Background: an optimization exercise with open tools, aiming at small area and a short achievable clock period. Do not read the settings as production practice. RTL that was checked went through simulation tests only; none was proved equivalent to the original. Some runs may be left out. An edit can pass the tests and still lose a function that they never use. Only the layout flow was run in run 2; the RTL was not checked for function there. Power figures rest on the tool's default switching activity, not on a simulated workload.

**Run 1: wires at chosen ports, followed through buffers**

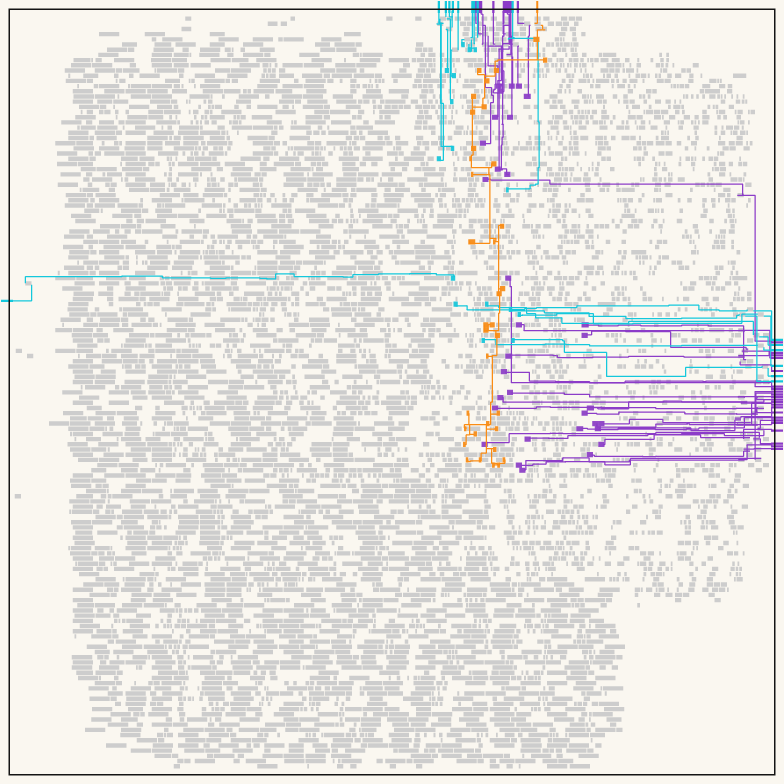
**Run 1: cell classes on the final placement**

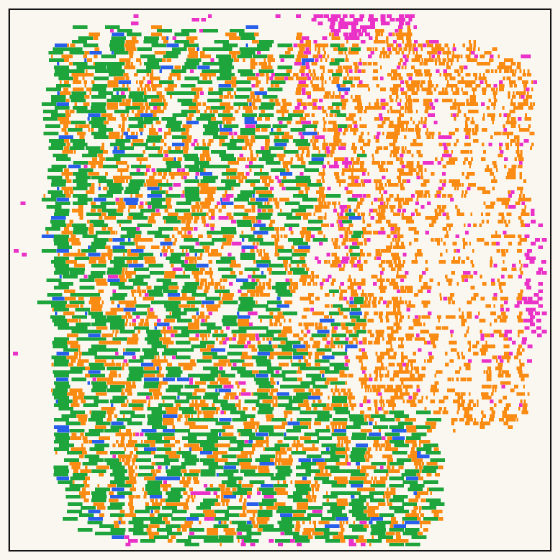
**Run 1: local utilization**

20 x 20 tiles, from black (low) to pale yellow (high), 0 to 100% covered.
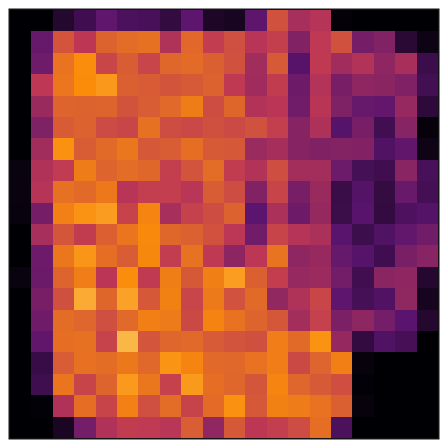
--- flow/run.sh ---
#!/bin/bash
# synth_recipe.tcl (not shown) runs the flow's synth.tcl, then flattens the netlist and writes it again
# the make line also repeats each setting of config.mk as NAME=value (left out here)
make -C /OpenROAD-flow-scripts/flow DESIGN_CONFIG=/design/flow/config.mk WORK_HOME=/design/flow/orfs CLKGATE_MAP_FILE= SYNTH_SCRIPT=/design/flow/synth_recipe.tcl finish
--- flow/config.mk ---
export PLATFORM = sky130hd
export DESIGN_NAME = mips_single_cycle
export DESIGN_NICKNAME = mips_single_cycle
export VERILOG_FILES = /design/flow/design.v
export SDC_FILE = /design/flow/constraint.sdc
export NUM_CORES = 4
export LEC_CHECK = 0
export CAP_MARGIN = 20
export CORE_MARGIN = 2
export CORE_UTILIZATION = 40
export SLEW_MARGIN = 20
--- flow/constraint.sdc ---
create_clock -name core_clock -period 12.0 [get_ports {clk}]
set_input_delay 2.4000 -clock core_clock [delete_from_list [all_inputs] [get_ports {clk}]]
set_output_delay 2.4000 -clock core_clock [all_outputs]
set_load 0.01 [all_outputs]
--- flow/design.v ---
package definitions;
typedef enum logic[5:0]{
 RTYPE = 6'b000000,
 ADDI = 6'b000001,
 SUBI = 6'b000010,
 ANDI = 6'b000011,
 ORI = 6'b000100,
 XORI = 6'b000101,
 LUI = 6'b000110,
 LLI = 6'b000111,
 LWR = 6'b001000,
 SWR = 6'b001001,
 LWI = 6'b001010,
 SWI = 6'b001011,
 BEQ = 6'b001100,
 BNE = 6'b001101,
 J = 6'b001110,
 JAL = 6'b001111,
 RET = 6'b010000, 
 BNEG = 6'b010001  
} opcode;
typedef enum logic[3:0]{
 ALU_ADD = 4'b0000,
 ALU_SUB = 4'b0001,
 ALU_AND = 4'b0010,
 ALU_OR = 4'b0011,
 ALU_XOR = 4'b0100,
 ALU_SLL = 4'b0101,
 ALU_SRL = 4'b0110,
 ALU_SLA = 4'b0111,
 ALU_SRA = 4'b1000,
 ALU_LUI = 4'b1001,
 ALU_LLI = 4'b1010,
 ALU_NOT = 4'b1011,  
 ALU_Z = 4'b1111  
} operation;
endpackage
import definitions::*;
module controller
		#(parameter FUNC_SIZE=6)
		(input logic [5:0] op,
		 input logic[FUNC_SIZE-1:0] func,
		 output logic rf_we,
		 output logic sel_op_a,
		 output logic sel_op_b,
		 output logic zero_or_sign,
		 output logic [1:0] rd_sel,
		 output logic [1:0] rf_data_sel,
		 output logic mem_ad_sel,
		 output logic dm_we,
		 output logic beq,
		 output logic bne,
		 output logic[2:0] pc_sel,  
		 output logic rs_sel
		 );
always_comb
begin
	case(op)
		RTYPE:
		begin
			sel_op_b = 0;
			rf_we = 1;
			if(func==5 || func==6 || func==7 || func==8)
				sel_op_a = 1;
			else
				sel_op_a = 0;
			zero_or_sign=0;
			rd_sel = 0;
			rf_data_sel = 0;
			dm_we = 0;
			mem_ad_sel = 0;
			beq = 0;
			bne = 0;
			pc_sel = 0;
			rs_sel = 0;
		end
		ADDI:
		begin
			sel_op_a = 0;
			sel_op_b = 1;
			rf_we = 1;
			zero_or_sign = 1;
			rd_sel = 1;
			rf_data_sel = 0;
			dm_we = 0;
			mem_ad_sel = 0;
			beq = 0;
			bne = 0;
			pc_sel = 0;
			rs_sel = 0;
		end
		SUBI:
		begin
			sel_op_a = 0;
			sel_op_b = 1;
			rf_we = 1;
			zero_or_sign = 1;
			rd_sel = 1;
			rf_data_sel = 0;
			dm_we = 0;
			mem_ad_sel = 0;
			beq = 0;
			bne = 0;
			pc_sel = 0;
			rs_sel = 0;
		end
		ANDI:
		begin
			sel_op_a = 0;
			sel_op_b = 1;
			rf_we = 1;
			zero_or_sign = 0;
			rd_sel = 1;
			rf_data_sel = 0;
			dm_we = 0;
			mem_ad_sel = 0;
			beq = 0;
			bne = 0;
			pc_sel = 0;
			rs_sel = 0;
		end
		ORI:
		begin
			sel_op_a = 0;
			sel_op_b = 1;
			rf_we = 1;
			zero_or_sign = 0;
			rd_sel = 1;
			rf_data_sel = 0;
			dm_we = 0;
			mem_ad_sel = 0;
			beq = 0;
			bne = 0;
			pc_sel = 0;
			rs_sel = 0;
		end
		XORI:
		begin
			sel_op_a = 0;
			sel_op_b = 1;
			rf_we = 1;
			zero_or_sign = 0;
			rd_sel = 1;
			rf_data_sel = 0;
			dm_we = 0;
			mem_ad_sel = 0;
			beq = 0;
			bne = 0;
			pc_sel = 0;
			rs_sel = 0;
		end
		LUI:
		begin
			sel_op_a = 0;
			sel_op_b = 1;
			rf_we = 1;
			zero_or_sign = 0;  
			rd_sel = 1;
			rf_data_sel = 0;
			dm_we = 0;
			mem_ad_sel = 0;
			beq = 0;
			bne = 0;
			pc_sel = 0;
			rs_sel = 0;
		end
		LLI:
		begin
			sel_op_a = 0;
			sel_op_b = 1;
			rf_we = 1;
			zero_or_sign = 0;  
			rd_sel = 1;
			rf_data_sel = 0;
			dm_we = 0;
			mem_ad_sel = 0;
			beq = 0;
			bne = 0;
			pc_sel = 0;
			rs_sel = 0;
		end
		LWR:
		begin
			sel_op_a = 0;
			sel_op_b = 0;
			rf_we = 1;
			zero_or_sign = 0;
			rd_sel = 1;
			rf_data_sel = 1;
			dm_we = 0;
			mem_ad_sel = 0;
			beq = 0;
			bne = 0;
			pc_sel = 0;
			rs_sel = 0;
		end
		SWR:
		begin
			sel_op_a = 0;
			sel_op_b = 0;
			rf_we = 0;
			zero_or_sign = 0;
			rd_sel = 0;
			rf_data_sel = 0;
			dm_we = 1;
			mem_ad_sel = 0;
			beq = 0;
			bne = 0;
			pc_sel = 0;
			rs_sel = 0;
		end
		LWI:
		begin
			sel_op_a = 0;
			sel_op_b = 0;
			rf_we = 1;
			zero_or_sign = 0;
			rd_sel = 1;
			rf_data_sel = 1;
			dm_we = 0;
			mem_ad_sel = 1;
			beq = 0;
			bne = 0;
			pc_sel = 0;
			rs_sel = 0;
		end
		SWI:
		begin
			sel_op_a = 0;
			sel_op_b = 0;
			rf_we = 0;
			zero_or_sign = 0;
			rd_sel = 0;
			rf_data_sel = 0;
			dm_we = 1;
			mem_ad_sel = 1;
			beq = 0;
			bne = 0;
			pc_sel = 0;
			rs_sel = 0;
		end
		BEQ:
		begin
			sel_op_a = 0;
			sel_op_b = 0;
			rf_we = 0;
			zero_or_sign = 0;
			rd_sel = 0;
			rf_data_sel = 0;
			dm_we = 0;
			mem_ad_sel = 0;
			beq = 1;
			bne = 0;
			pc_sel = 1;
			rs_sel = 0;
		end
		BNE:
		begin
			sel_op_a = 0;
			sel_op_b = 0;
			rf_we = 0;
			zero_or_sign = 0;
			rd_sel = 0;
			rf_data_sel = 0;
			dm_we = 0;
			mem_ad_sel = 0;
			beq = 0;
			bne = 1;
			pc_sel = 1;
			rs_sel = 0;
		end
		J:
		begin
			sel_op_a = 0;
			sel_op_b = 0;
			rf_we = 0;
			zero_or_sign = 0;
			rd_sel = 0;
			rf_data_sel = 0;
			dm_we = 0;
			mem_ad_sel = 0;
			beq = 0;
			bne = 0;
			pc_sel = 2;
			rs_sel = 0;
		end
		JAL:
		begin
			sel_op_a = 0;
			sel_op_b = 0;
			rf_we = 1;
			zero_or_sign = 0;
			rd_sel = 2;
			rf_data_sel = 2;
			dm_we = 0;
			mem_ad_sel = 0;
			beq = 0;
			bne = 0;
			pc_sel = 2;
			rs_sel = 0;
		end
		RET:
		begin
			sel_op_a = 0;
			sel_op_b = 0;
			rf_we = 0;
			zero_or_sign = 0;
			rd_sel = 0;
			rf_data_sel = 0;
			dm_we = 0;
			mem_ad_sel = 0;
			beq = 0;
			bne = 0;
			pc_sel = 3;
			rs_sel = 1;
		end
		BNEG:
		begin
			sel_op_a = 0;
			sel_op_b = 0;
			rf_we = 0;
			zero_or_sign = 0;
			rd_sel = 0;
			rf_data_sel = 0;
			dm_we = 0;
			mem_ad_sel = 0;
			beq = 0;
			bne = 0;
			pc_sel = 4;
			rs_sel = 0;
		end
		default:
		begin
			sel_op_a = 0;
			sel_op_b = 0;
			rf_we = 0;
			zero_or_sign = 0;
			rd_sel = 0;
			rf_data_sel = 0;
			dm_we = 0;
			mem_ad_sel = 0;
			beq = 0;
			bne = 0;
			pc_sel = 0;
			rs_sel = 0;
		end
	endcase
end
endmodule
import definitions::*;
module instruction_decoder
	#(parameter FUNC_SIZE=6)
	 (input logic [5:0] op,
	  input logic[FUNC_SIZE-1:0] func,
	  output logic [3:0] alu_op
	 );
always_comb
begin
	case(op)
		RTYPE:
		begin
			alu_op = func[3:0];
		end
		ADDI:
		begin
			alu_op = ALU_ADD;  
		end
		SUBI:
		begin
			alu_op = ALU_SUB;  
		end
		ANDI:
		begin
			alu_op = ALU_AND;  
		end
		ORI:
		begin
			alu_op = ALU_OR;  
		end
		XORI:
		begin
			alu_op = ALU_XOR;  
		end
		LUI:
		begin
			alu_op = ALU_LUI;  
		end
		LLI:
		begin
			alu_op = ALU_LLI;  
		end
		LWR:
		begin
			alu_op = ALU_Z;
		end
		SWR:
		begin
			alu_op = ALU_Z;
		end
		LWI:
		begin
			alu_op = ALU_Z;
		end
		SWI:
		begin
			alu_op = ALU_Z;
		end
		BEQ:
		begin
			alu_op = ALU_SUB;  
		end
		BNE:
		begin
			alu_op = ALU_SUB;  
		end
		J:
		begin
			alu_op = ALU_Z;  
		end
		JAL:
		begin
			alu_op = ALU_Z;  
		end
		RET:
		begin
			alu_op = ALU_Z;  
		end
		BNEG:
		begin
			alu_op = ALU_ADD;  
		end
		default:
			alu_op = ALU_Z;
	endcase	
end
endmodule
import definitions::*;
module alu
	#(parameter DATA_SIZE=32)
	 (input logic signed[DATA_SIZE-1:0] a,
	  input logic signed[DATA_SIZE-1:0] b,
	  input logic [3:0] op,
	  output logic signed[DATA_SIZE-1:0] r,
	  output logic z, 
	  output logic n  
	);
always_comb
begin
	case(op)
		ALU_ADD: r = a + b;
		ALU_SUB: r = a - b;
		ALU_AND: r = a & b;
		ALU_OR: r = a | b;
		ALU_XOR: r = a ^ b;
		ALU_SLL: r = b << a;
		ALU_SRL: r = b >> a;
		ALU_SLA: r = b <<< a;
		ALU_SRA: r = b >>> a;
		ALU_LUI: r = {b[15:0],16'b0};
		ALU_LLI: r = {16'b0,b[15:0]};
		ALU_NOT: r = ~a;
		default: r = 0;
	endcase
	z = (r==0) ? 1'b1 : 1'b0;
	n = r[DATA_SIZE-1];
end
endmodule
module extender(input logic [4:0] sa,
		input logic [15:0] imm,
		input logic zero_or_sign,
		output logic [31:0] ext_sa,
		output logic [31:0] ext_imm 
		);
always_comb 
begin 
	if(sa[4]==0)
		ext_sa = {27'b0,sa[4:0]};
	else	
		ext_sa = {27'b1,sa[4:0]};
	if(zero_or_sign)  
	begin
		if(imm[15]==0)
			ext_imm = {16'b0,imm[15:0]};
		else	
			ext_imm = {16'hffff,imm[15:0]};	
	end
	else  
	begin
		ext_imm = {16'b0,imm[15:0]};
	end
end
endmodule
module regfile
	#(parameter DATA_SIZE=32, parameter SELEC_SIZE=5, parameter ADDRESSES=32)
	 (input logic[SELEC_SIZE-1:0] rs,
	  input logic[SELEC_SIZE-1:0] rt,
	  input logic[SELEC_SIZE-1:0] rd,
	  input logic[DATA_SIZE-1:0] D,
	  input logic we,
	  input logic clk,
	  output logic[DATA_SIZE-1:0] Qs,
	  output logic[DATA_SIZE-1:0] Qt
	 );
logic [DATA_SIZE-1:0] mem [ADDRESSES-1:0];
always_ff@(posedge clk) 
begin
    if(we)
    begin
        if(rd != 0)
		mem[rd] <= D;
    end
end
always_comb 
begin
    Qs = (rs == 0) ? '0 : mem[rs];
    Qt = (rt == 0) ? '0 : mem[rt];
end
endmodule
import definitions::*;
module mips_single_cycle
	#(parameter INS_SIZE=32)
	 (input logic clk,
	  input logic rst,  
	  input logic[INS_SIZE-1:0] instruction,
	  input logic[31:0] dm_q,
	  output logic dm_we,
	  output logic [15:0] dm_address,
	  output logic [31:0] dm_d,
	  output logic [31:0] pc_out
	 );
logic [5:0] ins_op;
logic[4:0] ins_rs;
logic[4:0] ins_rt;
logic[4:0] ins_rd;
logic[4:0] ins_sa;
logic[5:0] ins_func;
logic[15:0] ins_imm;
logic [3:0] alu_op;
logic rf_we;
logic sel_op_a;
logic sel_op_b;
logic zero_or_sign;
logic [1:0]rd_sel;
logic [1:0]rf_data_sel;
logic mem_ad_sel;
logic[31:0] operandA;
logic[31:0] operandB;
logic[31:0] result;
logic zero;
logic[31:0] ext_sa;
logic[31:0] ext_imm;
logic[31:0] Qs;
logic[31:0] Qt;
logic[31:0] D;
logic[4:0] rd;
logic beq;
logic bne;
logic[31:0] next_pc;
logic[31:0] pc;
logic[2:0] pc_sel;
logic[25:0] ins_addr;
logic rs_sel;
logic [4:0]rs;
logic negative;
logic dm_we_ctrl;
controller controller0
		(.op(ins_op),
		 .func(ins_func),
		 .rf_we(rf_we),
		 .sel_op_a(sel_op_a),
		 .sel_op_b(sel_op_b),
		 .zero_or_sign(zero_or_sign),
		 .rd_sel(rd_sel),
		 .rf_data_sel(rf_data_sel),
		 .mem_ad_sel(mem_ad_sel),
		 .dm_we(dm_we_ctrl),
		 .beq(beq),
		 .bne(bne),
		 .pc_sel(pc_sel),
		 .rs_sel(rs_sel)
		 );
regfile regfile0
	 (.rs(rs),
	  .rt(ins_rt),
	  .rd(rd),
	  .D(D),
	  .we(rf_we & ~rst),
	  .clk(clk),
	  .Qs(Qs),
	  .Qt(Qt)
	 );
alu alu0
	 (.a(operandA),
	  .b(operandB),
	  .op(alu_op),
	  .r(result),
	  .z(zero),
	  .n(negative)
	);
extender extender0
	(.sa(ins_sa),
	 .imm(ins_imm),
	 .zero_or_sign(zero_or_sign),
	 .ext_sa(ext_sa),
	 .ext_imm(ext_imm) 
	);
instruction_decoder instruction_decoder0
	 (.op(ins_op),
	  .func(ins_func),
	  .alu_op(alu_op)
	 );
always_comb
begin
	ins_op = instruction[31:26];
	ins_rs = instruction[25:21];
	ins_rt = instruction[20:16];
	ins_rd = instruction[15:11];
	ins_sa = instruction[10:6];
	ins_func = instruction[5:0];
	ins_imm = instruction[15:0];
	ins_addr = instruction[25:0];
	operandA = (sel_op_a) ? ext_sa : Qs;
	operandB = (sel_op_b) ? ext_imm : Qt;
	dm_address = (mem_ad_sel) ? ins_imm : Qs;
	rs = (rs_sel) ? 5'd31 : ins_rs; 
	dm_d = Qt;
	dm_we = dm_we_ctrl & ~rst;
	pc_out = pc;
	case(rd_sel)
		0:
		begin
			rd = ins_rd;
		end
		1:
		begin
			rd = ins_rt;
		end
		2:
		begin
			rd = 5'd31;
		end
		default:
		begin
			rd = ins_rd;
		end
	endcase
	case(rf_data_sel)
		0:
		begin
			D = result;
		end
		1:
		begin
			D = dm_q;
		end
		2:
		begin
			D = pc+1;
		end
		default:
		begin
			D =  result;
		end
	endcase 
	case(pc_sel)
		0:
		begin
			next_pc = pc +1;
		end
		1:
		begin
			if(beq)
			begin
				if(zero)
					next_pc = {16'b0,ins_imm};
				else
					next_pc = pc+1;
			end
			else
			begin
				if(bne)
				begin
					if(~(zero))
						next_pc = {16'b0,ins_imm};
					else
						next_pc = pc+1;
				end
				else
					next_pc = pc+1;
			end
		end
		2:
		begin
			next_pc = {6'b0,ins_addr};
		end
		3:
		begin
			next_pc = Qs;
		end
		4:  
		begin
			if(negative)
				next_pc = {16'b0,ins_imm};
			else
				next_pc = pc+1;
		end
		default:
			next_pc = pc+1;
	endcase
end
always_ff@(posedge clk)
begin
	if (rst)
		pc <= '0;
	else
		pc <= next_pc;
end
endmodule
==> impl_metrics.tcl, run 1 <==
set metrics [dict create \
    arrival_ns 11.69 \
    cts.sinks 1056 \
    powerDensity_nw_per_um2 142.3 \
    max-clock-path-buffers 3 \
    switchingPower_uw 3291 \
    syn_area_per_cell_um2 12.29 \
    dp_hpwl_mm 216.5 \
    holdPathEnd "pc[0]" \
    async_flop_share_pct 0 \
    cts_buffers 107 \
    cts_tree "built" \
    num_vias 53380 \
    post_dp_cell_area_um2 68820 \
    crit_type "in2reg" \
    maxCapViolations 0 \
    cellInternalPower_uw 7021 \
    wl_per_cell_um 41.65 \
    clkPwrFrac_pct 33.9 \
    finalSetupTns_ns 0 \
    hp-class "reg2reg" \
    pwr-share-seq_pct 41.1 \
    run_status "no timing/DRC/antenna violations" \
    leakage_uw 0.02537 \
    slowest_stage "clkdlybuf4s50_1" \
    regToRegSetupSlack_ns 2.67 \
    critPathCaptureType "flop" \
    hp-start "pc[0]" \
    worst_pin_slew_ns 1.230 \
    synth_cells 5109 \
    synth_cell_type_count 117 \
    synth_area_um2 62810 \
    clk_pin_slew_worst_paths_ns 0.06 \
    finalHoldViolations 0 \
    grt_usage_pct 38.17 \
    drt-total-wl_mm 314.8 \
    drt_iter0_drc 8409 \
    post-route-period-util_pct 92.20 \
    comb_power_share_pct 25.0 \
    syn2layout_area_growth_pct 15.39 \
    path_delay_family "simple AND/OR/NAND/NOR gates" \
    cts_hold_buf 0 \
    nNetsFinal 5565 \
    antenna_found_initial 20 \
    setup_viol 0 \
    path_max_fanout 22 \
    synth_ff_type "edfxtp_1" \
    switching_share_pct 31.92 \
    finalMaxSlewViolations 0 \
    synth-seq-cells 1056 \
    finClkSkew_ns 0.04351 \
    cp-start-kind "input port" \
    drt_pass1_iterations 8 \
    ant_nets 0 \
    period_needed_ns 11.06 \
    rsz0062_at_grt "false" \
    die_h_um 400.3 \
    grt_pass1_wl_mm 424.8 \
    vdd_ir_drop_max_v 0.0001301 \
    synth_enable_flop_cells 1024 \
    yosysWarnings 6 \
    clockRootBuffer "clkbuf_16" \
    cpPeakStageDelay_ns 0.69 \
    drc 0 \
    grt_pass1_vias 50340 \
    fill_cells 13980 \
    startpoint "instruction[20]" \
    insertion_delay_ns 0.75 \
    r2r_cells 33 \
    grt-ovfl-total 0 \
    die_w_um 400.3 \
    drive_above_1_share_pct 20.29 \
    ys_seq_area_share_pct 49.98 \
    drt-vias-per-instance 7.062 \
    grt_max_degree 102 \
    clock.fmax_ghz 0.09039 \
    min_path_cells 1 \
    cpMostUsedCell "buf_4" \
    r2r_end "pc[16]" \
    post_cts_buffers 0 \
    worst-path-buf-inv 6 \
    h-tree-depth 3 \
    r2r_start "regfile0.mem[31][4]" \
    crit_required_ns 12.63 \
    place_congestion 1.118 \
    die-area_um2 160200 \
    maxSlewHeadroom_pct 17.99 \
    cts_resized 0 \
]
Back to the opening pictures, 'wires at chosen ports, followed through buffers':
port	color	bits	direction	edge	end cells	wire
`dm_q`	purple	32	input	22 right, 10 top	32	3690 um
`dm_address`	cyan	16	output	9 top, 6 right, 1 left	16	1740 um
`rst`	orange	1	input	top	35	455 um
Port-buffer cells: 146
I/O pin count: 147

Back to the opening pictures, 'cell classes on the final placement':
class	color	cells	share of their area
clock drivers and dummy loads	blue	197	5.2%
remaining logic cells	orange	3680	43%
remaining buffers and delay cells	magenta	552	6.9%
registers	green	1056	45%
design area: 72480 um^2
placeable core region: 156000 um^2
row count: 145
Seq area share: 43.31%
fin util: 46.45%

Back to the opening pictures, 'local utilization':
mean over tiles	44%
nearly empty tiles	10%
tiles over 75% full	4.3%
densest ninth of the die	bottom middle
fullest tile	84%
starting density of the core: 40.26%

-- run 1: power by group through the flow --
| stage | sequential (uW) | clock, uW | combinational (uW) |
|---|---|---|---|
| floorplan | 4310 | 0 | 1300 |
| global placement | 4310 | 0 | 2460 |
| detailed placement | 4310 | 0 | 2460 |
| CTS | 4230 | 3510 | 2460 |
| global route | 4240 | 3640 | 2640 |
| finish | 4240 | 3500 | 2580 |
-- run 1: how the worst max path moves through the flow --
stage                  end  slack, ns  depth (start not counted)
floorplan           pc[10]       1.66                         34
global placement    pc[16]       0.63                         35
detailed placement  pc[17]       0.39                         35
CTS                 pc[17]       1.14                         35
global route        pc[17]       0.73                         34
finish              pc[16]       0.94                         34
-- run 1: final cells by class --
| type | count | area (um^2) | share of cell area, % |
|---|---|---|---|
| flip-flops and latches | 1056 | 31390 | 43.31 |
| multi-input cells | 3572 | 29660 | 40.92 |
| repair buffers | 552 | 4807 | 6.633 |
| clock buffers | 130 | 2785 | 3.843 |
| well taps | 2058 | 2575 | 3.553 |
| clock inverters | 67 | 813.3 | 1.122 |
| inverters | 108 | 410.4 | 0.5662 |
| diodes | 15 | 37.54 | 0.05179 |
-- run 1: cell families after synthesis --
kind of cell | synth area share (%)
buffers and inverters | 3.811
adders and majority gates | 2.044
other | 0.005971
DFF | 49.98
xor gates and xnor gates | 1.141
muxes | 19.05
and+or+nand+nor | 9.026
AOI/OAI and AO/OA | 14.94
-- run 1: routing by layer --
layer | wire length, um | vias to the layer above | global-route usage [%]
li1 | - | 21010 | -
met1 | 108400 | 26670 | 45.95
met2 | 138000 | 4432 | 57.68
met3 | 38750 | 1250 | 10.90
met4 | 29520 | 12 | 29.74
met5 | 83 | - | 0
-- run 1: metrics by stage --
step / setup slack (ns) / instances / power (uW) / utilization (%) / hold slack [ns]
final: 0.9364 / 7558 / 10310 / 46.45 / 0.6292
after global routing: 0.7313 / 7544 / 10510 / 46.43 / 0.6656
after floorplan: 1.664 / 5140 / 5610 / - / 0.4875
after CTS: 1.139 / 7543 / 10210 / 46.41 / 0.6259
after global placement: 0.6310 / 7345 / 6776 / 44.09 / 0.6054
after detailed placement: 0.3895 / 7346 / 6770 / 44.11 / 0.6123
-- run 1: cell usage in the layout, fill, tap and decap left out, types with 108 or more instances in the layout --
master	count
mux4_2	294
mux2i_1	439
clkbuf_16	108
edfxtp_1	1024
nand2_1	317
nor2_1	329
a21oi_1	241
nand3_1	121
a22oi_1	174
buf_4	385
clkdlybuf4s50_1	139
o21ai_0	223
-- run 1: synth_stat cells (21+ instances only) --
library cell,number,area (um^2)
and3_1,31,193.9
nand3_1,122,610.6
o32a_1,24,240.2
nor3_1,71,355.3
nand2b_1,43,269.0
mux2_2,81,912.1
xnor2_1,68,595.6
mux4_2,294,6621
and2_1,31,193.9
clkbuf_1,172,645.6
inv_1,95,356.6
o21ai_0,226,1131
nand4_1,32,200.2
dfxtp_1,32,640.6
buf_4,38,285.3
a211oi_1,74,555.5
buf_2,133,665.6
nor2_1,378,1419
a22oi_1,174,1306
nand2_1,319,1197
a21oi_1,260,1301
o21a_1,26,195.2
nor2b_1,21,131.4
a21o_1,28,210.2
mux2i_1,440,4404
o31ai_1,21,157.7
edfxtp_1,1024,30750
a31oi_1,39,244.0
o221ai_1,45,394.1
buf_1,43,161.4
a221oi_1,73,639.4
o22ai_1,85,531.8
ha_1,101,1264
nor4_1,22,137.6
o211ai_1,51,382.9
-- run 1: state kept, by name, summed over array words and instances (netlist names) --
name,cells
pc,32
regfile0.mem,1024
--- run 2 (changed files replaced; the others as in run 1) ---
==> flow/design.v <==
package definitions;
typedef enum logic[5:0]{
 RTYPE = 6'b000000,
 ADDI = 6'b000001,
 SUBI = 6'b000010,
 ANDI = 6'b000011,
 ORI = 6'b000100,
 XORI = 6'b000101,
 LUI = 6'b000110,
 LLI = 6'b000111,
 LWR = 6'b001000,
 SWR = 6'b001001,
 LWI = 6'b001010,
 SWI = 6'b001011,
 BEQ = 6'b001100,
 BNE = 6'b001101,
 J = 6'b001110,
 JAL = 6'b001111,
 RET = 6'b010000, 
 BNEG = 6'b010001  
} opcode;
typedef enum logic[3:0]{
 ALU_ADD = 4'b0000,
 ALU_SUB = 4'b0001,
 ALU_AND = 4'b0010,
 ALU_OR = 4'b0011,
 ALU_XOR = 4'b0100,
 ALU_SLL = 4'b0101,
 ALU_SRL = 4'b0110,
 ALU_SLA = 4'b0111,
 ALU_SRA = 4'b1000,
 ALU_LUI = 4'b1001,
 ALU_LLI = 4'b1010,
 ALU_NOT = 4'b1011,  
 ALU_Z = 4'b1111  
} operation;
endpackage
module rf_rd_bit
	 (input  logic [31:1] sel,
	  input  logic [31:1] d,
	  output logic        q
	 );
assign q = |(sel & d);
endmodule
module mips_single_cycle
	#(parameter INS_SIZE=32)
	 (input logic clk,
	  input logic rst,  
	  input logic[INS_SIZE-1:0] instruction,
	  input logic[31:0] dm_q,
	  output logic dm_we,
	  output logic [15:0] dm_address,
	  output logic [31:0] dm_d,
	  output logic [31:0] pc_out
	 );
logic [5:0]  op;
logic [4:0]  rs, rt, rd, sa;
logic [5:0]  func;
logic [15:0] imm;
assign op   = instruction[31:26];
assign rs   = instruction[25:21];
assign rt   = instruction[20:16];
assign rd   = instruction[15:11];
assign sa   = instruction[10:6];
assign func = instruction[5:0];
assign imm  = instruction[15:0];
logic op_r, op_imm, op_lw, op_sw, op_beq, op_bne, op_j, op_jal, op_ret, op_bneg;
logic sext, rf_we;
always_comb begin
	op_r    = (op == 6'd0);
	op_imm  = (op >= 6'd1) && (op <= 6'd7);
	op_lw   = (op == 6'd8) || (op == 6'd10);
	op_sw   = (op == 6'd9) || (op == 6'd11);
	op_beq  = (op == 6'd12);
	op_bne  = (op == 6'd13);
	op_j    = (op == 6'd14);
	op_jal  = (op == 6'd15);
	op_ret  = (op == 6'd16);
	op_bneg = (op == 6'd17);
	sext    = (op == 6'd1) || (op == 6'd2);
	rf_we   = op_r | op_imm | op_lw | op_jal;
end
logic [31:1][31:0] regs;
logic [31:0] qs, qt, wd;
logic [4:0]  wa;
logic [31:0] rs_oh, rt_oh, wa_oh;
assign wa = op_r ? rd : (op_jal ? 5'd31 : rt);
always_comb begin
	for (int i = 0; i < 32; i++) begin
		rs_oh[i] = (rs == i[4:0]);
		rt_oh[i] = (rt == i[4:0]);
		wa_oh[i] = (wa == i[4:0]);
	end
end
logic [31:0][31:1] col;  
always_comb
	for (int b = 0; b < 32; b++)
		for (int i = 1; i < 32; i++)
			col[b][i] = regs[i][b];
for (genvar b = 0; b < 32; b++) begin : g_rd
	rf_rd_bit u_s (.sel(rs_oh[31:1]), .d(col[b]), .q(qs[b]));
	rf_rd_bit u_t (.sel(rt_oh[31:1]), .d(col[b]), .q(qt[b]));
end
always_ff @(posedge clk) begin
	for (int i = 1; i < 32; i++)
		if (rf_we && !rst && wa_oh[i])
			regs[i] <= wd;
end
logic [3:0]  f;
logic [31:0] b, bx, sum, alu, sh_in, sh_out, sh_rev;
logic        sub, shamt_sel, sh_big, sh_left, sh_fill;
logic [4:0]  amt;
always_comb begin
	case (op[2:0])
		3'd1: f = 4'd0;   
		3'd2: f = 4'd1;   
		3'd3: f = 4'd2;   
		3'd4: f = 4'd3;   
		3'd5: f = 4'd4;   
		3'd6: f = 4'd9;   
		3'd7: f = 4'd10;  
		default: f = 4'd0;
	endcase
	if (op_r)
		f = func[3:0];
end
assign b   = (op_r | op_bneg) ? qt : {{16{imm[15] & sext}}, imm};
assign sub = (f == 4'd1) & ~op_bneg;
assign bx  = sub ? ~b : b;
assign sum = qs + bx + {31'd0, sub};
assign shamt_sel = op_r && (func == 6'd5 || func == 6'd6 || func == 6'd7 || func == 6'd8);
assign amt    = shamt_sel ? sa : qs[4:0];
assign sh_big = shamt_sel ? sa[4] : (|qs[31:5]);
assign sh_left = (f == 4'd5) || (f == 4'd7);
assign sh_fill = (f == 4'd8) & qt[31];
always_comb begin
	for (int i = 0; i < 32; i++)
		sh_in[i] = sh_left ? qt[31-i] : qt[i];
	sh_out = sh_in;
	if (amt[0]) sh_out = {{1{sh_fill}},  sh_out[31:1]};
	if (amt[1]) sh_out = {{2{sh_fill}},  sh_out[31:2]};
	if (amt[2]) sh_out = {{4{sh_fill}},  sh_out[31:4]};
	if (amt[3]) sh_out = {{8{sh_fill}},  sh_out[31:8]};
	if (amt[4]) sh_out = {{16{sh_fill}}, sh_out[31:16]};
	if (sh_big) sh_out = {32{sh_fill}};
	for (int i = 0; i < 32; i++)
		sh_rev[i] = sh_out[31-i];
end
always_comb begin
	case (f)
		4'd0, 4'd1: alu = sum;
		4'd2:       alu = qs & b;
		4'd3:       alu = qs | b;
		4'd4:       alu = qs ^ b;
		4'd5, 4'd7: alu = sh_rev;
		4'd6, 4'd8: alu = sh_out;
		4'd9:       alu = {b[15:0], 16'h0000};
		4'd10:      alu = {16'h0000, b[15:0]};
		4'd11:      alu = ~qs;
		default:    alu = '0;
	endcase
end
logic [31:0] pc, pc1, next_pc;
assign pc1 = pc + 32'd1;
assign wd  = op_lw ? dm_q : (op_jal ? pc1 : alu);
logic taken, eq;
assign eq    = (qs == qt);
assign taken = (op_beq & eq) | (op_bne & ~eq) | (op_bneg & sum[31]);
always_comb begin
	if (taken)
		next_pc = {16'h0000, imm};
	else if (op_j | op_jal)
		next_pc = {6'b0, instruction[25:0]};
	else if (op_ret)
		next_pc = regs[31];
	else
		next_pc = pc1;
end
always_ff @(posedge clk) begin
	if (rst)
		pc <= '0;
	else
		pc <= next_pc;
end
assign pc_out     = pc;
assign dm_we      = op_sw & ~rst;
assign dm_d       = qt;
assign dm_address = op[1] ? imm : qs[15:0];
endmodule
==> flow/config.mk <==
export PLATFORM = sky130hd
export DESIGN_NAME = mips_single_cycle
export DESIGN_NICKNAME = mips_single_cycle
export VERILOG_FILES = /design/flow/design.v
export SDC_FILE = /design/flow/constraint.sdc
export NUM_CORES = 4
export LEC_CHECK = 0
export CAP_MARGIN = 20
export CORE_MARGIN = 2
export CORE_UTILIZATION = 40
export SLEW_MARGIN = 20
export SYNTH_HIERARCHICAL = 1
==> run 2 against run 1 <==
Net effect:
- synthesized area down 16%
- register-to-register slack better by 2.5 ns
- critical path depth down 12
- highest routed layer unchanged
- clock skew up 0.028 ns
- total power down 7.3%
- largest cell class unchanged
- synthesized cell count down 16%
- global-route usage up 0.19 points
- count of clock-buffer cells in the layout down 1
- flip-flop and latch count down 32
- final area down 15%
- critical endpoint is now regs[474]
- first-iteration DRC count up 0.84%
==> impl_metrics.tcl, run 2 <==
set metrics [dict create \
    run_status "no timing/DRC/antenna violations" \
    cts_resized 0 \
    synth-seq-cells 1024 \
    reg_top3 "regs: 992 flops, pc: 32 flops" \
    synth_area_leaders "edfxtp_1 57%, a22oi_1 11%, ha_1 2.4%, nand3_1 1.9%, a221oi_2 1.9%" \
    dp_hpwl_mm 188.0 \
    synthMostInstantiatedCell "edfxtp_1" \
    wl_per_cell_um 41.27 \
    synth_area_um2 52640 \
    cts.sinks 1024 \
    syn_area_per_cell_um2 12.33 \
    vdd_ir_drop_max_v 0.0001350 \
    synth_top_area_share_pct 56.59 \
    rsz0062_at_grt "false" \
    power_uw 9560 \
    worst_pin_slew_ns 1.205 \
    maxCapViolations 0 \
    setup_viol 0 \
    powerDensity_nw_per_um2 154.7 \
    finalSetupTns_ns 0 \
    grt_pass1_wl_mm 358.5 \
    die_h_um 366.8 \
    finClkSkew_ns 0.07125 \
    place_congestion 1.053 \
    die-area_um2 134500 \
    finalHoldViolations 0 \
    drt_pass1_iterations 10 \
    clk_pin_slew_worst_paths_ns 0.06 \
    drt-vias-per-instance 7.152 \
    insertion_delay_ns 0.75 \
    cpPeakStageDelay_ns 1.08 \
    period_needed_ns 10.15 \
    start_util_pct 40.20 \
    synth_enable_flop_cells 992 \
    leakage_uw 0.02014 \
    hp-class "reg2reg" \
    nNetsFinal 4764 \
    crit_type "in2reg" \
    synth_cells 4270 \
    clockRootBuffer "clkbuf_16" \
    max-clock-path-buffers 3 \
    mostFrequentLayoutCell "edfxtp_1" \
    yosysWarnings 7 \
    synth_cell_type_count 101 \
    critPathCaptureType "flop" \
    grt_pass1_vias 42520 \
    core-area_um2 131000 \
    cts_hold_buf 0 \
    register_area_um2 30430 \
    grt-ovfl-total 0 \
    h-tree-depth 3 \
    final_cell_area_um2 61810 \
    num_vias 46090 \
    multi_input_area_um2 22010 \
    async_flop_share_pct 0 \
    portBuffers 146 \
    syn2layout_area_growth_pct 17.40 \
    drive_above_1_share_pct 13.60 \
    post_dp_cell_area_um2 58300 \
    maxSlewHeadroom_pct 19.61 \
    worst-path-buf-inv 4 \
    final_cell_mix "992 x edfxtp_1, 780 x a22oi_1, 218 x buf_4" \
    cpMostUsedCell "buf_4" \
    cp-start-kind "input port" \
    path_max_fanout 32 \
    io_pins 147 \
    grt_usage_pct 38.35 \
    die_w_um 366.8 \
    path_delay_family "compound AO/OA/AOI/OAI gates" \
    regMostFlops "regs" \
    drt_iter0_drc 8480 \
    crit_required_ns 12.39 \
    drt-total-wl_mm 266.0 \
    largest_reg_flops 992 \
    slowest_stage "clkdlybuf4s50_1" \
]
-- run 2: cell families after synthesis --
kind of cell             after synthesis  synth area share [%]
buffers and inverters                243                 1.916
AO/OA/AOI/OAI                       1621                 23.71
adder cells (fa/ha/maj)              103                 2.462
flip-flops                          1024                 57.80
AND/OR/NAND/NOR                     1082                 10.44
XOR/XNOR                             121                 2.039
multiplexers                          76                 1.630
-- run 2: area by class of cell --
cell class              instances  area share (%)
clock buffers                 129           4.500
multi-input cells            3003           35.62
inverters                      83          0.5041
well taps                    1755           3.553
diodes                         14         0.05668
repair buffers                377           5.486
flip-flops and latches       1024           49.23
clock inverters                60           1.047
-- run 2: stage by stage --
step                      utilization [%]  setup WS (ns)  cells  hold slack, ns
after floorplan                         -         0.9648   4270          0.5944
after global placement              44.38          1.504   6233          0.6615
after detailed placement            44.52          1.487   6240          0.6742
after CTS                           47.13          2.149   6429          0.6816
after global routing                47.17          1.805   6433          0.7139
final                               47.19          1.849   6445          0.6868
-- run 2: power breakdown --
group | internal (uW) | switching [uW] | total (uW)
clock network | 1860 | 1410 | 3280
registers | 4190 | 10.5 | 4200
logic | 521 | 1560 | 2080
total | 6570 | 2990 | 9560
-- run 2: final timing paths --
path	start	end	slack, ns	depth (start not counted)
setup reg to reg	regs[973]	regs[474]	5.12	17
setup / recovery	instruction[20]	regs[474]	1.85	22
hold / removal	regs[987]	pc[27]	0.69	2
hold reg to reg	regs[987]	pc[27]	0.69	2
-- run 2: worst min-delay path, delay by kind of cell, from the launching register on --
kind | cells | cell delay, ns
flops | 1 | 0.42
simple gates | 1 | 0.15
compound gates | 1 | 0.07
-- run 2: layer usage --
| layer | part of all wire (%) | GRT usage [%] | vias to the layer above |
|---|---|---|---|
| li1 | - | - | 18640 |
| met1 | 37 | 50.10 | 22930 |
| met2 | 42 | 54.93 | 3730 |
| met3 | 13 | 11.65 | 763 |
| met4 | 8.1 | 25.28 | 24 |
| met5 | 0.067 | 0 | - |
-- run 2: Yosys stat by module (local to each module, per instance) --
| module | flip-flops and latches | area (um^2) | copies in the design | cells |
|---|---|---|---|---|
| mips_single_cycle | 1024 | 42790 | 1 | 2990 |
| rf_rd_bit | 0 | 153.9 | 64 | 20 |
**Run 2: wires at chosen ports, followed through buffers**

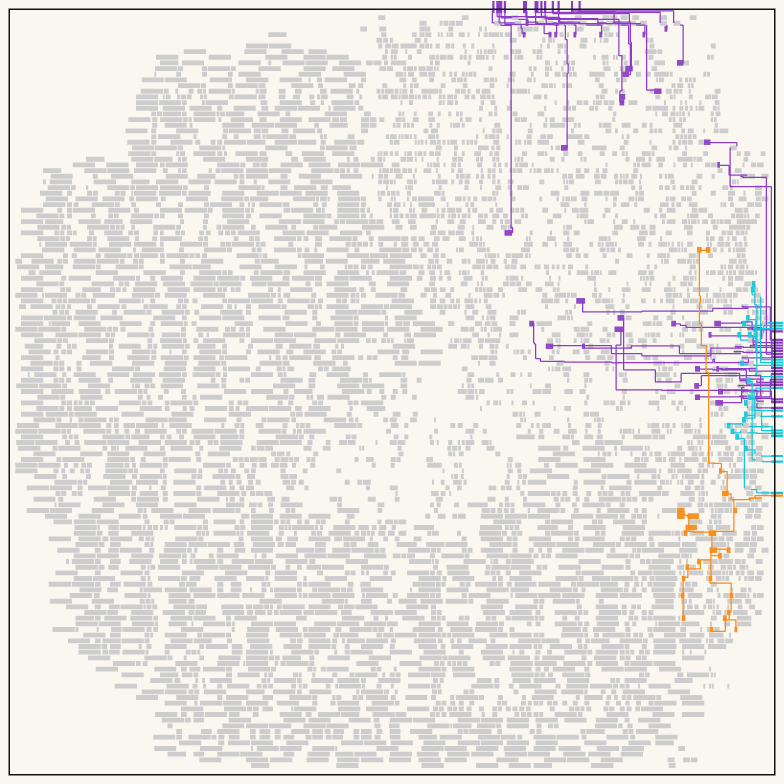
port	color	bits	direction	edge	end cells	wire
`dm_address`	cyan	16	output	right	16	387 um
`rst`	orange	1	input	right	25	363 um
`dm_q`	purple	32	input	17 right, 15 top	33	2210 um

**Run 2: local utilization**

37 x 37 tiles, from black (low) to pale yellow (high), 0 to 100% covered.
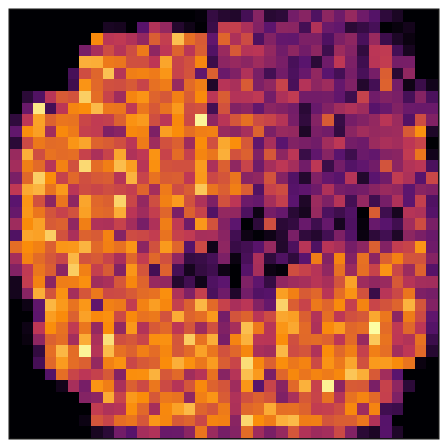
nearly empty tiles	10%
tiles over 75% full	10%
emptiest ninth of the die	top right

**Run 2: cell classes on the final placement**

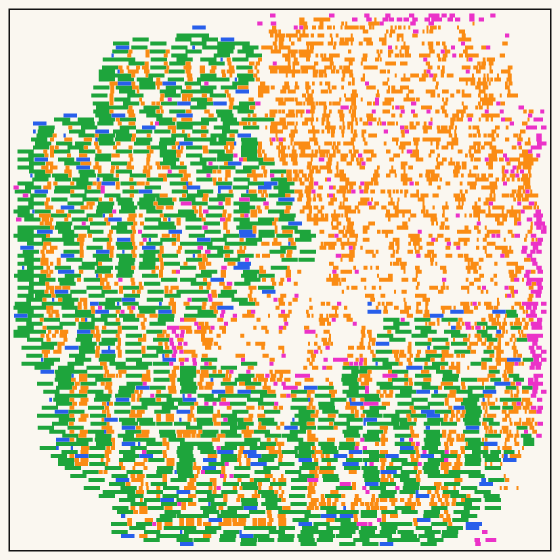
Seq area share: 49.23%
row count: 133

--- run 3 (changed files replaced; the others as in run 2) ---
removed: flow/run.sh
==> flow/design.v <==
package definitions;
typedef enum logic[5:0]{
 RTYPE = 6'b000000,
 ADDI = 6'b000001,
 SUBI = 6'b000010,
 ANDI = 6'b000011,
 ORI = 6'b000100,
 XORI = 6'b000101,
 LUI = 6'b000110,
 LLI = 6'b000111,
 LWR = 6'b001000,
 SWR = 6'b001001,
 LWI = 6'b001010,
 SWI = 6'b001011,
 BEQ = 6'b001100,
 BNE = 6'b001101,
 J = 6'b001110,
 JAL = 6'b001111,
 RET = 6'b010000, 
 BNEG = 6'b010001  
} opcode;
typedef enum logic[3:0]{
 ALU_ADD = 4'b0000,
 ALU_SUB = 4'b0001,
 ALU_AND = 4'b0010,
 ALU_OR = 4'b0011,
 ALU_XOR = 4'b0100,
 ALU_SLL = 4'b0101,
 ALU_SRL = 4'b0110,
 ALU_SLA = 4'b0111,
 ALU_SRA = 4'b1000,
 ALU_LUI = 4'b1001,
 ALU_LLI = 4'b1010,
 ALU_NOT = 4'b1011,  
 ALU_Z = 4'b1111  
} operation;
endpackage
module xor32
	 (input  logic [31:0] a,
	  input  logic [31:0] b,
	  output logic [31:0] y
	 );
assign y = a ^ b;
endmodule
module and32
	 (input  logic [31:0] a,
	  input  logic [31:0] b,
	  output logic [31:0] y
	 );
assign y = a & b;
endmodule
module pg32
	 (input  logic [31:0] a,
	  input  logic [31:0] b,
	  output logic [31:0] p,
	  output logic [31:0] g
	 );
assign p = a ^ b;
assign g = a & b;
endmodule
module br_cond
	 (input  logic [31:0] a,
	  input  logic [31:0] b,
	  output logic        eq,
	  output logic        neg
	 );
logic [31:0] g, p, G, P;
pg32 pg0 (.a(a), .b(b), .p(p), .g(g));
always_comb begin
	eq = ~|p;
	G = g;
	P = p;
	for (int d = 1; d < 32; d = d * 2)
		for (int i = 2 * d - 1; i < 32; i = i + 2 * d) begin
			G[i] = G[i] | (P[i] & G[i - d]);
			P[i] = P[i] & P[i - d];
		end
	neg = p[31] ^ (G[30] | (P[30] & (G[29] | (P[29] & (G[27] | (P[27] & (G[23] | (P[23] & G[15]))))))));
end
endmodule
module rf_dec
	 (input  logic [4:0]  a,
	  input  logic [31:1] blk,
	  output logic [31:1] sel
	 );
logic [3:0] lo;   
logic [7:0] hi;   
always_comb begin
	for (int j = 0; j < 4; j++)
		lo[j] = (a[1:0] == j[1:0]);
	for (int j = 0; j < 8; j++)
		hi[j] = (a[4:2] == j[2:0]);
	for (int i = 1; i < 32; i++)
		sel[i] = hi[i / 4] & lo[i % 4] & ~blk[i];
end
endmodule
module rf_wdec
	 (input  logic        we,
	  input  logic [4:0]  wa,
	  output logic [31:1] blk
	 );
always_comb
	for (int i = 1; i < 32; i++)
		blk[i] = we & (wa == i[4:0]);
endmodule
module add32
	 (input  logic [31:0] a,
	  input  logic [31:0] b,
	  input  logic        cin,
	  output logic [31:0] s,
	  output logic [31:0] p,
	  output logic [31:0] g
	 );
logic [31:0] G, P;
xor32 x0 (.a(a), .b(b), .y(p));
and32 n0 (.a(a), .b(b), .y(g));
always_comb begin
	G = g;
	P = p;
	G[0] = g[0] | (p[0] & cin);
	for (int l = 0; l < 5; l++)
		for (int i = 0; i < 32; i++)
			if (i[l]) begin
				G[i] = G[i] | (P[i] & G[((i >> l) << l) - 1]);
				P[i] = P[i] & P[((i >> l) << l) - 1];
			end
end
xor32 x1 (.a(p), .b({G[30:0], cin}), .y(s));
endmodule
module shr32
	 (input  logic [31:0] x,
	  input  logic [4:0]  amt,
	  input  logic        big,   
	  input  logic        fill,
	  output logic [31:0] y
	 );
always_comb begin
	y = x;
	if (amt[0]) y = {{1{fill}},  y[31:1]};
	if (amt[1]) y = {{2{fill}},  y[31:2]};
	if (amt[2]) y = {{4{fill}},  y[31:4]};
	if (amt[3]) y = {{8{fill}},  y[31:8]};
	if (amt[4]) y = {{16{fill}}, y[31:16]};
	if (big)    y = {32{fill}};
end
endmodule
module alu_bit
	 (input  logic [6:0] s,
	  input  logic [6:0] d,
	  output logic       r
	 );
assign r = |(s & d);
endmodule
module alu
	 (input  logic [31:0] a,
	  input  logic [31:0] b,
	  input  logic        cin,
	  input  logic        sel_sum,
	  input  logic        sel_shr,
	  input  logic        sel_shl,    
	  input  logic        sel_p,      
	  input  logic        sel_g,      
	  input  logic        sel_na,     
	  input  logic        sel_b_lo,   
	  input  logic        sel_b_hi,   
	  input  logic        fill_en,    
	  output logic [31:0] r
	 );
logic [31:0] sum, p, g, sh_in, sh_out;
add32 add0 (.a(a), .b(b), .cin(cin), .s(sum), .p(p), .g(g));
always_comb
	for (int i = 0; i < 32; i++)
		sh_in[i] = sel_shl ? b[31 - i] : b[i];
shr32 shr0 (.x(sh_in), .amt(a[4:0]), .big(|a[31:5]), .fill(fill_en & b[31]), .y(sh_out));
for (genvar i = 0; i < 32; i++) begin : g_r
	logic [6:0] s7, d7;
	assign s7 = {(i < 16) ? sel_b_lo : sel_b_hi, sel_na, sel_g, sel_p, sel_shl, sel_shr, sel_sum};
	assign d7 = {b[i], ~a[i], g[i], p[i], sh_out[31 - i], sh_out[i], sum[i]};
	alu_bit u (.s(s7), .d(d7), .r(r[i]));
end
endmodule
module rf_a22oi (input logic s0, d0, s1, d1, output logic y);
assign y = ~((s0 & d0) | (s1 & d1));
endmodule
module rf_nand2 (input logic a, b, output logic y);
assign y = ~(a & b);
endmodule
module rf_nand3 (input logic a, b, c, output logic y);
assign y = ~(a & b & c);
endmodule
module rf_nand4 (input logic a, b, c, d, output logic y);
assign y = ~(a & b & c & d);
endmodule
module rf_nor2 (input logic a, b, output logic y);
assign y = ~(a | b);
endmodule
module rf_o21ai (input logic a1, a2, b1, output logic y);
assign y = ~((a1 | a2) & b1);
endmodule
module rf_rd_tree_en
	 (input  logic [31:1] sel,
	  input  logic [31:1] d,
	  input  logic        en,
	  output logic        m0,
	  output logic        m1
	 );
logic [15:0] y;
logic [3:0]  n;
for (genvar j = 0; j < 15; j++) begin : g_l1
	rf_a22oi u (.s0(sel[2*j+1]), .d0(d[2*j+1]), .s1(sel[2*j+2]), .d1(d[2*j+2]), .y(y[j]));
end
rf_nand2 u_l1 (.a(sel[31]), .b(d[31]), .y(y[15]));
for (genvar k = 0; k < 4; k++) begin : g_l2
	rf_nand4 u (.a(y[4*k]), .b(y[4*k+1]), .c(y[4*k+2]), .d(y[4*k+3]), .y(n[k]));
end
rf_o21ai u_l3a (.a1(n[0]), .a2(n[1]), .b1(en), .y(m0));
rf_o21ai u_l3b (.a1(n[2]), .a2(n[3]), .b1(en), .y(m1));
endmodule
module rf_rd_tree
	 (input  logic [31:1] sel,
	  input  logic [31:1] d,
	  output logic        m0,
	  output logic        m1
	 );
logic [15:0] y;
logic [3:0]  n;
for (genvar j = 0; j < 15; j++) begin : g_l1
	rf_a22oi u (.s0(sel[2*j+1]), .d0(d[2*j+1]), .s1(sel[2*j+2]), .d1(d[2*j+2]), .y(y[j]));
end
rf_nand2 u_l1 (.a(sel[31]), .b(d[31]), .y(y[15]));
for (genvar k = 0; k < 4; k++) begin : g_l2
	rf_nand4 u (.a(y[4*k]), .b(y[4*k+1]), .c(y[4*k+2]), .d(y[4*k+3]), .y(n[k]));
end
rf_nor2 u_l3a (.a(n[0]), .b(n[1]), .y(m0));
rf_nor2 u_l3b (.a(n[2]), .b(n[3]), .y(m1));
endmodule
module rf_hold
	 (input  logic we,
	  input  logic nwe,
	  input  logic wd,
	  input  logic q,
	  output logic d
	 );
assign d = (we & wd) | (nwe & q);
endmodule
module mips_single_cycle
	#(parameter INS_SIZE=32)
	 (input logic clk,
	  input logic rst,  
	  input logic[INS_SIZE-1:0] instruction,
	  input logic[31:0] dm_q,
	  output logic dm_we,
	  output logic [15:0] dm_address,
	  output logic [31:0] dm_d,
	  output logic [31:0] pc_out
	 );
logic [5:0]  op;
logic [4:0]  rs, rt, rd, sa;
logic [5:0]  func;
logic [15:0] imm;
assign op   = instruction[31:26];
assign rs   = instruction[25:21];
assign rt   = instruction[20:16];
assign rd   = instruction[15:11];
assign sa   = instruction[10:6];
assign func = instruction[5:0];
assign imm  = instruction[15:0];
logic op_r, op_imm, op_lw, op_sw, op_lsi, op_beq, op_bne, op_j, op_jal, op_ret, op_bneg;
logic sext, rf_we, shamt_sel;
always_comb begin
	op_r    = (op == 6'd0);
	op_imm  = (op >= 6'd1) && (op <= 6'd7);
	op_lw   = (op == 6'd8) || (op == 6'd10);
	op_sw   = (op == 6'd9) || (op == 6'd11);
	op_lsi  = (op == 6'd10) || (op == 6'd11);   
	op_beq  = (op == 6'd12);
	op_bne  = (op == 6'd13);
	op_j    = (op == 6'd14);
	op_jal  = (op == 6'd15);
	op_ret  = (op == 6'd16);
	op_bneg = (op == 6'd17);
	sext    = (op == 6'd1) || (op == 6'd2);
	rf_we   = op_r | op_imm | op_lw | op_jal;
	shamt_sel = op_r && (func == 6'd5 || func == 6'd6 || func == 6'd7 || func == 6'd8);
end
logic        we_p;    
logic [4:0]  wa_p;    
logic [31:0] res_p;   
logic [31:1][31:0] regs;
logic [31:0] qs, qt;
logic [31:1] row_we, row_nwe, blk;
logic [31:1] rs_sel, rt_sel;
logic        hit_s, hit_t;
always_comb
	for (int i = 1; i < 32; i++) begin
		row_we[i]  = we_p & (wa_p == i[4:0]);
		row_nwe[i] = ~row_we[i];
	end
rf_wdec wdec (.we(we_p), .wa(wa_p), .blk(blk));
rf_dec dec_s (.a(rs), .blk(blk), .sel(rs_sel));
rf_dec dec_t (.a(rt), .blk(blk), .sel(rt_sel));
assign hit_s = we_p & (rs == wa_p) & ~op_lsi;
assign hit_t = we_p & (rt == wa_p);
for (genvar b = 0; b < 32; b++) begin : g_rd
	logic [31:1] col;  
	logic        sm0, sm1, tm0, tm1, snb, tnb;
	for (genvar i = 1; i < 32; i++) begin : g_c
		assign col[i] = regs[i][b];
	end
	rf_rd_tree u_t (.sel(rt_sel), .d(col), .m0(tm0), .m1(tm1));
	rf_nand2 u_sb (.a(hit_s), .b(res_p[b]), .y(snb));
	rf_nand2 u_tb (.a(hit_t), .b(res_p[b]), .y(tnb));
	rf_nand3 u_t3 (.a(tm0), .b(tm1), .c(tnb), .y(qt[b]));
	rf_nand3 u_t3o (.a(tm0), .b(tm1), .c(tnb), .y(dm_d[b]));
	if (b < 16) begin : g_imm
		logic sni;
		rf_rd_tree_en u_s (.sel(rs_sel), .d(col), .en(~op_lsi), .m0(sm0), .m1(sm1));
		rf_nand2 u_si (.a(op_lsi), .b(imm[b]), .y(sni));
		rf_nand4 u_s4 (.a(sm0), .b(sm1), .c(snb), .d(sni), .y(qs[b]));
		rf_nand4 u_s4o (.a(sm0), .b(sm1), .c(snb), .d(sni), .y(dm_address[b]));
	end else begin : g_noimm
		rf_rd_tree u_s (.sel(rs_sel), .d(col), .m0(sm0), .m1(sm1));
		rf_nand3 u_s3 (.a(sm0), .b(sm1), .c(snb), .y(qs[b]));
	end
end
logic [31:1][31:0] regs_d;
for (genvar i = 1; i < 32; i++) begin : g_wr
	for (genvar b = 0; b < 32; b++) begin : g_b
		rf_hold u_h (.we(row_we[i]), .nwe(row_nwe[i]), .wd(res_p[b]), .q(regs[i][b]), .d(regs_d[i][b]));
	end
end
always_ff @(posedge clk)
	regs <= regs_d;
logic [31:0] pc, pc1, next_pc, next_seq;
logic [3:0]  f;
logic [31:0] a_n, b_n;
logic [4:0]  wa;
logic        pass, sub;
assign pc1 = pc + 32'd1;
assign wa  = op_r ? rd : (op_jal ? 5'd31 : rt);
always_comb begin
	case (op[2:0])
		3'd1: f = 4'd0;   
		3'd2: f = 4'd1;   
		3'd3: f = 4'd2;   
		3'd4: f = 4'd3;   
		3'd5: f = 4'd4;   
		3'd6: f = 4'd9;   
		3'd7: f = 4'd10;  
		default: f = 4'd0;
	endcase
	if (op_r)
		f = func[3:0];
end
assign pass = ~op_r & ~op_imm;
assign sub  = ~pass & (f == 4'd1);
always_comb begin
	if (shamt_sel)
		a_n = {26'd0, sa[4], sa};
	else if (~pass & (f == 4'd9))
		a_n = 32'd16;
	else
		a_n = qs;
end
always_comb begin
	if (op_r)
		b_n = qt;
	else if (op_lw)
		b_n = dm_q;
	else if (op_jal)
		b_n = pc1;
	else
		b_n = {{16{imm[15] & sext}}, imm};
	if (sub)
		b_n = ~b_n;
end
logic [31:0] res_n;
alu alu0 (.a(a_n), .b(b_n), .cin(sub),
          .sel_sum(~pass & ((f == 4'd0) | (f == 4'd1))),
          .sel_shr(~pass & ((f == 4'd6) | (f == 4'd8))),
          .sel_shl(~pass & ((f == 4'd5) | (f == 4'd7) | (f == 4'd9))),
          .sel_p(~pass & ((f == 4'd3) | (f == 4'd4))),
          .sel_g(~pass & ((f == 4'd2) | (f == 4'd3))),
          .sel_na(~pass & (f == 4'd11)),
          .sel_b_lo(pass | (f == 4'd10)),
          .sel_b_hi(pass),
          .fill_en(~pass & (f == 4'd8)),
          .r(res_n));
always_ff @(posedge clk) begin
	we_p  <= rf_we & ~rst & (wa != 5'd0);
	wa_p  <= wa;
	res_p <= res_n;
end
logic eq, neg, taken;
logic [31:0] r31;
br_cond br0 (.a(qs), .b(qt), .eq(eq), .neg(neg));
assign taken = (op_beq & eq) | (op_bne & ~eq) | (op_bneg & neg);
assign r31   = row_we[31] ? res_p : regs[31];
always_comb begin
	if (op_j | op_jal)
		next_seq = {6'b0, instruction[25:0]};
	else if (op_ret)
		next_seq = r31;
	else
		next_seq = pc1;
	next_pc = taken ? {16'h0000, imm} : next_seq;
end
always_ff @(posedge clk) begin
	if (rst)
		pc <= '0;
	else
		pc <= next_pc;
end
assign pc_out     = pc;
assign dm_we      = op_sw & ~rst;
endmodule
==> flow/flow/run.sh <==
#!/bin/bash
# Standard ORFS layout with: synthesis sized for light loads (the layout's
# repair sizes up what timing needs), small buffers on the ports, and setup
# repair pushed past the 12 ns clock (after clock tree synthesis and again
# after global routing).
set -euo pipefail
V=("ABC_LOAD_IN_FF=1" "BUFFER_PORTS_ARGS=-buffer_cell sky130_fd_sc_hd__buf_2")
bash standard.sh cts "${V[@]}" SETUP_SLACK_MARGIN=5 TNS_END_PERCENT=100 > flow_to_cts.log 2>&1
bash standard.sh finish "${V[@]}" SETUP_SLACK_MARGIN=4.8 TNS_END_PERCENT=100 > flow_finish.log 2>&1
==> flow/standard.sh <==
#!/bin/bash
# synth_recipe.tcl (not shown) runs the flow's synth.tcl, then flattens the netlist and writes it again
# the make line also repeats each setting of config.mk as NAME=value (left out here)
make -C /OpenROAD-flow-scripts/flow DESIGN_CONFIG=/design/flow/config.mk WORK_HOME=/design/flow/orfs CLKGATE_MAP_FILE= SYNTH_SCRIPT=/design/flow/synth_recipe.tcl "${@:-finish}"
==> flow/config.mk <==
export PLATFORM = sky130hd
export DESIGN_NAME = mips_single_cycle
export DESIGN_NICKNAME = mips_single_cycle
export VERILOG_FILES = /design/flow/design.v
export SDC_FILE = /design/flow/constraint.sdc
export NUM_CORES = 4
export LEC_CHECK = 0
export CAP_MARGIN = 20
export CORE_MARGIN = 2
export CORE_UTILIZATION = 60
export CTS_BUF_LIST = sky130_fd_sc_hd__clkbuf_8
export CTS_CLUSTER_DIAMETER = 50
export CTS_CLUSTER_SIZE = 16
export SLEW_MARGIN = 20
export SYNTH_HIERARCHICAL = 1
==> run 3 against run 2 <==
Net effect:
- maximum frequency rose by 35%
- via count increased by 20%
- setup slack better by 2.6 ns
- critical path type is now in2out
- highest routed layer unchanged
==> impl_metrics.tcl, run 3 <==
set metrics [dict create \
    die_h_um 294.8 \
    period_needed_ns 7.507 \
    grt_pass1_vias 49240 \
    comb_power_share_pct 14.0 \
    min_path_cells 1 \
    synth_xor_xnor_area_share_pct 2.365 \
    wl_per_cell_um 35.86 \
    clockRootBuffer "clkbuf_8" \
    clkPwrFrac_pct 35.2 \
    regToRegSetupSlack_ns 4.96 \
    finClkSkew_ns 0.07177 \
    crit_type "in2out" \
    finalSetupTns_ns 0 \
    die-area_um2 86890 \
    h-tree-depth 3 \
    drt_pass1_iterations 13 \
    vdd_ir_drop_max_v 0.0001492 \
    synth_enable_flop_cells 0 \
    synth_area_leaders "dfxtp_1 42%, a22o_1 17%, a22oi_1 15%, nand4_1 3.9%, nand2_1 2.3%" \
    r2r_end "pc[3]" \
    grt_pass1_wl_mm 348.6 \
    maxCapViolations 0 \
    portBuffers 146 \
    hp-start "regs[956]" \
    insertion_delay_ns 0.87 \
    yosysWarnings 13 \
    critPathCaptureType "primary output" \
    crit_required_ns 9.60 \
    power_uw 7664 \
    synthAdderAreaFrac_pct 0.8139 \
    mostFrequentLayoutCell "dfxtp_1" \
    cp-start-kind "input port" \
    synth_cell_type_count 93 \
    maxSlewHeadroom_pct 14.30 \
    r2r_start "wa_p[0]" \
    max-clock-path-buffers 3 \
    synth_top_cell_by_area "dfxtp_1" \
    syn2layout_area_growth_pct 16.20 \
    largest_reg_flops 992 \
    drt_iter0_drc 10950 \
    grt-ovfl-total 0 \
    cts_hold_buf 0 \
    rows 106 \
    clk_pin_slew_worst_paths_ns 0.08 \
    run_status "no timing/DRC/antenna violations" \
    synth_cells 5198 \
    regMostFlops "regs" \
    place_congestion 1.115 \
    synth_top_area_share_pct 41.91 \
    drt-vias-per-instance 8.105 \
    async_flop_share_pct 0 \
    holdPathEnd "regs[956]" \
    drive_above_1_share_pct 15.21 \
    die_w_um 294.8 \
    rsz0062_at_grt "true" \
    pwr-share-seq_pct 50.8 \
    dp_hpwl_mm 151.1 \
    io_pins 147 \
    cellInternalPower_uw 5254 \
    path_max_fanout 7 \
    final_cell_mix "1052 x dfxtp_1, 1034 x a22oi_1, 998 x a22o_1" \
    synth_simple_gate_area_share_pct 12.89 \
    worst_pin_slew_ns 1.286 \
    grt_usage_pct 54.08 \
    r2r_cells 22 \
    syn_area_per_cell_um2 9.760 \
    synth-seq-cells 1062 \
    hp-class "reg2reg" \
    switching_share_pct 31.44 \
    synth_area_um2 50730 \
    setup_viol 0 \
    nNetsFinal 5710 \
    synthMostInstantiatedCell "dfxtp_1" \
    synthMuxAreaShare_pct 2.476 \
    powerDensity_nw_per_um2 130.0 \
    fin_hold_ws_ns 0.5061 \
]
==> run 3: changes by cell type in the layout (fill, tap and decap cells not counted), moves of 66 or more <==
cell	delta
clkdlybuf4s50_1	-146
ha_1	-69
clkbuf_16	-103
clkbuf_8	+114
or4_1	-69
dfxtp_1	+1020
a21oi_1	-75
nand2_1	+98
a22o_1	+931
buf_2	+136
edfxtp_1	-992
a22oi_1	+254
nand4_1	+172
a221oi_2	-66
==> run 3: area by class of cell <==
type	instances	area, um^2	area share [%]
sequential	1062	21270	36.09
timing repair buffer	398	3263	5.536
clock inverter	76	928.4	1.575
tap	1134	1419	2.407
multi-input combinational	3961	30160	51.17
clock buffer	114	1569	2.662
inverter	83	315.3	0.5349
antenna	7	17.52	0.02972
==> run 3: cells by family after synthesis <==
| family | count (synthesis) |
|---|---|
| xor+xnor | 137 |
| flops | 1062 |
| mux | 97 |
| compound gates | 2418 |
| buf+inv | 177 |
| fa+ha+maj | 33 |
| simple gates | 1274 |
==> run 3: modules after synthesis, one instance, submodules excluded, a selection <==
module             cells inside  copies in the design  area, um^2  flip-flops and latches
pg32                         32                     1       400.4                       0
shr32                       257                     1        1972                       0
rf_nor2                       1                    96       3.754                       0
rf_nand4                      1                   288       6.256                       0
rf_dec                       49                     2       311.5                       0
br_cond                      66                     1       401.6                       0
add32                        86                     1       563.0                       0
rf_nand2                      1                   144       3.754                       0
alu                          78                     1       615.6                       0
xor32                        32                     2       280.3                       0
rf_a22oi                      1                   960       7.507                       0
rf_nand3                      1                    80       5.005                       0
mips_single_cycle          1719                     1       25040                    1062
==> run 3: power groups by stage <==
stage / Combinational [uW] / Sequential (uW) / Clock [uW]
6_report: 1070 / 3890 / 2700
3_3_place_gp: 938 / 3950 / 0
4_1_cts: 971 / 3880 / 2660
5_1_grt: 1090 / 3910 / 2800
2_1_floorplan: 545 / 3930 / 0
3_5_place_dp: 941 / 3950 / 0
==> run 3: repair_timing <==
item	CTS	global route
buffers inserted	36	29
gates resized for setup	216	61
pin swaps	56	34
endpoints found under the setup margin	109	76
gates cloned	6	5
==> run 3: worst max-delay path by stage <==
stage                    startpoint        endpoint  slack (ns)  cells after the start
finish              instruction[21]  dm_address[11]        4.49                     10
global route        instruction[23]  dm_address[11]        4.63                      9
floorplan           instruction[18]       res_p[31]        4.86                     20
global placement    instruction[16]       res_p[31]        3.19                     21
CTS                 instruction[20]        dm_d[28]        4.94                     10
detailed placement  instruction[16]       res_p[31]        3.18                     21
==> run 3: worst max-delay path, stage by stage <==
cell     delay [ns]
buf_16         0.13
or3b_4         0.28
buf_6          0.12
nor3_4         0.06
buf_12         0.18
a22oi_1        0.18
nand4_1        0.45
o21ai_4        0.53
nand4_1        0.45
buf_2          0.30
==> run 3: through the flow <==
step / worst slack (ns) / area, um^2 / cells
2_1_floorplan: 4.861 / 51330 / 5198
3_3_place_gp: 3.192 / 54490 / 6562
3_5_place_dp: 3.182 / 54490 / 6562
4_1_cts: 4.945 / 58300 / 6794
5_1_grt: 4.627 / 58930 / 6829
6_report: 4.493 / 58950 / 6835
==> run 3: layer usage <==
layer	vias up	share of wire [%]	global-route usage, %
met5	-	0.25	1.702
met4	24	8.2	32.49
met3	1190	19	28.23
met2	5550	38	71.47
met1	26180	34	68.72
li1	22460	-	-
**Run 3: local utilization**

29 x 29 tiles, from black (low) to pale yellow (high), 0 to 100% covered.
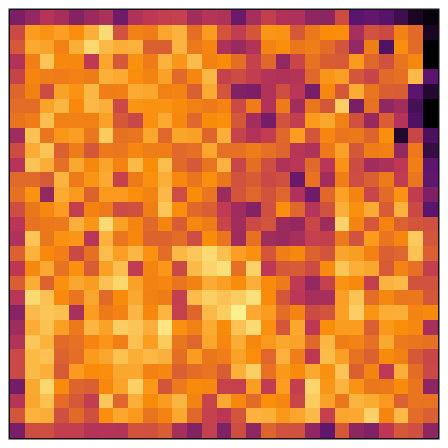
nearly empty tiles	0.60%
tiles over 75% full	34%
mean over tiles	66%
fullest tile	97%
emptiest ninth of the die	top right
placeable core region: 83690 um^2
fin util: 70.44%
starting density of the core: 60.62%

**Run 3: met1 routing**

Bar = 100 um. Supply wires on this layer in gray.
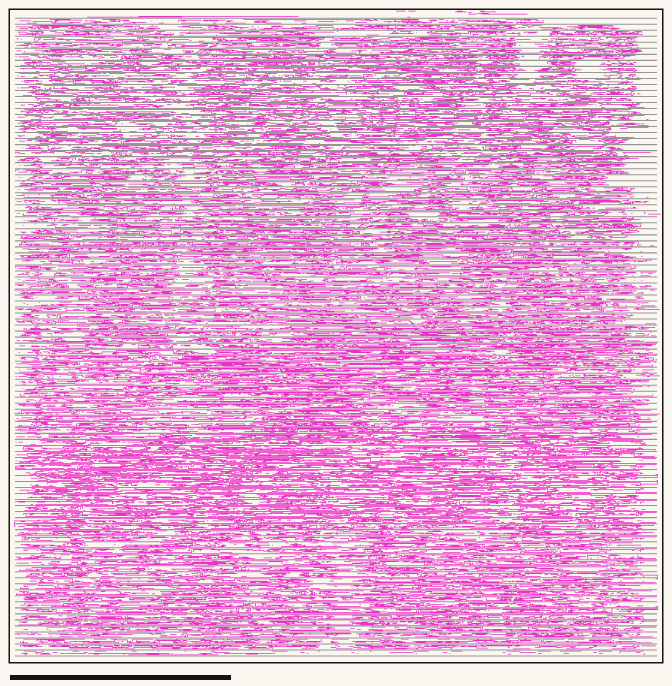
main direction	horizontal
longest straight run	79.1 um
nets with wire on the layer	5458
WL final: 245.1 mm
met1 Use GR: 68.72%
DR vias: 55400

**Run 3: wires at chosen ports, followed through buffers**

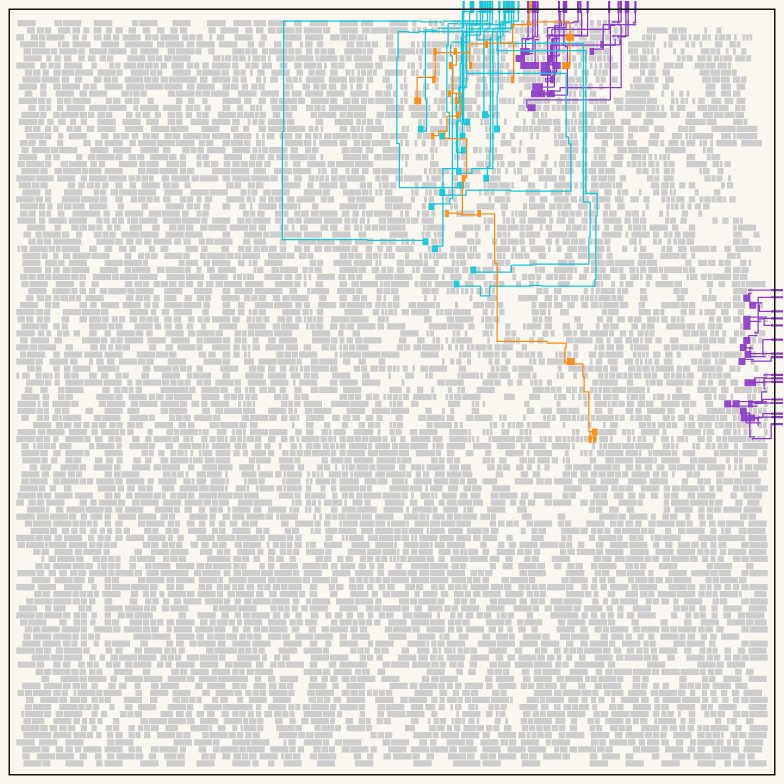
port	color	bits	direction	edge	end cells	wire
`dm_address`	cyan	16	output	top	16	1680 um
`rst`	orange	1	input	top	22	384 um
`dm_q`	purple	32	input	16 top, 16 right	32	866 um

==> inputs of run 4 (changes only) <==
--- a/flow/design.v
+++ b/flow/design.v
@@ -84,13 +84,18 @@
 	  output logic [31:1] sel
 	 );
-logic [3:0] lo;   
-logic [7:0] hi;   
-always_comb begin
-	for (int j = 0; j < 4; j++)
-		lo[j] = (a[1:0] == j[1:0]);
-	for (int j = 0; j < 8; j++)
-		hi[j] = (a[4:2] == j[2:0]);
-	for (int i = 1; i < 32; i++)
-		sel[i] = hi[i / 4] & lo[i % 4] & ~blk[i];
+logic [4:0] an;      
+logic [3:0] lo_n;    
+logic [7:0] hi_n;    
+for (genvar k = 0; k < 5; k++) begin : g_inv
+	rf_inv u (.a(a[k]), .y(an[k]));
+end
+for (genvar j = 0; j < 4; j++) begin : g_lo
+	rf_nand2 u (.a(j[1] ? a[1] : an[1]), .b(j[0] ? a[0] : an[0]), .y(lo_n[j]));
+end
+for (genvar j = 0; j < 8; j++) begin : g_hi
+	rf_nand3 u (.a(j[2] ? a[4] : an[4]), .b(j[1] ? a[3] : an[3]), .c(j[0] ? a[2] : an[2]), .y(hi_n[j]));
+end
+for (genvar i = 1; i < 32; i++) begin : g_sel
+	rf_nor3 u (.a(hi_n[i / 4]), .b(lo_n[i % 4]), .c(blk[i]), .y(sel[i]));
 end
 endmodule
@@ -192,4 +197,10 @@
 assign y = ~(a & b & c & d);
 endmodule
+module rf_inv (input logic a, output logic y);
+assign y = ~a;
+endmodule
+module rf_nor3 (input logic a, b, c, output logic y);
+assign y = ~(a | b | c);
+endmodule
 module rf_nor2 (input logic a, b, output logic y);
 assign y = ~(a | b);
==> run 4 against run 3 <==
Net effect:
- sequential power shrank 1%
- critical path type unchanged
- highest routed layer unchanged
- first-iteration DRC count rose by 5.1%
- setup slack better by 0.099 ns
- worst hold slack worse by 0.0013 ns
- sequential share of layout area shrank 0.22 points
- via count shrank 0.61%
- core utilization up 0.51 points
- cell count down 0.75%
- flip-flop and latch count stayed put
- critical endpoint is now dm_d[5]
==> impl_metrics.tcl, run 4 <==
set metrics [dict create \
    cts_hold_buf 0 \
    regMostFlops "regs" \
    die-area_um2 86610 \
    slowest_stage "nor2_4" \
    yosysWarnings 12 \
    dp_hpwl_mm 146.5 \
    clk_pin_slew_worst_paths_ns 0.09 \
    rsz0062_at_grt "true" \
    insertion_delay_ns 0.86 \
    drt-vias-per-instance 8.116 \
    crit_required_ns 9.60 \
    period_needed_ns 7.408 \
    worst_pin_slew_ns 1.119 \
    clockRootBuffer "clkbuf_8" \
    maxCapViolations 0 \
    drt_pass1_iterations 10 \
    mostFrequentLayoutCell "dfxtp_1" \
    grt_pass1_vias 48710 \
    portBuffers 146 \
    arrival_ns 5.01 \
    die_w_um 294.3 \
    post_dp_cell_area_um2 54300 \
    syn_area_per_cell_um2 9.731 \
    leakage_uw 0.02278 \
    powerDensity_nw_per_um2 129.2 \
    setup_viol 0 \
    place_congestion 1.145 \
    run_status "no timing/DRC/antenna violations" \
    cts_buffers 105 \
    synth-seq-cells 1062 \
    async_flop_share_pct 0 \
    drive_above_1_share_pct 15.66 \
    path_cells "buf_6 -> clkinvlp_4 -> buf_12 -> nand3_4 -> nor3_4 -> buf_6 -> a22oi_1 -> nand4_1 -> nor2_4 -> nand3_1 -> buf_2" \
    clock.fmax_ghz 0.1350 \
    final_cell_area_um2 59280 \
    setup_ws_ns 4.592 \
    synth_area_um2 50560 \
    vdd_ir_drop_max_v 0.0001705 \
    drt_iter0_drc 11500 \
    nNetsFinal 5721 \
    crit_type "in2out" \
    grt-ovfl-total 0 \
    synth_area_leaders "dfxtp_1 42%, a22o_1 17%, a22oi_1 15%, nand4_1 3.9%, nand2_1 2.3%" \
    grt_pass1_wl_mm 341.5 \
    pre_cts_ws_ns 3.323 \
    cp-start-kind "input port" \
    synth_enable_flop_cells 0 \
    grt_usage_pct 52.92 \
    finalSetupTns_ns 0 \
    max-clock-path-buffers 3 \
    synth_cells 5196 \
    critPathCaptureType "primary output" \
    wl_per_cell_um 35.77 \
    synthMostInstantiatedCell "dfxtp_1" \
    cpMostUsedCell "buf_6" \
    maxSlewHeadroom_pct 25.38 \
    h-tree-depth 3 \
    finClkSkew_ns 0.06811 \
    hp-class "reg2reg" \
    synth_top_area_share_pct 42.05 \
    path_max_fanout 32 \
    power_uw 7662 \
    cpPeakStageDelay_ns 0.56 \
    synth_top_cell_by_area "dfxtp_1" \
    largest_reg_flops 992 \
    io_pins 147 \
    syn2layout_area_growth_pct 17.24 \
    synth_cell_type_count 89 \
    final_cell_mix "1061 x dfxtp_1, 1031 x a22oi_1, 998 x a22o_1" \
]
-- run 4: cell types whose count changed after synthesis, moves of 8 or more --
cell,before,now
nand3_1,159,173
nand2b_1,19,11
buf_6,14,6
nor3_1,72,86
nor4_1,37,23
inv_1,82,92
-- run 4: layout make-up --
cell class	count	area (um^2)
diodes	1	2.502
clock buffers	109	1500
clock inverters	79	1046
fillers	6453	24270
inverters	93	380.4
multi-input cells	3957	30290
flip-flops and latches	1062	21260
well taps	1080	1351
repair buffers	403	3452
-- run 4: report_power, final --
group / switching, uW / leakage [uW] / total (uW) / internal (uW)
clock: 1500 / 0.00125 / 2720 / 1230
sequential: 159 / 0.00861 / 3850 / 3690
combinational: 734 / 0.0129 / 1090 / 354
-- run 4: worst paths after layout --
path | start | to | slack (ns) | cells after the start
setup / recovery | instruction[20] | dm_d[5] | 4.59 | 11
hold reg to reg | regs[444] | regs[444] | 0.50 | 1
hold / removal | regs[444] | regs[444] | 0.50 | 1
setup reg to reg | we_p | res_p[9] | 5.07 | 19
-- run 4: per-module statistics from Yosys, one instance, submodules excluded, a selection --
module             copies in the design  flops+latches
mips_single_cycle                     1           1062
alu                                   1              0
add32                                 1              0
br_cond                               1              0
pg32                                  1              0
xor32                                 2              0
rf_hold                             992              0
rf_nand4                            288              0
rf_o21ai                             32              0
rf_nand3                             96              0
rf_nor2                              96              0
rf_nand2                            152              0
-- run 4: stage by stage --
stage	hold WS [ns]	instances
after floorplan	0.4630	5196
after global placement	0.4754	6516
after detailed placement	0.4794	6516
after CTS	0.5039	6725
after global routing	0.5169	6784
final	0.5048	6784
-- run 4: worst max-delay path, delay by kind of cell --
family	cells	cell delay, ns
simple gates	5	1.39
buf+inv	5	0.91
compound gates	1	0.25
-- run 4: cell families (layout without fill, tap and decap cells) --
kind of cell	after synthesis	count (layout)	synth area share (%)
compound gates	2418	2418	37.94
buf+inv	179	684	1.626
fa+ha+maj	33	33	0.8166
other cells	0	1	0
simple gates	1270	1272	12.71
mux	97	97	2.484
xor+xnor	137	137	2.373
flops	1062	1062	42.05
-- run 4: layer usage --
metal | vias to the layer above | share of wire, % | GRT usage (%)
met5 | - | 0.090 | 0.05672
met4 | 14 | 9.0 | 33.11
met1 | 26050 | 34 | 69.26
met2 | 5349 | 38 | 70.83
met3 | 1197 | 19 | 22.86
li1 | 22450 | - | -
-- run 4: what timing repair did --
item                                    in CTS  in global routing
gates cloned                                 7                  9
pin swaps                                   52                 50
buffers inserted                            14                 49
endpoints found under the setup margin      97                 75
gates resized for setup                    253                 76
**Run 4: met1 routing**

Bar = 100 um. Supply wires on this layer in gray.
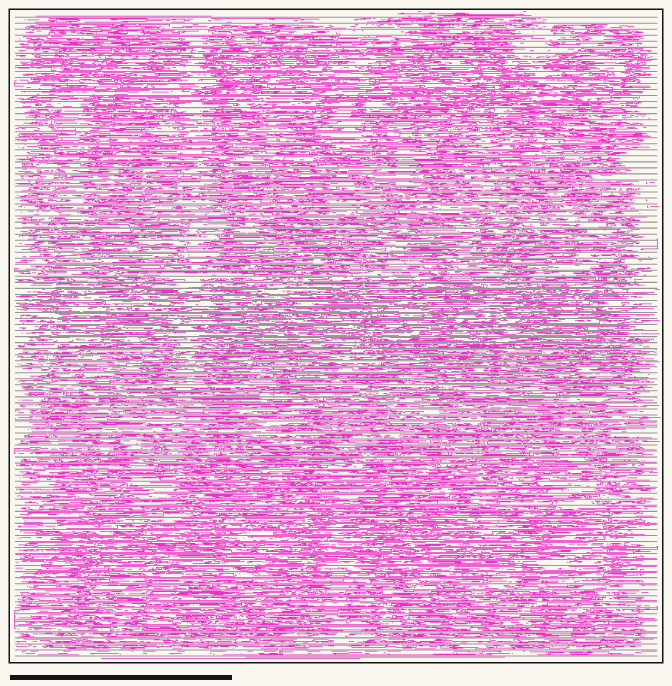
WL final: 242.7 mm
DR vias: 55060
met1 Use GR: 69.26%

**Run 4: cell classes on the final placement**

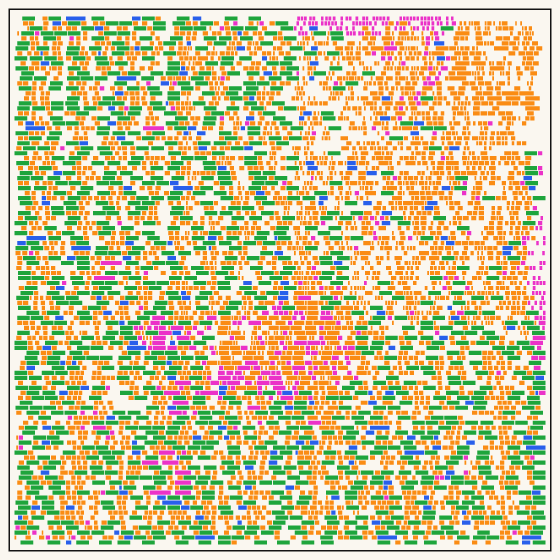
class	color	cells	share of their area
remaining logic cells	orange	4050	53%
remaining buffers and delay cells	magenta	403	6.0%
registers	green	1062	37%
clock drivers and dummy loads	blue	188	4.4%

**Run 4: local utilization**

29 x 29 tiles, from black (low) to pale yellow (high), 0 to 100% covered.
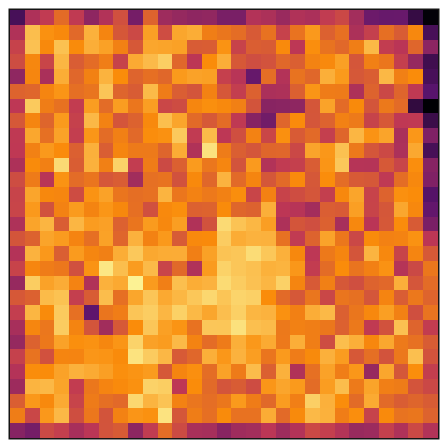
tiles over 75% full	33%
nearly empty tiles	0.20%
fullest tile	97%
fin util: 70.95%
placeable core region: 83560 um^2
starting density of the core: 60.52%

==> inputs of run 5 (changes only) <==
--- a/flow/design.v
+++ b/flow/design.v
@@ -309,6 +309,9 @@
 	end
 rf_wdec wdec (.we(we_p), .wa(wa_p), .blk(blk));
-rf_dec dec_s (.a(rs), .blk(blk), .sel(rs_sel));
-rf_dec dec_t (.a(rt), .blk(blk), .sel(rt_sel));
+logic [31:1] rs_sel_hi, rt_sel_hi;
+rf_dec dec_s  (.a(rs), .blk(blk), .sel(rs_sel));
+rf_dec dec_t  (.a(rt), .blk(blk), .sel(rt_sel));
+rf_dec dec_sh (.a(rs), .blk(blk), .sel(rs_sel_hi));
+rf_dec dec_th (.a(rt), .blk(blk), .sel(rt_sel_hi));
 assign hit_s = we_p & (rs == wa_p) & ~op_lsi;
 assign hit_t = we_p & (rt == wa_p);
@@ -319,5 +322,7 @@
 		assign col[i] = regs[i][b];
 	end
-	rf_rd_tree u_t (.sel(rt_sel), .d(col), .m0(tm0), .m1(tm1));
+	logic [31:1] tsel;
+	assign tsel = (b < 16) ? rt_sel : rt_sel_hi;
+	rf_rd_tree u_t (.sel(tsel), .d(col), .m0(tm0), .m1(tm1));
 	rf_nand2 u_sb (.a(hit_s), .b(res_p[b]), .y(snb));
 	rf_nand2 u_tb (.a(hit_t), .b(res_p[b]), .y(tnb));
@@ -331,5 +336,5 @@
 		rf_nand4 u_s4o (.a(sm0), .b(sm1), .c(snb), .d(sni), .y(dm_address[b]));
 	end else begin : g_noimm
-		rf_rd_tree u_s (.sel(rs_sel), .d(col), .m0(sm0), .m1(sm1));
+		rf_rd_tree u_s (.sel(rs_sel_hi), .d(col), .m0(sm0), .m1(sm1));
 		rf_nand3 u_s3 (.a(sm0), .b(sm1), .c(snb), .y(qs[b]));
 	end
==> run 5 against run 4 <==
Net effect:
- clock skew is 0.0014 ns higher
- via count rose by 0.86%
- core utilization down 1.2 points
- critical path type is now in2reg
- critical endpoint is now res_p[8]
- largest power group unchanged
==> impl_metrics.tcl, run 5 <==
set metrics [dict create \
    run_status "no timing/DRC/antenna violations" \
    path_delay_family "simple AND/OR/NAND/NOR gates" \
    nNetsFinal 5827 \
    clk_pin_slew_worst_paths_ns 0.09 \
    cp-start-kind "input port" \
    grt_usage_pct 52.49 \
    io_pins 147 \
    antenna_found_initial 18 \
    critPathCaptureType "flop" \
    grt_pass1_vias 50870 \
    worst-path-buf-inv 4 \
    slowest_stage "and2_0" \
    path_cells "buf_4 -> inv_1 -> nand3_1 -> nor3_2 -> buf_4 -> a22oi_1 -> nand4_1 -> nor2_2 -> nand3_1 -> o221ai_1 -> xnor2_1 -> buf_4 -> and2_0 -> nor2_1 -> a222oi_1 -> o311ai_0 -> o21ai_0 -> a22oi_1 -> nand3_1" \
    clockRootBuffer "clkbuf_8" \
    powerDensity_nw_per_um2 129.5 \
    synth_area_leaders "dfxtp_1 42%, a22o_1 17%, a22oi_1 15%, nand4_1 3.9%, nand2_1 2.4%" \
    synth_top_area_share_pct 41.67 \
    drt_pass1_iterations 10 \
    grt_busiest_layer "met2" \
    synth_top_cell_by_area "dfxtp_1" \
    synth_cell_type_count 89 \
    path_max_fanout 17 \
    setup_viol 0 \
    fin_hold_ws_ns 0.4999 \
    die_w_um 295.6 \
    post-route-period-util_pct 61.10 \
    max-clock-path-buffers 3 \
    synthMostInstantiatedCell "dfxtp_1" \
    async_flop_share_pct 0 \
    insertion_delay_ns 0.85 \
    mostFrequentLayoutCell "dfxtp_1" \
    period_needed_ns 7.332 \
    rows 106 \
    finClkSkew_ns 0.06946 \
    drive_above_1_share_pct 15.64 \
    reg_top3 "regs: 992 flops, pc: 32 flops, res_p: 32 flops" \
    grtUsageMet2_pct 74.47 \
    h-tree-depth 3 \
    leakage_uw 0.02252 \
    drc 0 \
    cpPeakStageDelay_ns 0.79 \
    finalMaxSlewViolations 0 \
    regToRegSetupSlack_ns 5.21 \
    setup_ws_ns 4.668 \
    regMostFlops "regs" \
    drt-vias-per-instance 7.984 \
    clock.fmax_ghz 0.1364 \
    cts_tree "built" \
    synth_ff_type "dfxtp_1" \
    ant_nets 0 \
    fill_cells 6663 \
    worst_pin_slew_ns 1.303 \
    final_cell_mix "1062 x dfxtp_1, 1041 x a22oi_1, 998 x a22o_1" \
    syn2layout_area_growth_pct 14.81 \
    r2r_start "wa_p[1]" \
    syn_area_per_cell_um2 9.641 \
    portBuffers 146 \
    die_h_um 295.6 \
    dp_hpwl_mm 158.0 \
    synth_enable_flop_cells 0 \
    grt_pass1_wl_mm 342.2 \
    synth_area_um2 51020 \
    crit_required_ns 12.76 \
    maxSlewHeadroom_pct 12.19 \
    startpoint "instruction[19]" \
    arrival_ns 8.09 \
    num_vias 55530 \
    crit_cells 19 \
    grt-ovfl-total 0 \
    maxCapViolations 0 \
    start_util_pct 60.78 \
    pre_cts_ws_ns 3.371 \
    finalSetupTns_ns 0 \
    hp-class "reg2reg" \
    drt-total-wl_mm 239.0 \
    crit_type "in2reg" \
    cts.sinks 1062 \
    core-area_um2 83950 \
    place_congestion 1.094 \
    synth_cells 5292 \
    cts_hold_buf 0 \
    grtUsageMet3_pct 23.14 \
    ys_seq_area_share_pct 41.67 \
    wl_per_cell_um 34.36 \
    grt_util_met1_pct 63.15 \
    grt_max_degree 66 \
    rsz0062_at_grt "true" \
    synth-seq-cells 1062 \
    endpoint "res_p[8]" \
    largest_reg_flops 992 \
    r2r_end "res_p[8]" \
    synthTopCellsByCount "1062 x dfxtp_1, 1041 x a22oi_1, 999 x a22o_1, 321 x nand2_1, 315 x nand4_1" \
    finalHoldViolations 0 \
    vdd_ir_drop_max_v 0.0001267 \
    r2r_cells 18 \
    drt_iter0_drc 10060 \
    yosysWarnings 12 \
    cts_buffers 106 \
]
==> run 5: cell types whose count changed in the layout (fill, tap and decap cells not counted), sizes merged, moves of 3 or more <==
cell      previous run  this run
nand3              173       189
clkbuf             120       114
buf                388       407
nand2              315       323
bufinv              14        11
inv                111       136
diode                1         5
nor3                91       153
clkinvlp            21        18
bufbuf               4         0
==> run 5: repair_timing <==
action	CTS	global route
pin swaps	17	10
setup buffers	15	11
gates resized for setup	102	33
cloned	4	0
setup endpoints to repair	111	50
==> run 5: cell type report <==
| class | count | area, um^2 | area share [%] |
|---|---|---|---|
| clock buffer | 111 | 1528 | 2.608 |
| antenna | 5 | 12.51 | 0.02136 |
| timing repair buffer | 410 | 2815 | 4.806 |
| sequential | 1062 | 21260 | 36.29 |
| inverter | 103 | 394.1 | 0.6728 |
| multi-input combinational | 4044 | 30180 | 51.52 |
| tap | 1134 | 1419 | 2.422 |
| clock inverter | 86 | 965.9 | 1.649 |
| timing repair inverter | 1 | 5.005 | 0.008544 |
==> run 5: cells by family after synthesis <==
family / synth area share, %
multiplexers: 2.462
AO/OA/AOI/OAI: 37.60
adder cells (fa/ha/maj): 0.8092
XOR/XNOR: 2.352
flip-flops: 41.67
buffers and inverters: 1.685
AND/OR/NAND/NOR: 13.42
==> run 5: how the worst min path moves through the flow <==
stage / startpoint / endpoint / slack [ns] / depth (start not counted)
after floorplan: regs[0] / regs[0] / 0.46 / 1
after CTS: regs[665] / regs[665] / 0.50 / 1
after detailed placement: regs[162] / regs[162] / 0.48 / 1
after global placement: regs[403] / regs[403] / 0.47 / 1
final: regs[140] / regs[140] / 0.50 / 1
after global routing: regs[689] / regs[689] / 0.51 / 1
==> run 5: power by group <==
part	leakage, uW	internal (uW)	switching [uW]
registers	0.00861	3690	155
clock network	0.00127	1170	1510
logic	0.0126	346	715
==> run 5: routing by layer <==
metal  vias to the layer above  share of wire (%)
li1                      22800                  -
met1                     26070                 34
met2                      5256                 40
met3                      1376                 17
met4                        26                9.0
met5                         -               0.13
==> run 5: through the flow <==
stage	cells	total power, uW	instance area, um^2	utilization [%]
finish	6956	7587	58580	69.77
detailed placement	6724	4877	55220	65.78
floorplan	5292	4465	51040	-
global placement	6723	4864	55200	65.75
CTS	6940	7478	58330	69.48
global route	6953	7729	58570	69.77
==> run 5: Yosys stat by module, one instance, submodules excluded, excerpt <==
module | area [um^2] | cells | copies in the design | flip-flops and latches
add32 | 563.0 | 86 | 1 | 0
rf_wdec | 230.2 | 46 | 1 | 0
xor32 | 280.3 | 32 | 2 | 0
alu | 615.6 | 78 | 1 | 0
br_cond | 401.6 | 66 | 1 | 0
mips_single_cycle | 25040 | 1719 | 1 | 1062
rf_nor2 | 3.754 | 1 | 96 | 0
shr32 | 1972 | 257 | 1 | 0
pg32 | 400.4 | 32 | 1 | 0
alu_bit | 30.03 | 4 | 32 | 0
rf_nand4 | 6.256 | 1 | 288 | 0
rf_nor3 | 5.005 | 1 | 124 | 0
and32 | 200.2 | 32 | 1 | 0
rf_o21ai | 5.005 | 1 | 32 | 0
rf_nand3 | 5.005 | 1 | 112 | 0
rf_a22oi | 7.507 | 1 | 960 | 0
**Run 5: met1 routing**

Bar = 100 um. Supply wires on this layer in gray.
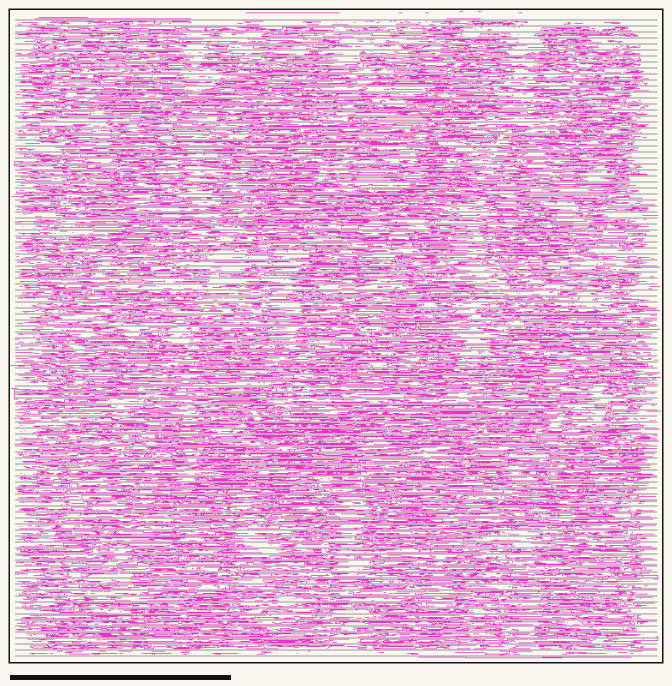
nets with wire on the layer	5554
wire length on this layer	80.7 mm

**Run 5: finished layout with every layer on**

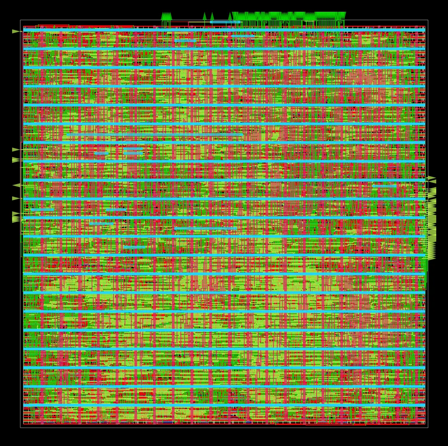
fin util: 69.77%
die area: 87390 um^2

**Run 5: wires at chosen ports, followed through buffers**

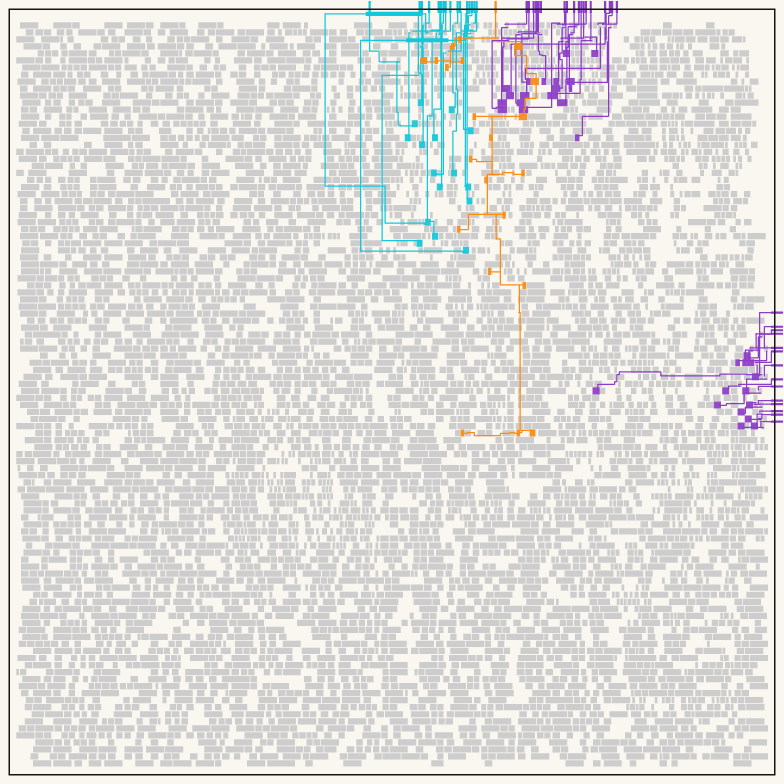
port	color	bits	direction	edge	end cells	wire
`dm_q`	purple	32	input	18 top, 14 right	32	1140 um
`dm_address`	cyan	16	output	top	16	1290 um
`rst`	orange	1	input	top	22	354 um

==> inputs of run 6 (changes only) <==
--- a/flow/flow/run.sh
+++ b/flow/flow/run.sh
@@ -7,3 +7,3 @@
 V=("ABC_LOAD_IN_FF=1" "BUFFER_PORTS_ARGS=-buffer_cell sky130_fd_sc_hd__buf_2")
 bash standard.sh cts "${V[@]}" SETUP_SLACK_MARGIN=5 TNS_END_PERCENT=100 > flow_to_cts.log 2>&1
-bash standard.sh finish "${V[@]}" SETUP_SLACK_MARGIN=4.8 TNS_END_PERCENT=100 > flow_finish.log 2>&1
+bash standard.sh finish "${V[@]}" SETUP_SLACK_MARGIN=5.0 TNS_END_PERCENT=100 > flow_finish.log 2>&1
==> run 6 against run 5 <==
Net effect:
- synthesized area is the same
- combinational power is essentially flat
- critical endpoint is now dm_d[19]
- setup slack gained 0.15 ns
- count of clock-buffer cells in the layout is the same
- global-route usage is the same
==> impl_metrics.tcl, run 6 <==
set metrics [dict create \
    run_status "no timing/DRC/antenna violations" \
    period_needed_ns 7.180 \
    drt_iter0_drc 9872 \
    critPathCaptureType "primary output" \
    ys_seq_area_share_pct 41.67 \
    drt_pass1_iterations 11 \
    synth_top_cell_by_area "dfxtp_1" \
    h-tree-depth 3 \
    reg_top3 "regs: 992 flops, pc: 32 flops, res_p: 32 flops" \
    setup_ws_ns 4.820 \
    nNetsFinal 5871 \
    grt-ovfl-total 0 \
    regMostFlops "regs" \
    rows 106 \
    synth_enable_flop_cells 0 \
    die_h_um 295.6 \
    mostFrequentLayoutCell "dfxtp_1" \
    finalSetupTns_ns 0 \
    pre_cts_ws_ns 3.371 \
    min_path_cells 1 \
    holdPathEnd "regs[140]" \
    crit_required_ns 9.60 \
    drc 0 \
    io_pins 147 \
    rsz0062_at_grt "true" \
    synth_top_area_share_pct 41.67 \
    grt_usage_pct 52.49 \
    register_area_um2 21260 \
    regToRegSetupSlack_ns 5.19 \
    drt-vias-per-instance 7.988 \
    async_flop_share_pct 0 \
    synthTopCellsByCount "1062 x dfxtp_1, 1041 x a22oi_1, 999 x a22o_1, 321 x nand2_1, 315 x nand4_1" \
    clock.fmax_ghz 0.1393 \
    power_uw 7614 \
    wl_per_cell_um 34.37 \
    dp.cells 6724 \
    syn_area_per_cell_um2 9.641 \
    portBuffers 146 \
    cp-start-kind "input port" \
    grt_pass1_vias 50870 \
    die_w_um 295.6 \
    leakage_uw 0.02291 \
    synth_area_leaders "dfxtp_1 42%, a22o_1 17%, a22oi_1 15%, nand4_1 3.9%, nand2_1 2.4%" \
    antenna_found_initial 10 \
    synth_ff_type "dfxtp_1" \
    dp_hpwl_mm 158.0 \
    die-area_um2 87390 \
    grt_max_degree 66 \
    worst_pin_slew_ns 1.325 \
    crit_type "in2out" \
    multi_input_area_um2 30590 \
    vdd_ir_drop_max_v 0.0001270 \
    ant_nets 0 \
    clk_pin_slew_worst_paths_ns 0.09 \
    maxSlewHeadroom_pct 10.74 \
    cts_buffers 106 \
    r2r_end "pc[30]" \
    finalMaxSlewViolations 0 \
    finClkSkew_ns 0.07232 \
    max-clock-path-buffers 3 \
    post-route-period-util_pct 59.83 \
    drive_above_1_share_pct 17.04 \
    insertion_delay_ns 0.86 \
    largest_reg_flops 992 \
    hp-class "reg2reg" \
    synth_area_um2 51020 \
    fill_cells 6529 \
    setup_viol 0 \
    path_max_fanout 16 \
    hp-start "regs[140]" \
    r2r_cells 19 \
    synth_cells 5292 \
    synthMostInstantiatedCell "dfxtp_1" \
    powerDensity_nw_per_um2 127.9 \
    fin_hold_ws_ns 0.5029 \
    synth_cell_type_count 89 \
    cts.sinks 1062 \
    synth-seq-cells 1062 \
    r2r_start "we_p" \
    place_congestion 1.094 \
    maxCapViolations 0 \
    arrival_ns 4.78 \
    syn2layout_area_growth_pct 16.63 \
    finalHoldViolations 0 \
    grt_pass1_wl_mm 342.2 \
    cts_tree "built" \
    instances_no_fill 7000 \
    clockRootBuffer "clkbuf_8" \
    start_util_pct 60.78 \
    final_cell_mix "1062 x dfxtp_1, 1030 x a22oi_1, 998 x a22o_1" \
    yosysWarnings 12 \
]
==> run 6: cell counts after synthesis <==
Identical to the previous run, type by type.
==> run 6: critical path: stages <==
cell and delay, ns:
buf_6 0.24, inv_1 0.18, nand3_1 0.23, nor3_2 0.07
buf_4 0.24, a22oi_1 0.23, nand4_1 0.42, nor2_4 0.38
nand3_4 0.19, buf_2 0.19
==> run 6: per-stage QoR <==
step	utilization, %	cell area (um^2)
6_report	70.88	59510
5_1_grt	70.87	59500
4_1_cts	69.48	58330
3_5_place_dp	65.78	55220
3_3_place_gp	65.75	55200
2_1_floorplan	-	51040
==> run 6: cell families (layout without fill, tap and decap cells) <==
group           Yosys count  in the layout  share of synthesized area (%)
buf+inv                 189            753                          1.685
fa+ha+maj                33             33                         0.8092
xor+xnor                137            137                          2.352
compound gates         2418           2420                          37.60
simple gates           1356           1359                          13.42
mux                      97             97                          2.462
flops                  1062           1062                          41.67
other cells               0              5                              0
==> run 6: final cells by class <==
cell class              instances  area share, %
diodes                          5        0.02103
inverters                     103         0.6812
repair buffers                452          5.585
flip-flops and latches       1062          35.73
repair inverters                1       0.008410
well taps                    1134          2.384
clock inverters                86          1.623
multi-input cells            4046          51.40
clock buffers                 111          2.567
==> run 6: power by group <==
part | total, uW | switching (uW) | internal [uW]
clock | 2680 | 1510 | 1170
combinational | 1090 | 726 | 360
sequential | 3850 | 156 | 3690
total | 7610 | 2390 | 5230
==> run 6: how the worst max path moves through the flow <==
stage / cells past startpoint / to / startpoint
global route: 11 / dm_address[12] / instruction[23]
finish: 10 / dm_d[19] / instruction[18]
detailed placement: 19 / res_p[14] / instruction[29]
floorplan: 16 / res_p[3] / instruction[26]
CTS: 10 / dm_d[19] / instruction[18]
global placement: 19 / res_p[14] / instruction[29]
==> run 6: routing by layer <==
layer | track usage [%] | up-vias | routed length, um | share of wire (%)
li1 | - | 22920 | - | -
met1 | 63.15 | 26100 | 80110 | 33
met2 | 74.47 | 5391 | 96140 | 40
met3 | 23.14 | 1484 | 41480 | 17
met4 | 37.25 | 14 | 22640 | 9.4
met5 | 1.386 | - | 241 | 0.10
==> run 6: per-module statistics from Yosys (local to each module, per instance), excerpt <==
module,area (um^2),cells,times used,flip-flops and latches
and32,200.2,32,1,0
br_cond,401.6,66,1,0
mips_single_cycle,25040,1719,1,1062
pg32,400.4,32,1,0
rf_a22oi,7.507,1,960,0
rf_hold,8.758,1,992,0
rf_inv,3.754,1,20,0
rf_nand2,3.754,1,160,0
rf_nand3,5.005,1,112,0
rf_nand4,6.256,1,288,0
rf_nor2,3.754,1,96,0
rf_nor3,5.005,1,124,0
rf_o21ai,5.005,1,32,0
rf_wdec,230.2,46,1,0
shr32,1972,257,1,0
xor32,280.3,32,2,0
==> run 6: timing repair <==
action | in CTS | in global routing
buffers inserted | 15 | 52
gates resized for setup | 102 | 146
endpoints found under the setup margin | 111 | 107
hold endpoints to repair | 0 | 0
pin swaps | 17 | 39
cloned | 4 | 3
hold buffers | 0 | 0
**Run 6: wires at chosen ports, followed through buffers**

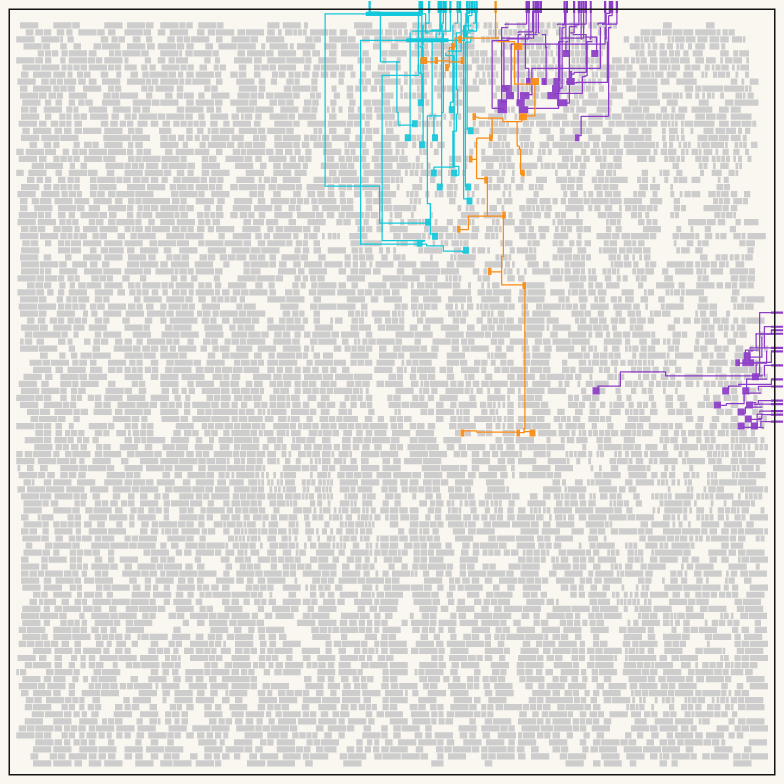

**Run 6: cell classes on the final placement**

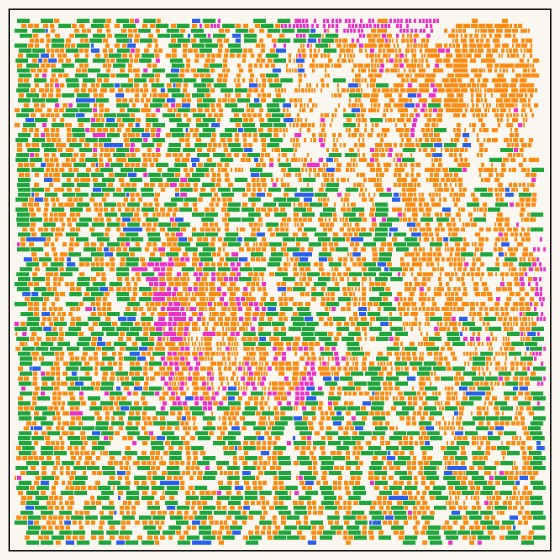
class	color	cells	share of their area
clock drivers and dummy loads	blue	197	4.3%
remaining buffers and delay cells	magenta	452	5.7%
remaining logic cells	orange	4150	53%
registers	green	1062	37%
Seq area share: 35.73%
design area: 59510 um^2
placeable core region: 83950 um^2

**Run 6: met1 routing**

Bar = 100 um. Supply wires on this layer in gray.
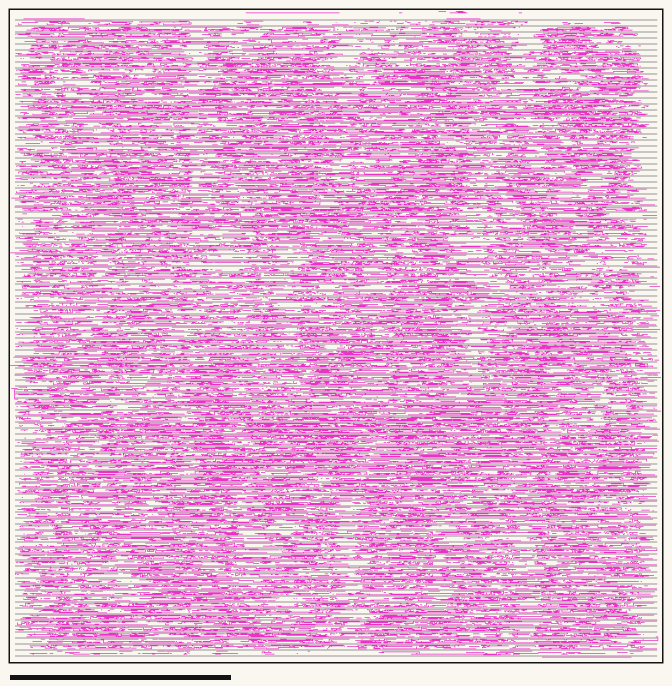
nets with wire on the layer	5574
main direction	horizontal
met1 Use GR: 63.15%
WL final: 240.6 mm
DR vias: 55910

==> inputs of run 7 (changes only) <==
--- a/flow/design.v
+++ b/flow/design.v
@@ -301,5 +301,4 @@
 logic [31:0] qs, qt;
 logic [31:1] row_we, row_nwe, blk;
-logic [31:1] rs_sel, rt_sel;
 logic        hit_s, hit_t;
 always_comb
@@ -309,9 +308,9 @@
 	end
 rf_wdec wdec (.we(we_p), .wa(wa_p), .blk(blk));
-logic [31:1] rs_sel_hi, rt_sel_hi;
-rf_dec dec_s  (.a(rs), .blk(blk), .sel(rs_sel));
-rf_dec dec_t  (.a(rt), .blk(blk), .sel(rt_sel));
-rf_dec dec_sh (.a(rs), .blk(blk), .sel(rs_sel_hi));
-rf_dec dec_th (.a(rt), .blk(blk), .sel(rt_sel_hi));
+logic [3:0][31:1] rs_selq, rt_selq;
+for (genvar q = 0; q < 4; q++) begin : g_dec
+	rf_dec dec_s (.a(rs), .blk(blk), .sel(rs_selq[q]));
+	rf_dec dec_t (.a(rt), .blk(blk), .sel(rt_selq[q]));
+end
 assign hit_s = we_p & (rs == wa_p) & ~op_lsi;
 assign hit_t = we_p & (rt == wa_p);
@@ -322,6 +321,7 @@
 		assign col[i] = regs[i][b];
 	end
-	logic [31:1] tsel;
-	assign tsel = (b < 16) ? rt_sel : rt_sel_hi;
+	logic [31:1] tsel, ssel;
+	assign tsel = rt_selq[b / 8];
+	assign ssel = rs_selq[b / 8];
 	rf_rd_tree u_t (.sel(tsel), .d(col), .m0(tm0), .m1(tm1));
 	rf_nand2 u_sb (.a(hit_s), .b(res_p[b]), .y(snb));
@@ -331,10 +331,10 @@
 	if (b < 16) begin : g_imm
 		logic sni;
-		rf_rd_tree_en u_s (.sel(rs_sel), .d(col), .en(~op_lsi), .m0(sm0), .m1(sm1));
+		rf_rd_tree_en u_s (.sel(ssel), .d(col), .en(~op_lsi), .m0(sm0), .m1(sm1));
 		rf_nand2 u_si (.a(op_lsi), .b(imm[b]), .y(sni));
 		rf_nand4 u_s4 (.a(sm0), .b(sm1), .c(snb), .d(sni), .y(qs[b]));
 		rf_nand4 u_s4o (.a(sm0), .b(sm1), .c(snb), .d(sni), .y(dm_address[b]));
 	end else begin : g_noimm
-		rf_rd_tree u_s (.sel(rs_sel_hi), .d(col), .m0(sm0), .m1(sm1));
+		rf_rd_tree u_s (.sel(ssel), .d(col), .m0(sm0), .m1(sm1));
 		rf_nand3 u_s3 (.a(sm0), .b(sm1), .c(snb), .y(qs[b]));
 	end
--- a/flow/flow/run.sh
+++ b/flow/flow/run.sh
@@ -7,3 +7,3 @@
 V=("ABC_LOAD_IN_FF=1" "BUFFER_PORTS_ARGS=-buffer_cell sky130_fd_sc_hd__buf_2")
 bash standard.sh cts "${V[@]}" SETUP_SLACK_MARGIN=5 TNS_END_PERCENT=100 > flow_to_cts.log 2>&1
-bash standard.sh finish "${V[@]}" SETUP_SLACK_MARGIN=5.0 TNS_END_PERCENT=100 > flow_finish.log 2>&1
+bash standard.sh finish "${V[@]}" SETUP_SLACK_MARGIN=4.8 TNS_END_PERCENT=100 > flow_finish.log 2>&1
==> run 7 against run 6 <==
Net effect:
- setup slack lost 0.18 ns
- via count grew 2.9%
- critical path depth grew 9
- combinational power is essentially flat
- still clean
- flip-flop and latch count is the same
- die area grew 1.8%
- non-clock buffer count shrank 71
- critical path type is now in2reg
- critical endpoint is now pc[28]
==> impl_metrics.tcl, run 7 <==
set metrics [dict create \
    crit_required_ns 12.76 \
    synth_simple_gate_area_share_pct 14.80 \
    synth_cells 5484 \
    reg_top3 "regs: 992 flops, pc: 32 flops, res_p: 32 flops" \
    clock.fmax_ghz 0.1359 \
    synthMuxAreaShare_pct 2.419 \
    mostFrequentLayoutCell "dfxtp_1" \
    nNetsFinal 5986 \
    finClkSkew_ns 0.05284 \
    syn2layout_area_growth_pct 14.50 \
    clockRootBuffer "clkbuf_8" \
    synth-seq-cells 1062 \
    synth_xor_xnor_area_share_pct 2.310 \
    synthAdderAreaFrac_pct 0.7950 \
    insertion_delay_ns 0.86 \
    run_status "no timing/DRC/antenna violations" \
    synth_top_cell_by_area "dfxtp_1" \
    arrival_ns 8.11 \
    regMostFlops "regs" \
    met3_length_mm 40.73 \
    path_max_fanout 34 \
    grt_max_degree 66 \
    start_util_pct 60.81 \
    cts.sinks 1062 \
    register_area_um2 21270 \
    ys_seq_area_share_pct 40.93 \
    maxCapViolations 0 \
    worst_pin_slew_ns 1.264 \
    vdd_ir_drop_max_v 0.0001317 \
    finalHoldViolations 0 \
    synth_ff_type "dfxtp_1" \
    synthTopCellsByCount "1062 x dfxtp_1, 1041 x a22oi_1, 999 x a22o_1, 337 x nand2_1, 315 x nand4_1" \
    synth_area_leaders "dfxtp_1 41%, a22o_1 17%, a22oi_1 15%, nand4_1 3.8%, nor3_1 2.6%" \
    yosysWarnings 12 \
    drt_iter0_drc 11600 \
    io_pins 147 \
    leakage_uw 0.02257 \
    setup_viol 0 \
    met2_length_mm 97.33 \
    async_flop_share_pct 0 \
    grt_pass1_vias 52750 \
    h-tree-depth 3 \
    powerDensity_nw_per_um2 126.5 \
    clk_pin_slew_worst_paths_ns 0.10 \
    largest_reg_flops 992 \
    grt_pass1_wl_mm 355.0 \
    die-area_um2 88940 \
    drt-vias-per-instance 8.082 \
    syn_area_per_cell_um2 9.471 \
    max-clock-path-buffers 3 \
    cts_buffers 105 \
    wl_per_cell_um 34.61 \
    ant_nets 0 \
    hp-class "reg2reg" \
    fill_cells 6788 \
    drc 0 \
    instances_no_fill 7119 \
    synth_cell_type_count 89 \
    place_congestion 1.073 \
    finalMaxSlewViolations 0 \
    cp-start-kind "input port" \
    synth_area_um2 51940 \
    drive_above_1_share_pct 15.13 \
    synth_top_area_share_pct 40.93 \
    antenna_found_initial 8 \
    portBuffers 146 \
    wl_met1_mm 85.51 \
    synth_top_family_by_area "compound AO/OA/AOI/OAI gates" \
    multi_input_area_um2 31250 \
    dp_hpwl_mm 169.5 \
    cts_tree "built" \
    rsz0062_at_grt "true" \
    setup_ws_ns 4.642 \
    critPathCaptureType "flop" \
    top_layer_used "met5" \
    pre_cts_ws_ns 3.215 \
    crit_type "in2reg" \
    final_cell_mix "1053 x dfxtp_1, 1040 x a22oi_1, 998 x a22o_1" \
    drt_pass1_iterations 14 \
    dp.cells 6896 \
    grt-ovfl-total 0 \
    synth_enable_flop_cells 0 \
    grt_usage_pct 52.84 \
    synthMostInstantiatedCell "dfxtp_1" \
    period_needed_ns 7.358 \
    synth_compound_area_share_pct 36.94 \
    finalSetupTns_ns 0 \
    post-route-period-util_pct 61.32 \
    maxSlewHeadroom_pct 15.06 \
]
==> run 7: cell type report <==
type                    instances  share of cell area, %
multi-input cells            4214                  52.55
repair buffers                381                  4.418
clock buffers                 118                  2.731
inverters                     123                 0.7827
well taps                    1144                  2.407
diodes                          5                0.02104
clock inverters                72                  1.317
flip-flops and latches       1062                  35.77
==> run 7: logic make-up after synthesis <==
logic type | after synthesis
AO/OA/AOI/OAI | 2418
AND/OR/NAND/NOR | 1528
flip-flops | 1062
buffers and inverters | 209
XOR/XNOR | 137
multiplexers | 97
adder cells (fa/ha/maj) | 33
==> run 7: worst paths after layout <==
check / from / endpoint / slack (ns) / depth (start not counted)
worst max-delay path: instruction[18] / pc[28] / 4.64 / 19
worst min-delay path: regs[304] / regs[304] / 0.51 / 1
worst max register to register: wa_p[3] / pc[17] / 5.02 / 20
worst min register to register: regs[304] / regs[304] / 0.51 / 1
==> run 7: modules after synthesis, one instance, submodules excluded, excerpt <==
| module | flip-flops and latches | copies in the design |
|---|---|---|
| rf_o21ai | 0 | 32 |
| rf_nor2 | 0 | 96 |
| pg32 | 0 | 1 |
| rf_hold | 0 | 992 |
| xor32 | 0 | 2 |
| and32 | 0 | 1 |
| br_cond | 0 | 1 |
==> run 7: stage by stage <==
stage,total power (uW),instance area [um^2],hold WS (ns)
2_1_floorplan,4480,51960,0.4630
3_3_place_gp,4877,55230,0.4750
3_5_place_dp,4894,55330,0.4789
4_1_cts,7404,58730,0.5034
5_1_grt,7678,59460,0.5208
6_report,7525,59470,0.5053
==> run 7: layer usage <==
layer | vias up | GRT usage, %
met5 | - | 0.2706
met4 | 10 | 36.37
met3 | 1413 | 18.41
met2 | 5629 | 73.75
met1 | 26980 | 68.07
li1 | 23510 | -
==> run 7: report_power, final <==
group          internal, uW  switching [uW]  total (uW)  leakage (uW)
clock                  1110            1480        2580       0.00124
sequential             3690             184        3880       0.00861
combinational           348             716        1060        0.0127
==> run 7: critical path, cell delays in order <==
cell      delay, ns
buf_6          0.34
inv_1          0.18
nand3_1        0.43
nor3_4         0.14
buf_4          0.19
a22oi_1        0.22
nand4_1        0.14
nor2_1         0.49
nand3_1        0.31
ha_1           0.39
nor4_1         0.81
nand4_1        0.25
nor2_1         0.36
xor2_1         0.14
o21ai_0        0.21
o21ai_2        0.08
buf_4          0.25
or2_2          0.46
a311oi_1       0.26
==> run 7: timing repair <==
action / in CTS / in global routing
buffers inserted: 6 / 18
pin swaps: 5 / 11
gates resized for setup: 213 / 100
cloned: 1 / 0
setup endpoints to repair: 94 / 64
hold buffers: 0 / 0
**Run 7: met1 routing**

Bar = 100 um. Supply wires on this layer in gray.
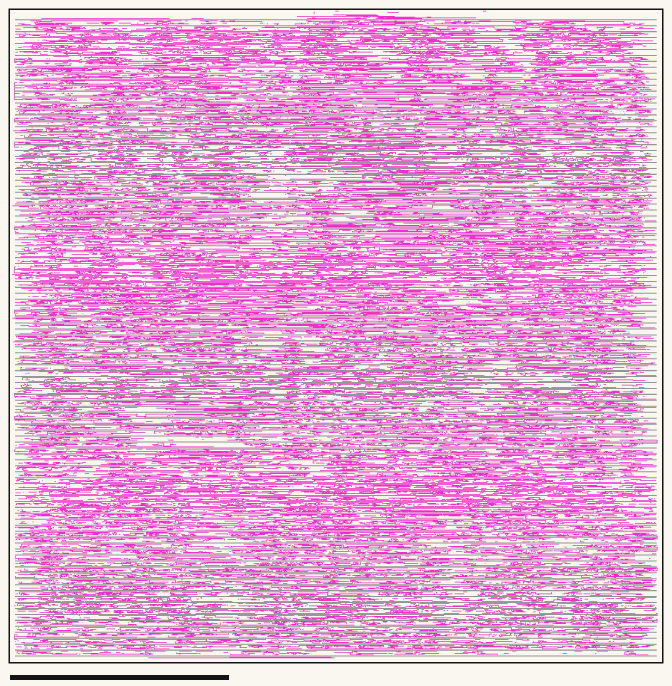
wire length on this layer	85.5 mm
nets with wire on the layer	5767
share of all routed wire	35%
main direction	horizontal
longest straight run	85.1 um
DR vias: 57540
WL final: 246.4 mm
met1 Use GR: 68.07%

**Run 7: cell classes on the final placement**

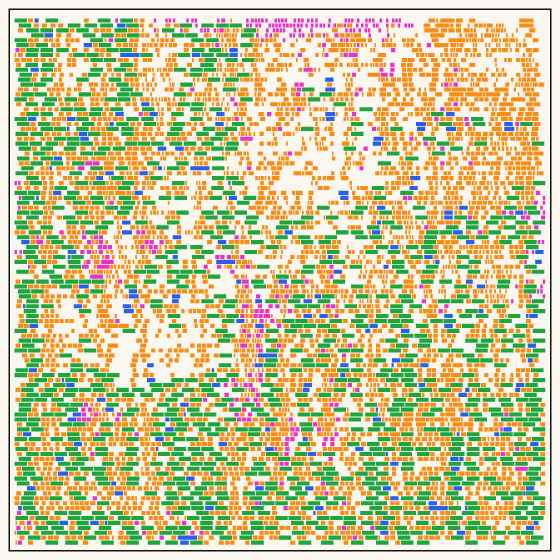
class	color	cells	share of their area
registers	green	1062	37%
remaining logic cells	orange	4337	55%
remaining buffers and delay cells	magenta	381	4.5%
clock drivers and dummy loads	blue	190	4.1%
Seq area share: 35.77%
fin util: 69.62%
design area: 59470 um^2
row count: 107
placeable core region: 85410 um^2

**Run 7: finished layout with every layer on**

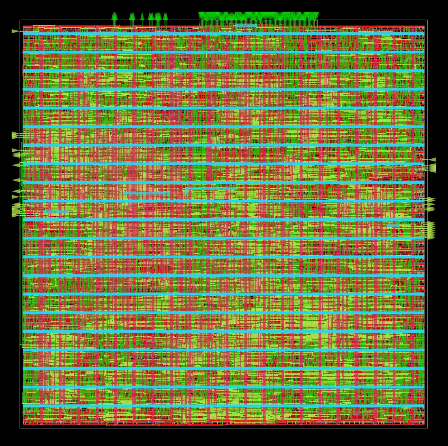
die height: 298.2 um
Die X: 298.2 um


==> layout pictures side by side <==
Finished layout with every layer on.
(a)
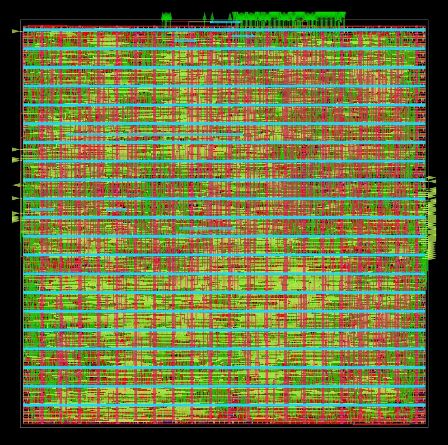
(b)
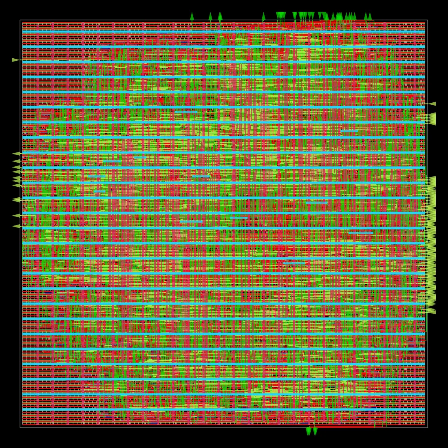
Run 6 is (a).
Run 2 is (b).
- largest die: (b)
- highest utilization: (a)


==> layout pictures side by side <==
Local utilization.
30 x 30 tiles, from black (low) to pale yellow (high), 0 to 100% covered.
Plate I
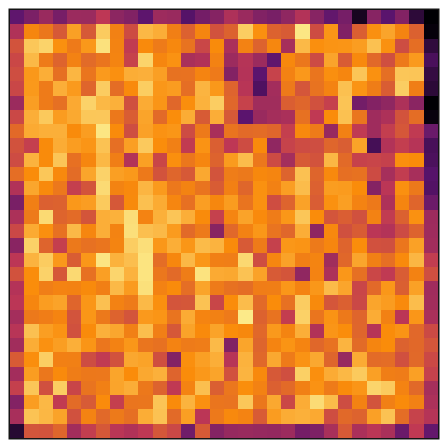
Plate II
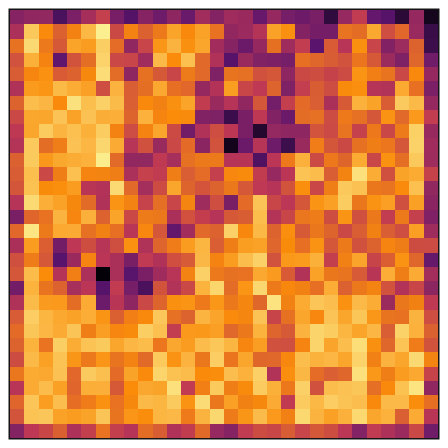
Plate II -> run 7
Plate I -> run 6

Key to Plate II:
fullest tile	97%
mean over tiles	65%
nearly empty tiles	0.10%
tiles over 75% full	35%

## afterwards: timing with drivers on the ports
The results above use ideal ports. As a check the final layouts listed here were re-extracted and re-timed, cells and wires unchanged. Step 1, drivers: a clkbuf_16 drives clk and a buf_2 each remaining input, both assumed. Step 2 times the ports against the registers' clock, not the clock port: input delays grow and output delays shrink by t, the midpoint of the rising clock arrivals with the driver on. Three values: ideal ports, drivers, drivers and shift; two values: the first two.
run	t, ns	setup slack, ns	worst setup path at the end	slew at the worst register clock pin (ns)
run 1	0.802	0.936 / 0.988 / 0.186	input to register	0.07 / 0.07
run 2	0.791	1.849 / 1.840 / 1.107	input to register	0.07 / 0.07
run 3	0.902	4.493 / 4.307 / 3.731	input to register	0.11 / 0.11
run 4	0.902	4.592 / 4.549 / 3.831	input to register	0.11 / 0.11
run 5	0.893	4.668 / 4.540 / 3.713	input to register	0.11 / 0.11
run 6	0.892	4.820 / 4.686 / 3.859	input to register	0.11 / 0.11
run 7	0.912	4.642 / 4.596 / 3.724	input to register	0.10 / 0.10
After both steps every run listed still meets setup and hold. The setup slack of run 6, which loses most, moves by -0.134 ns with the drivers and by -0.961 ns with both steps.
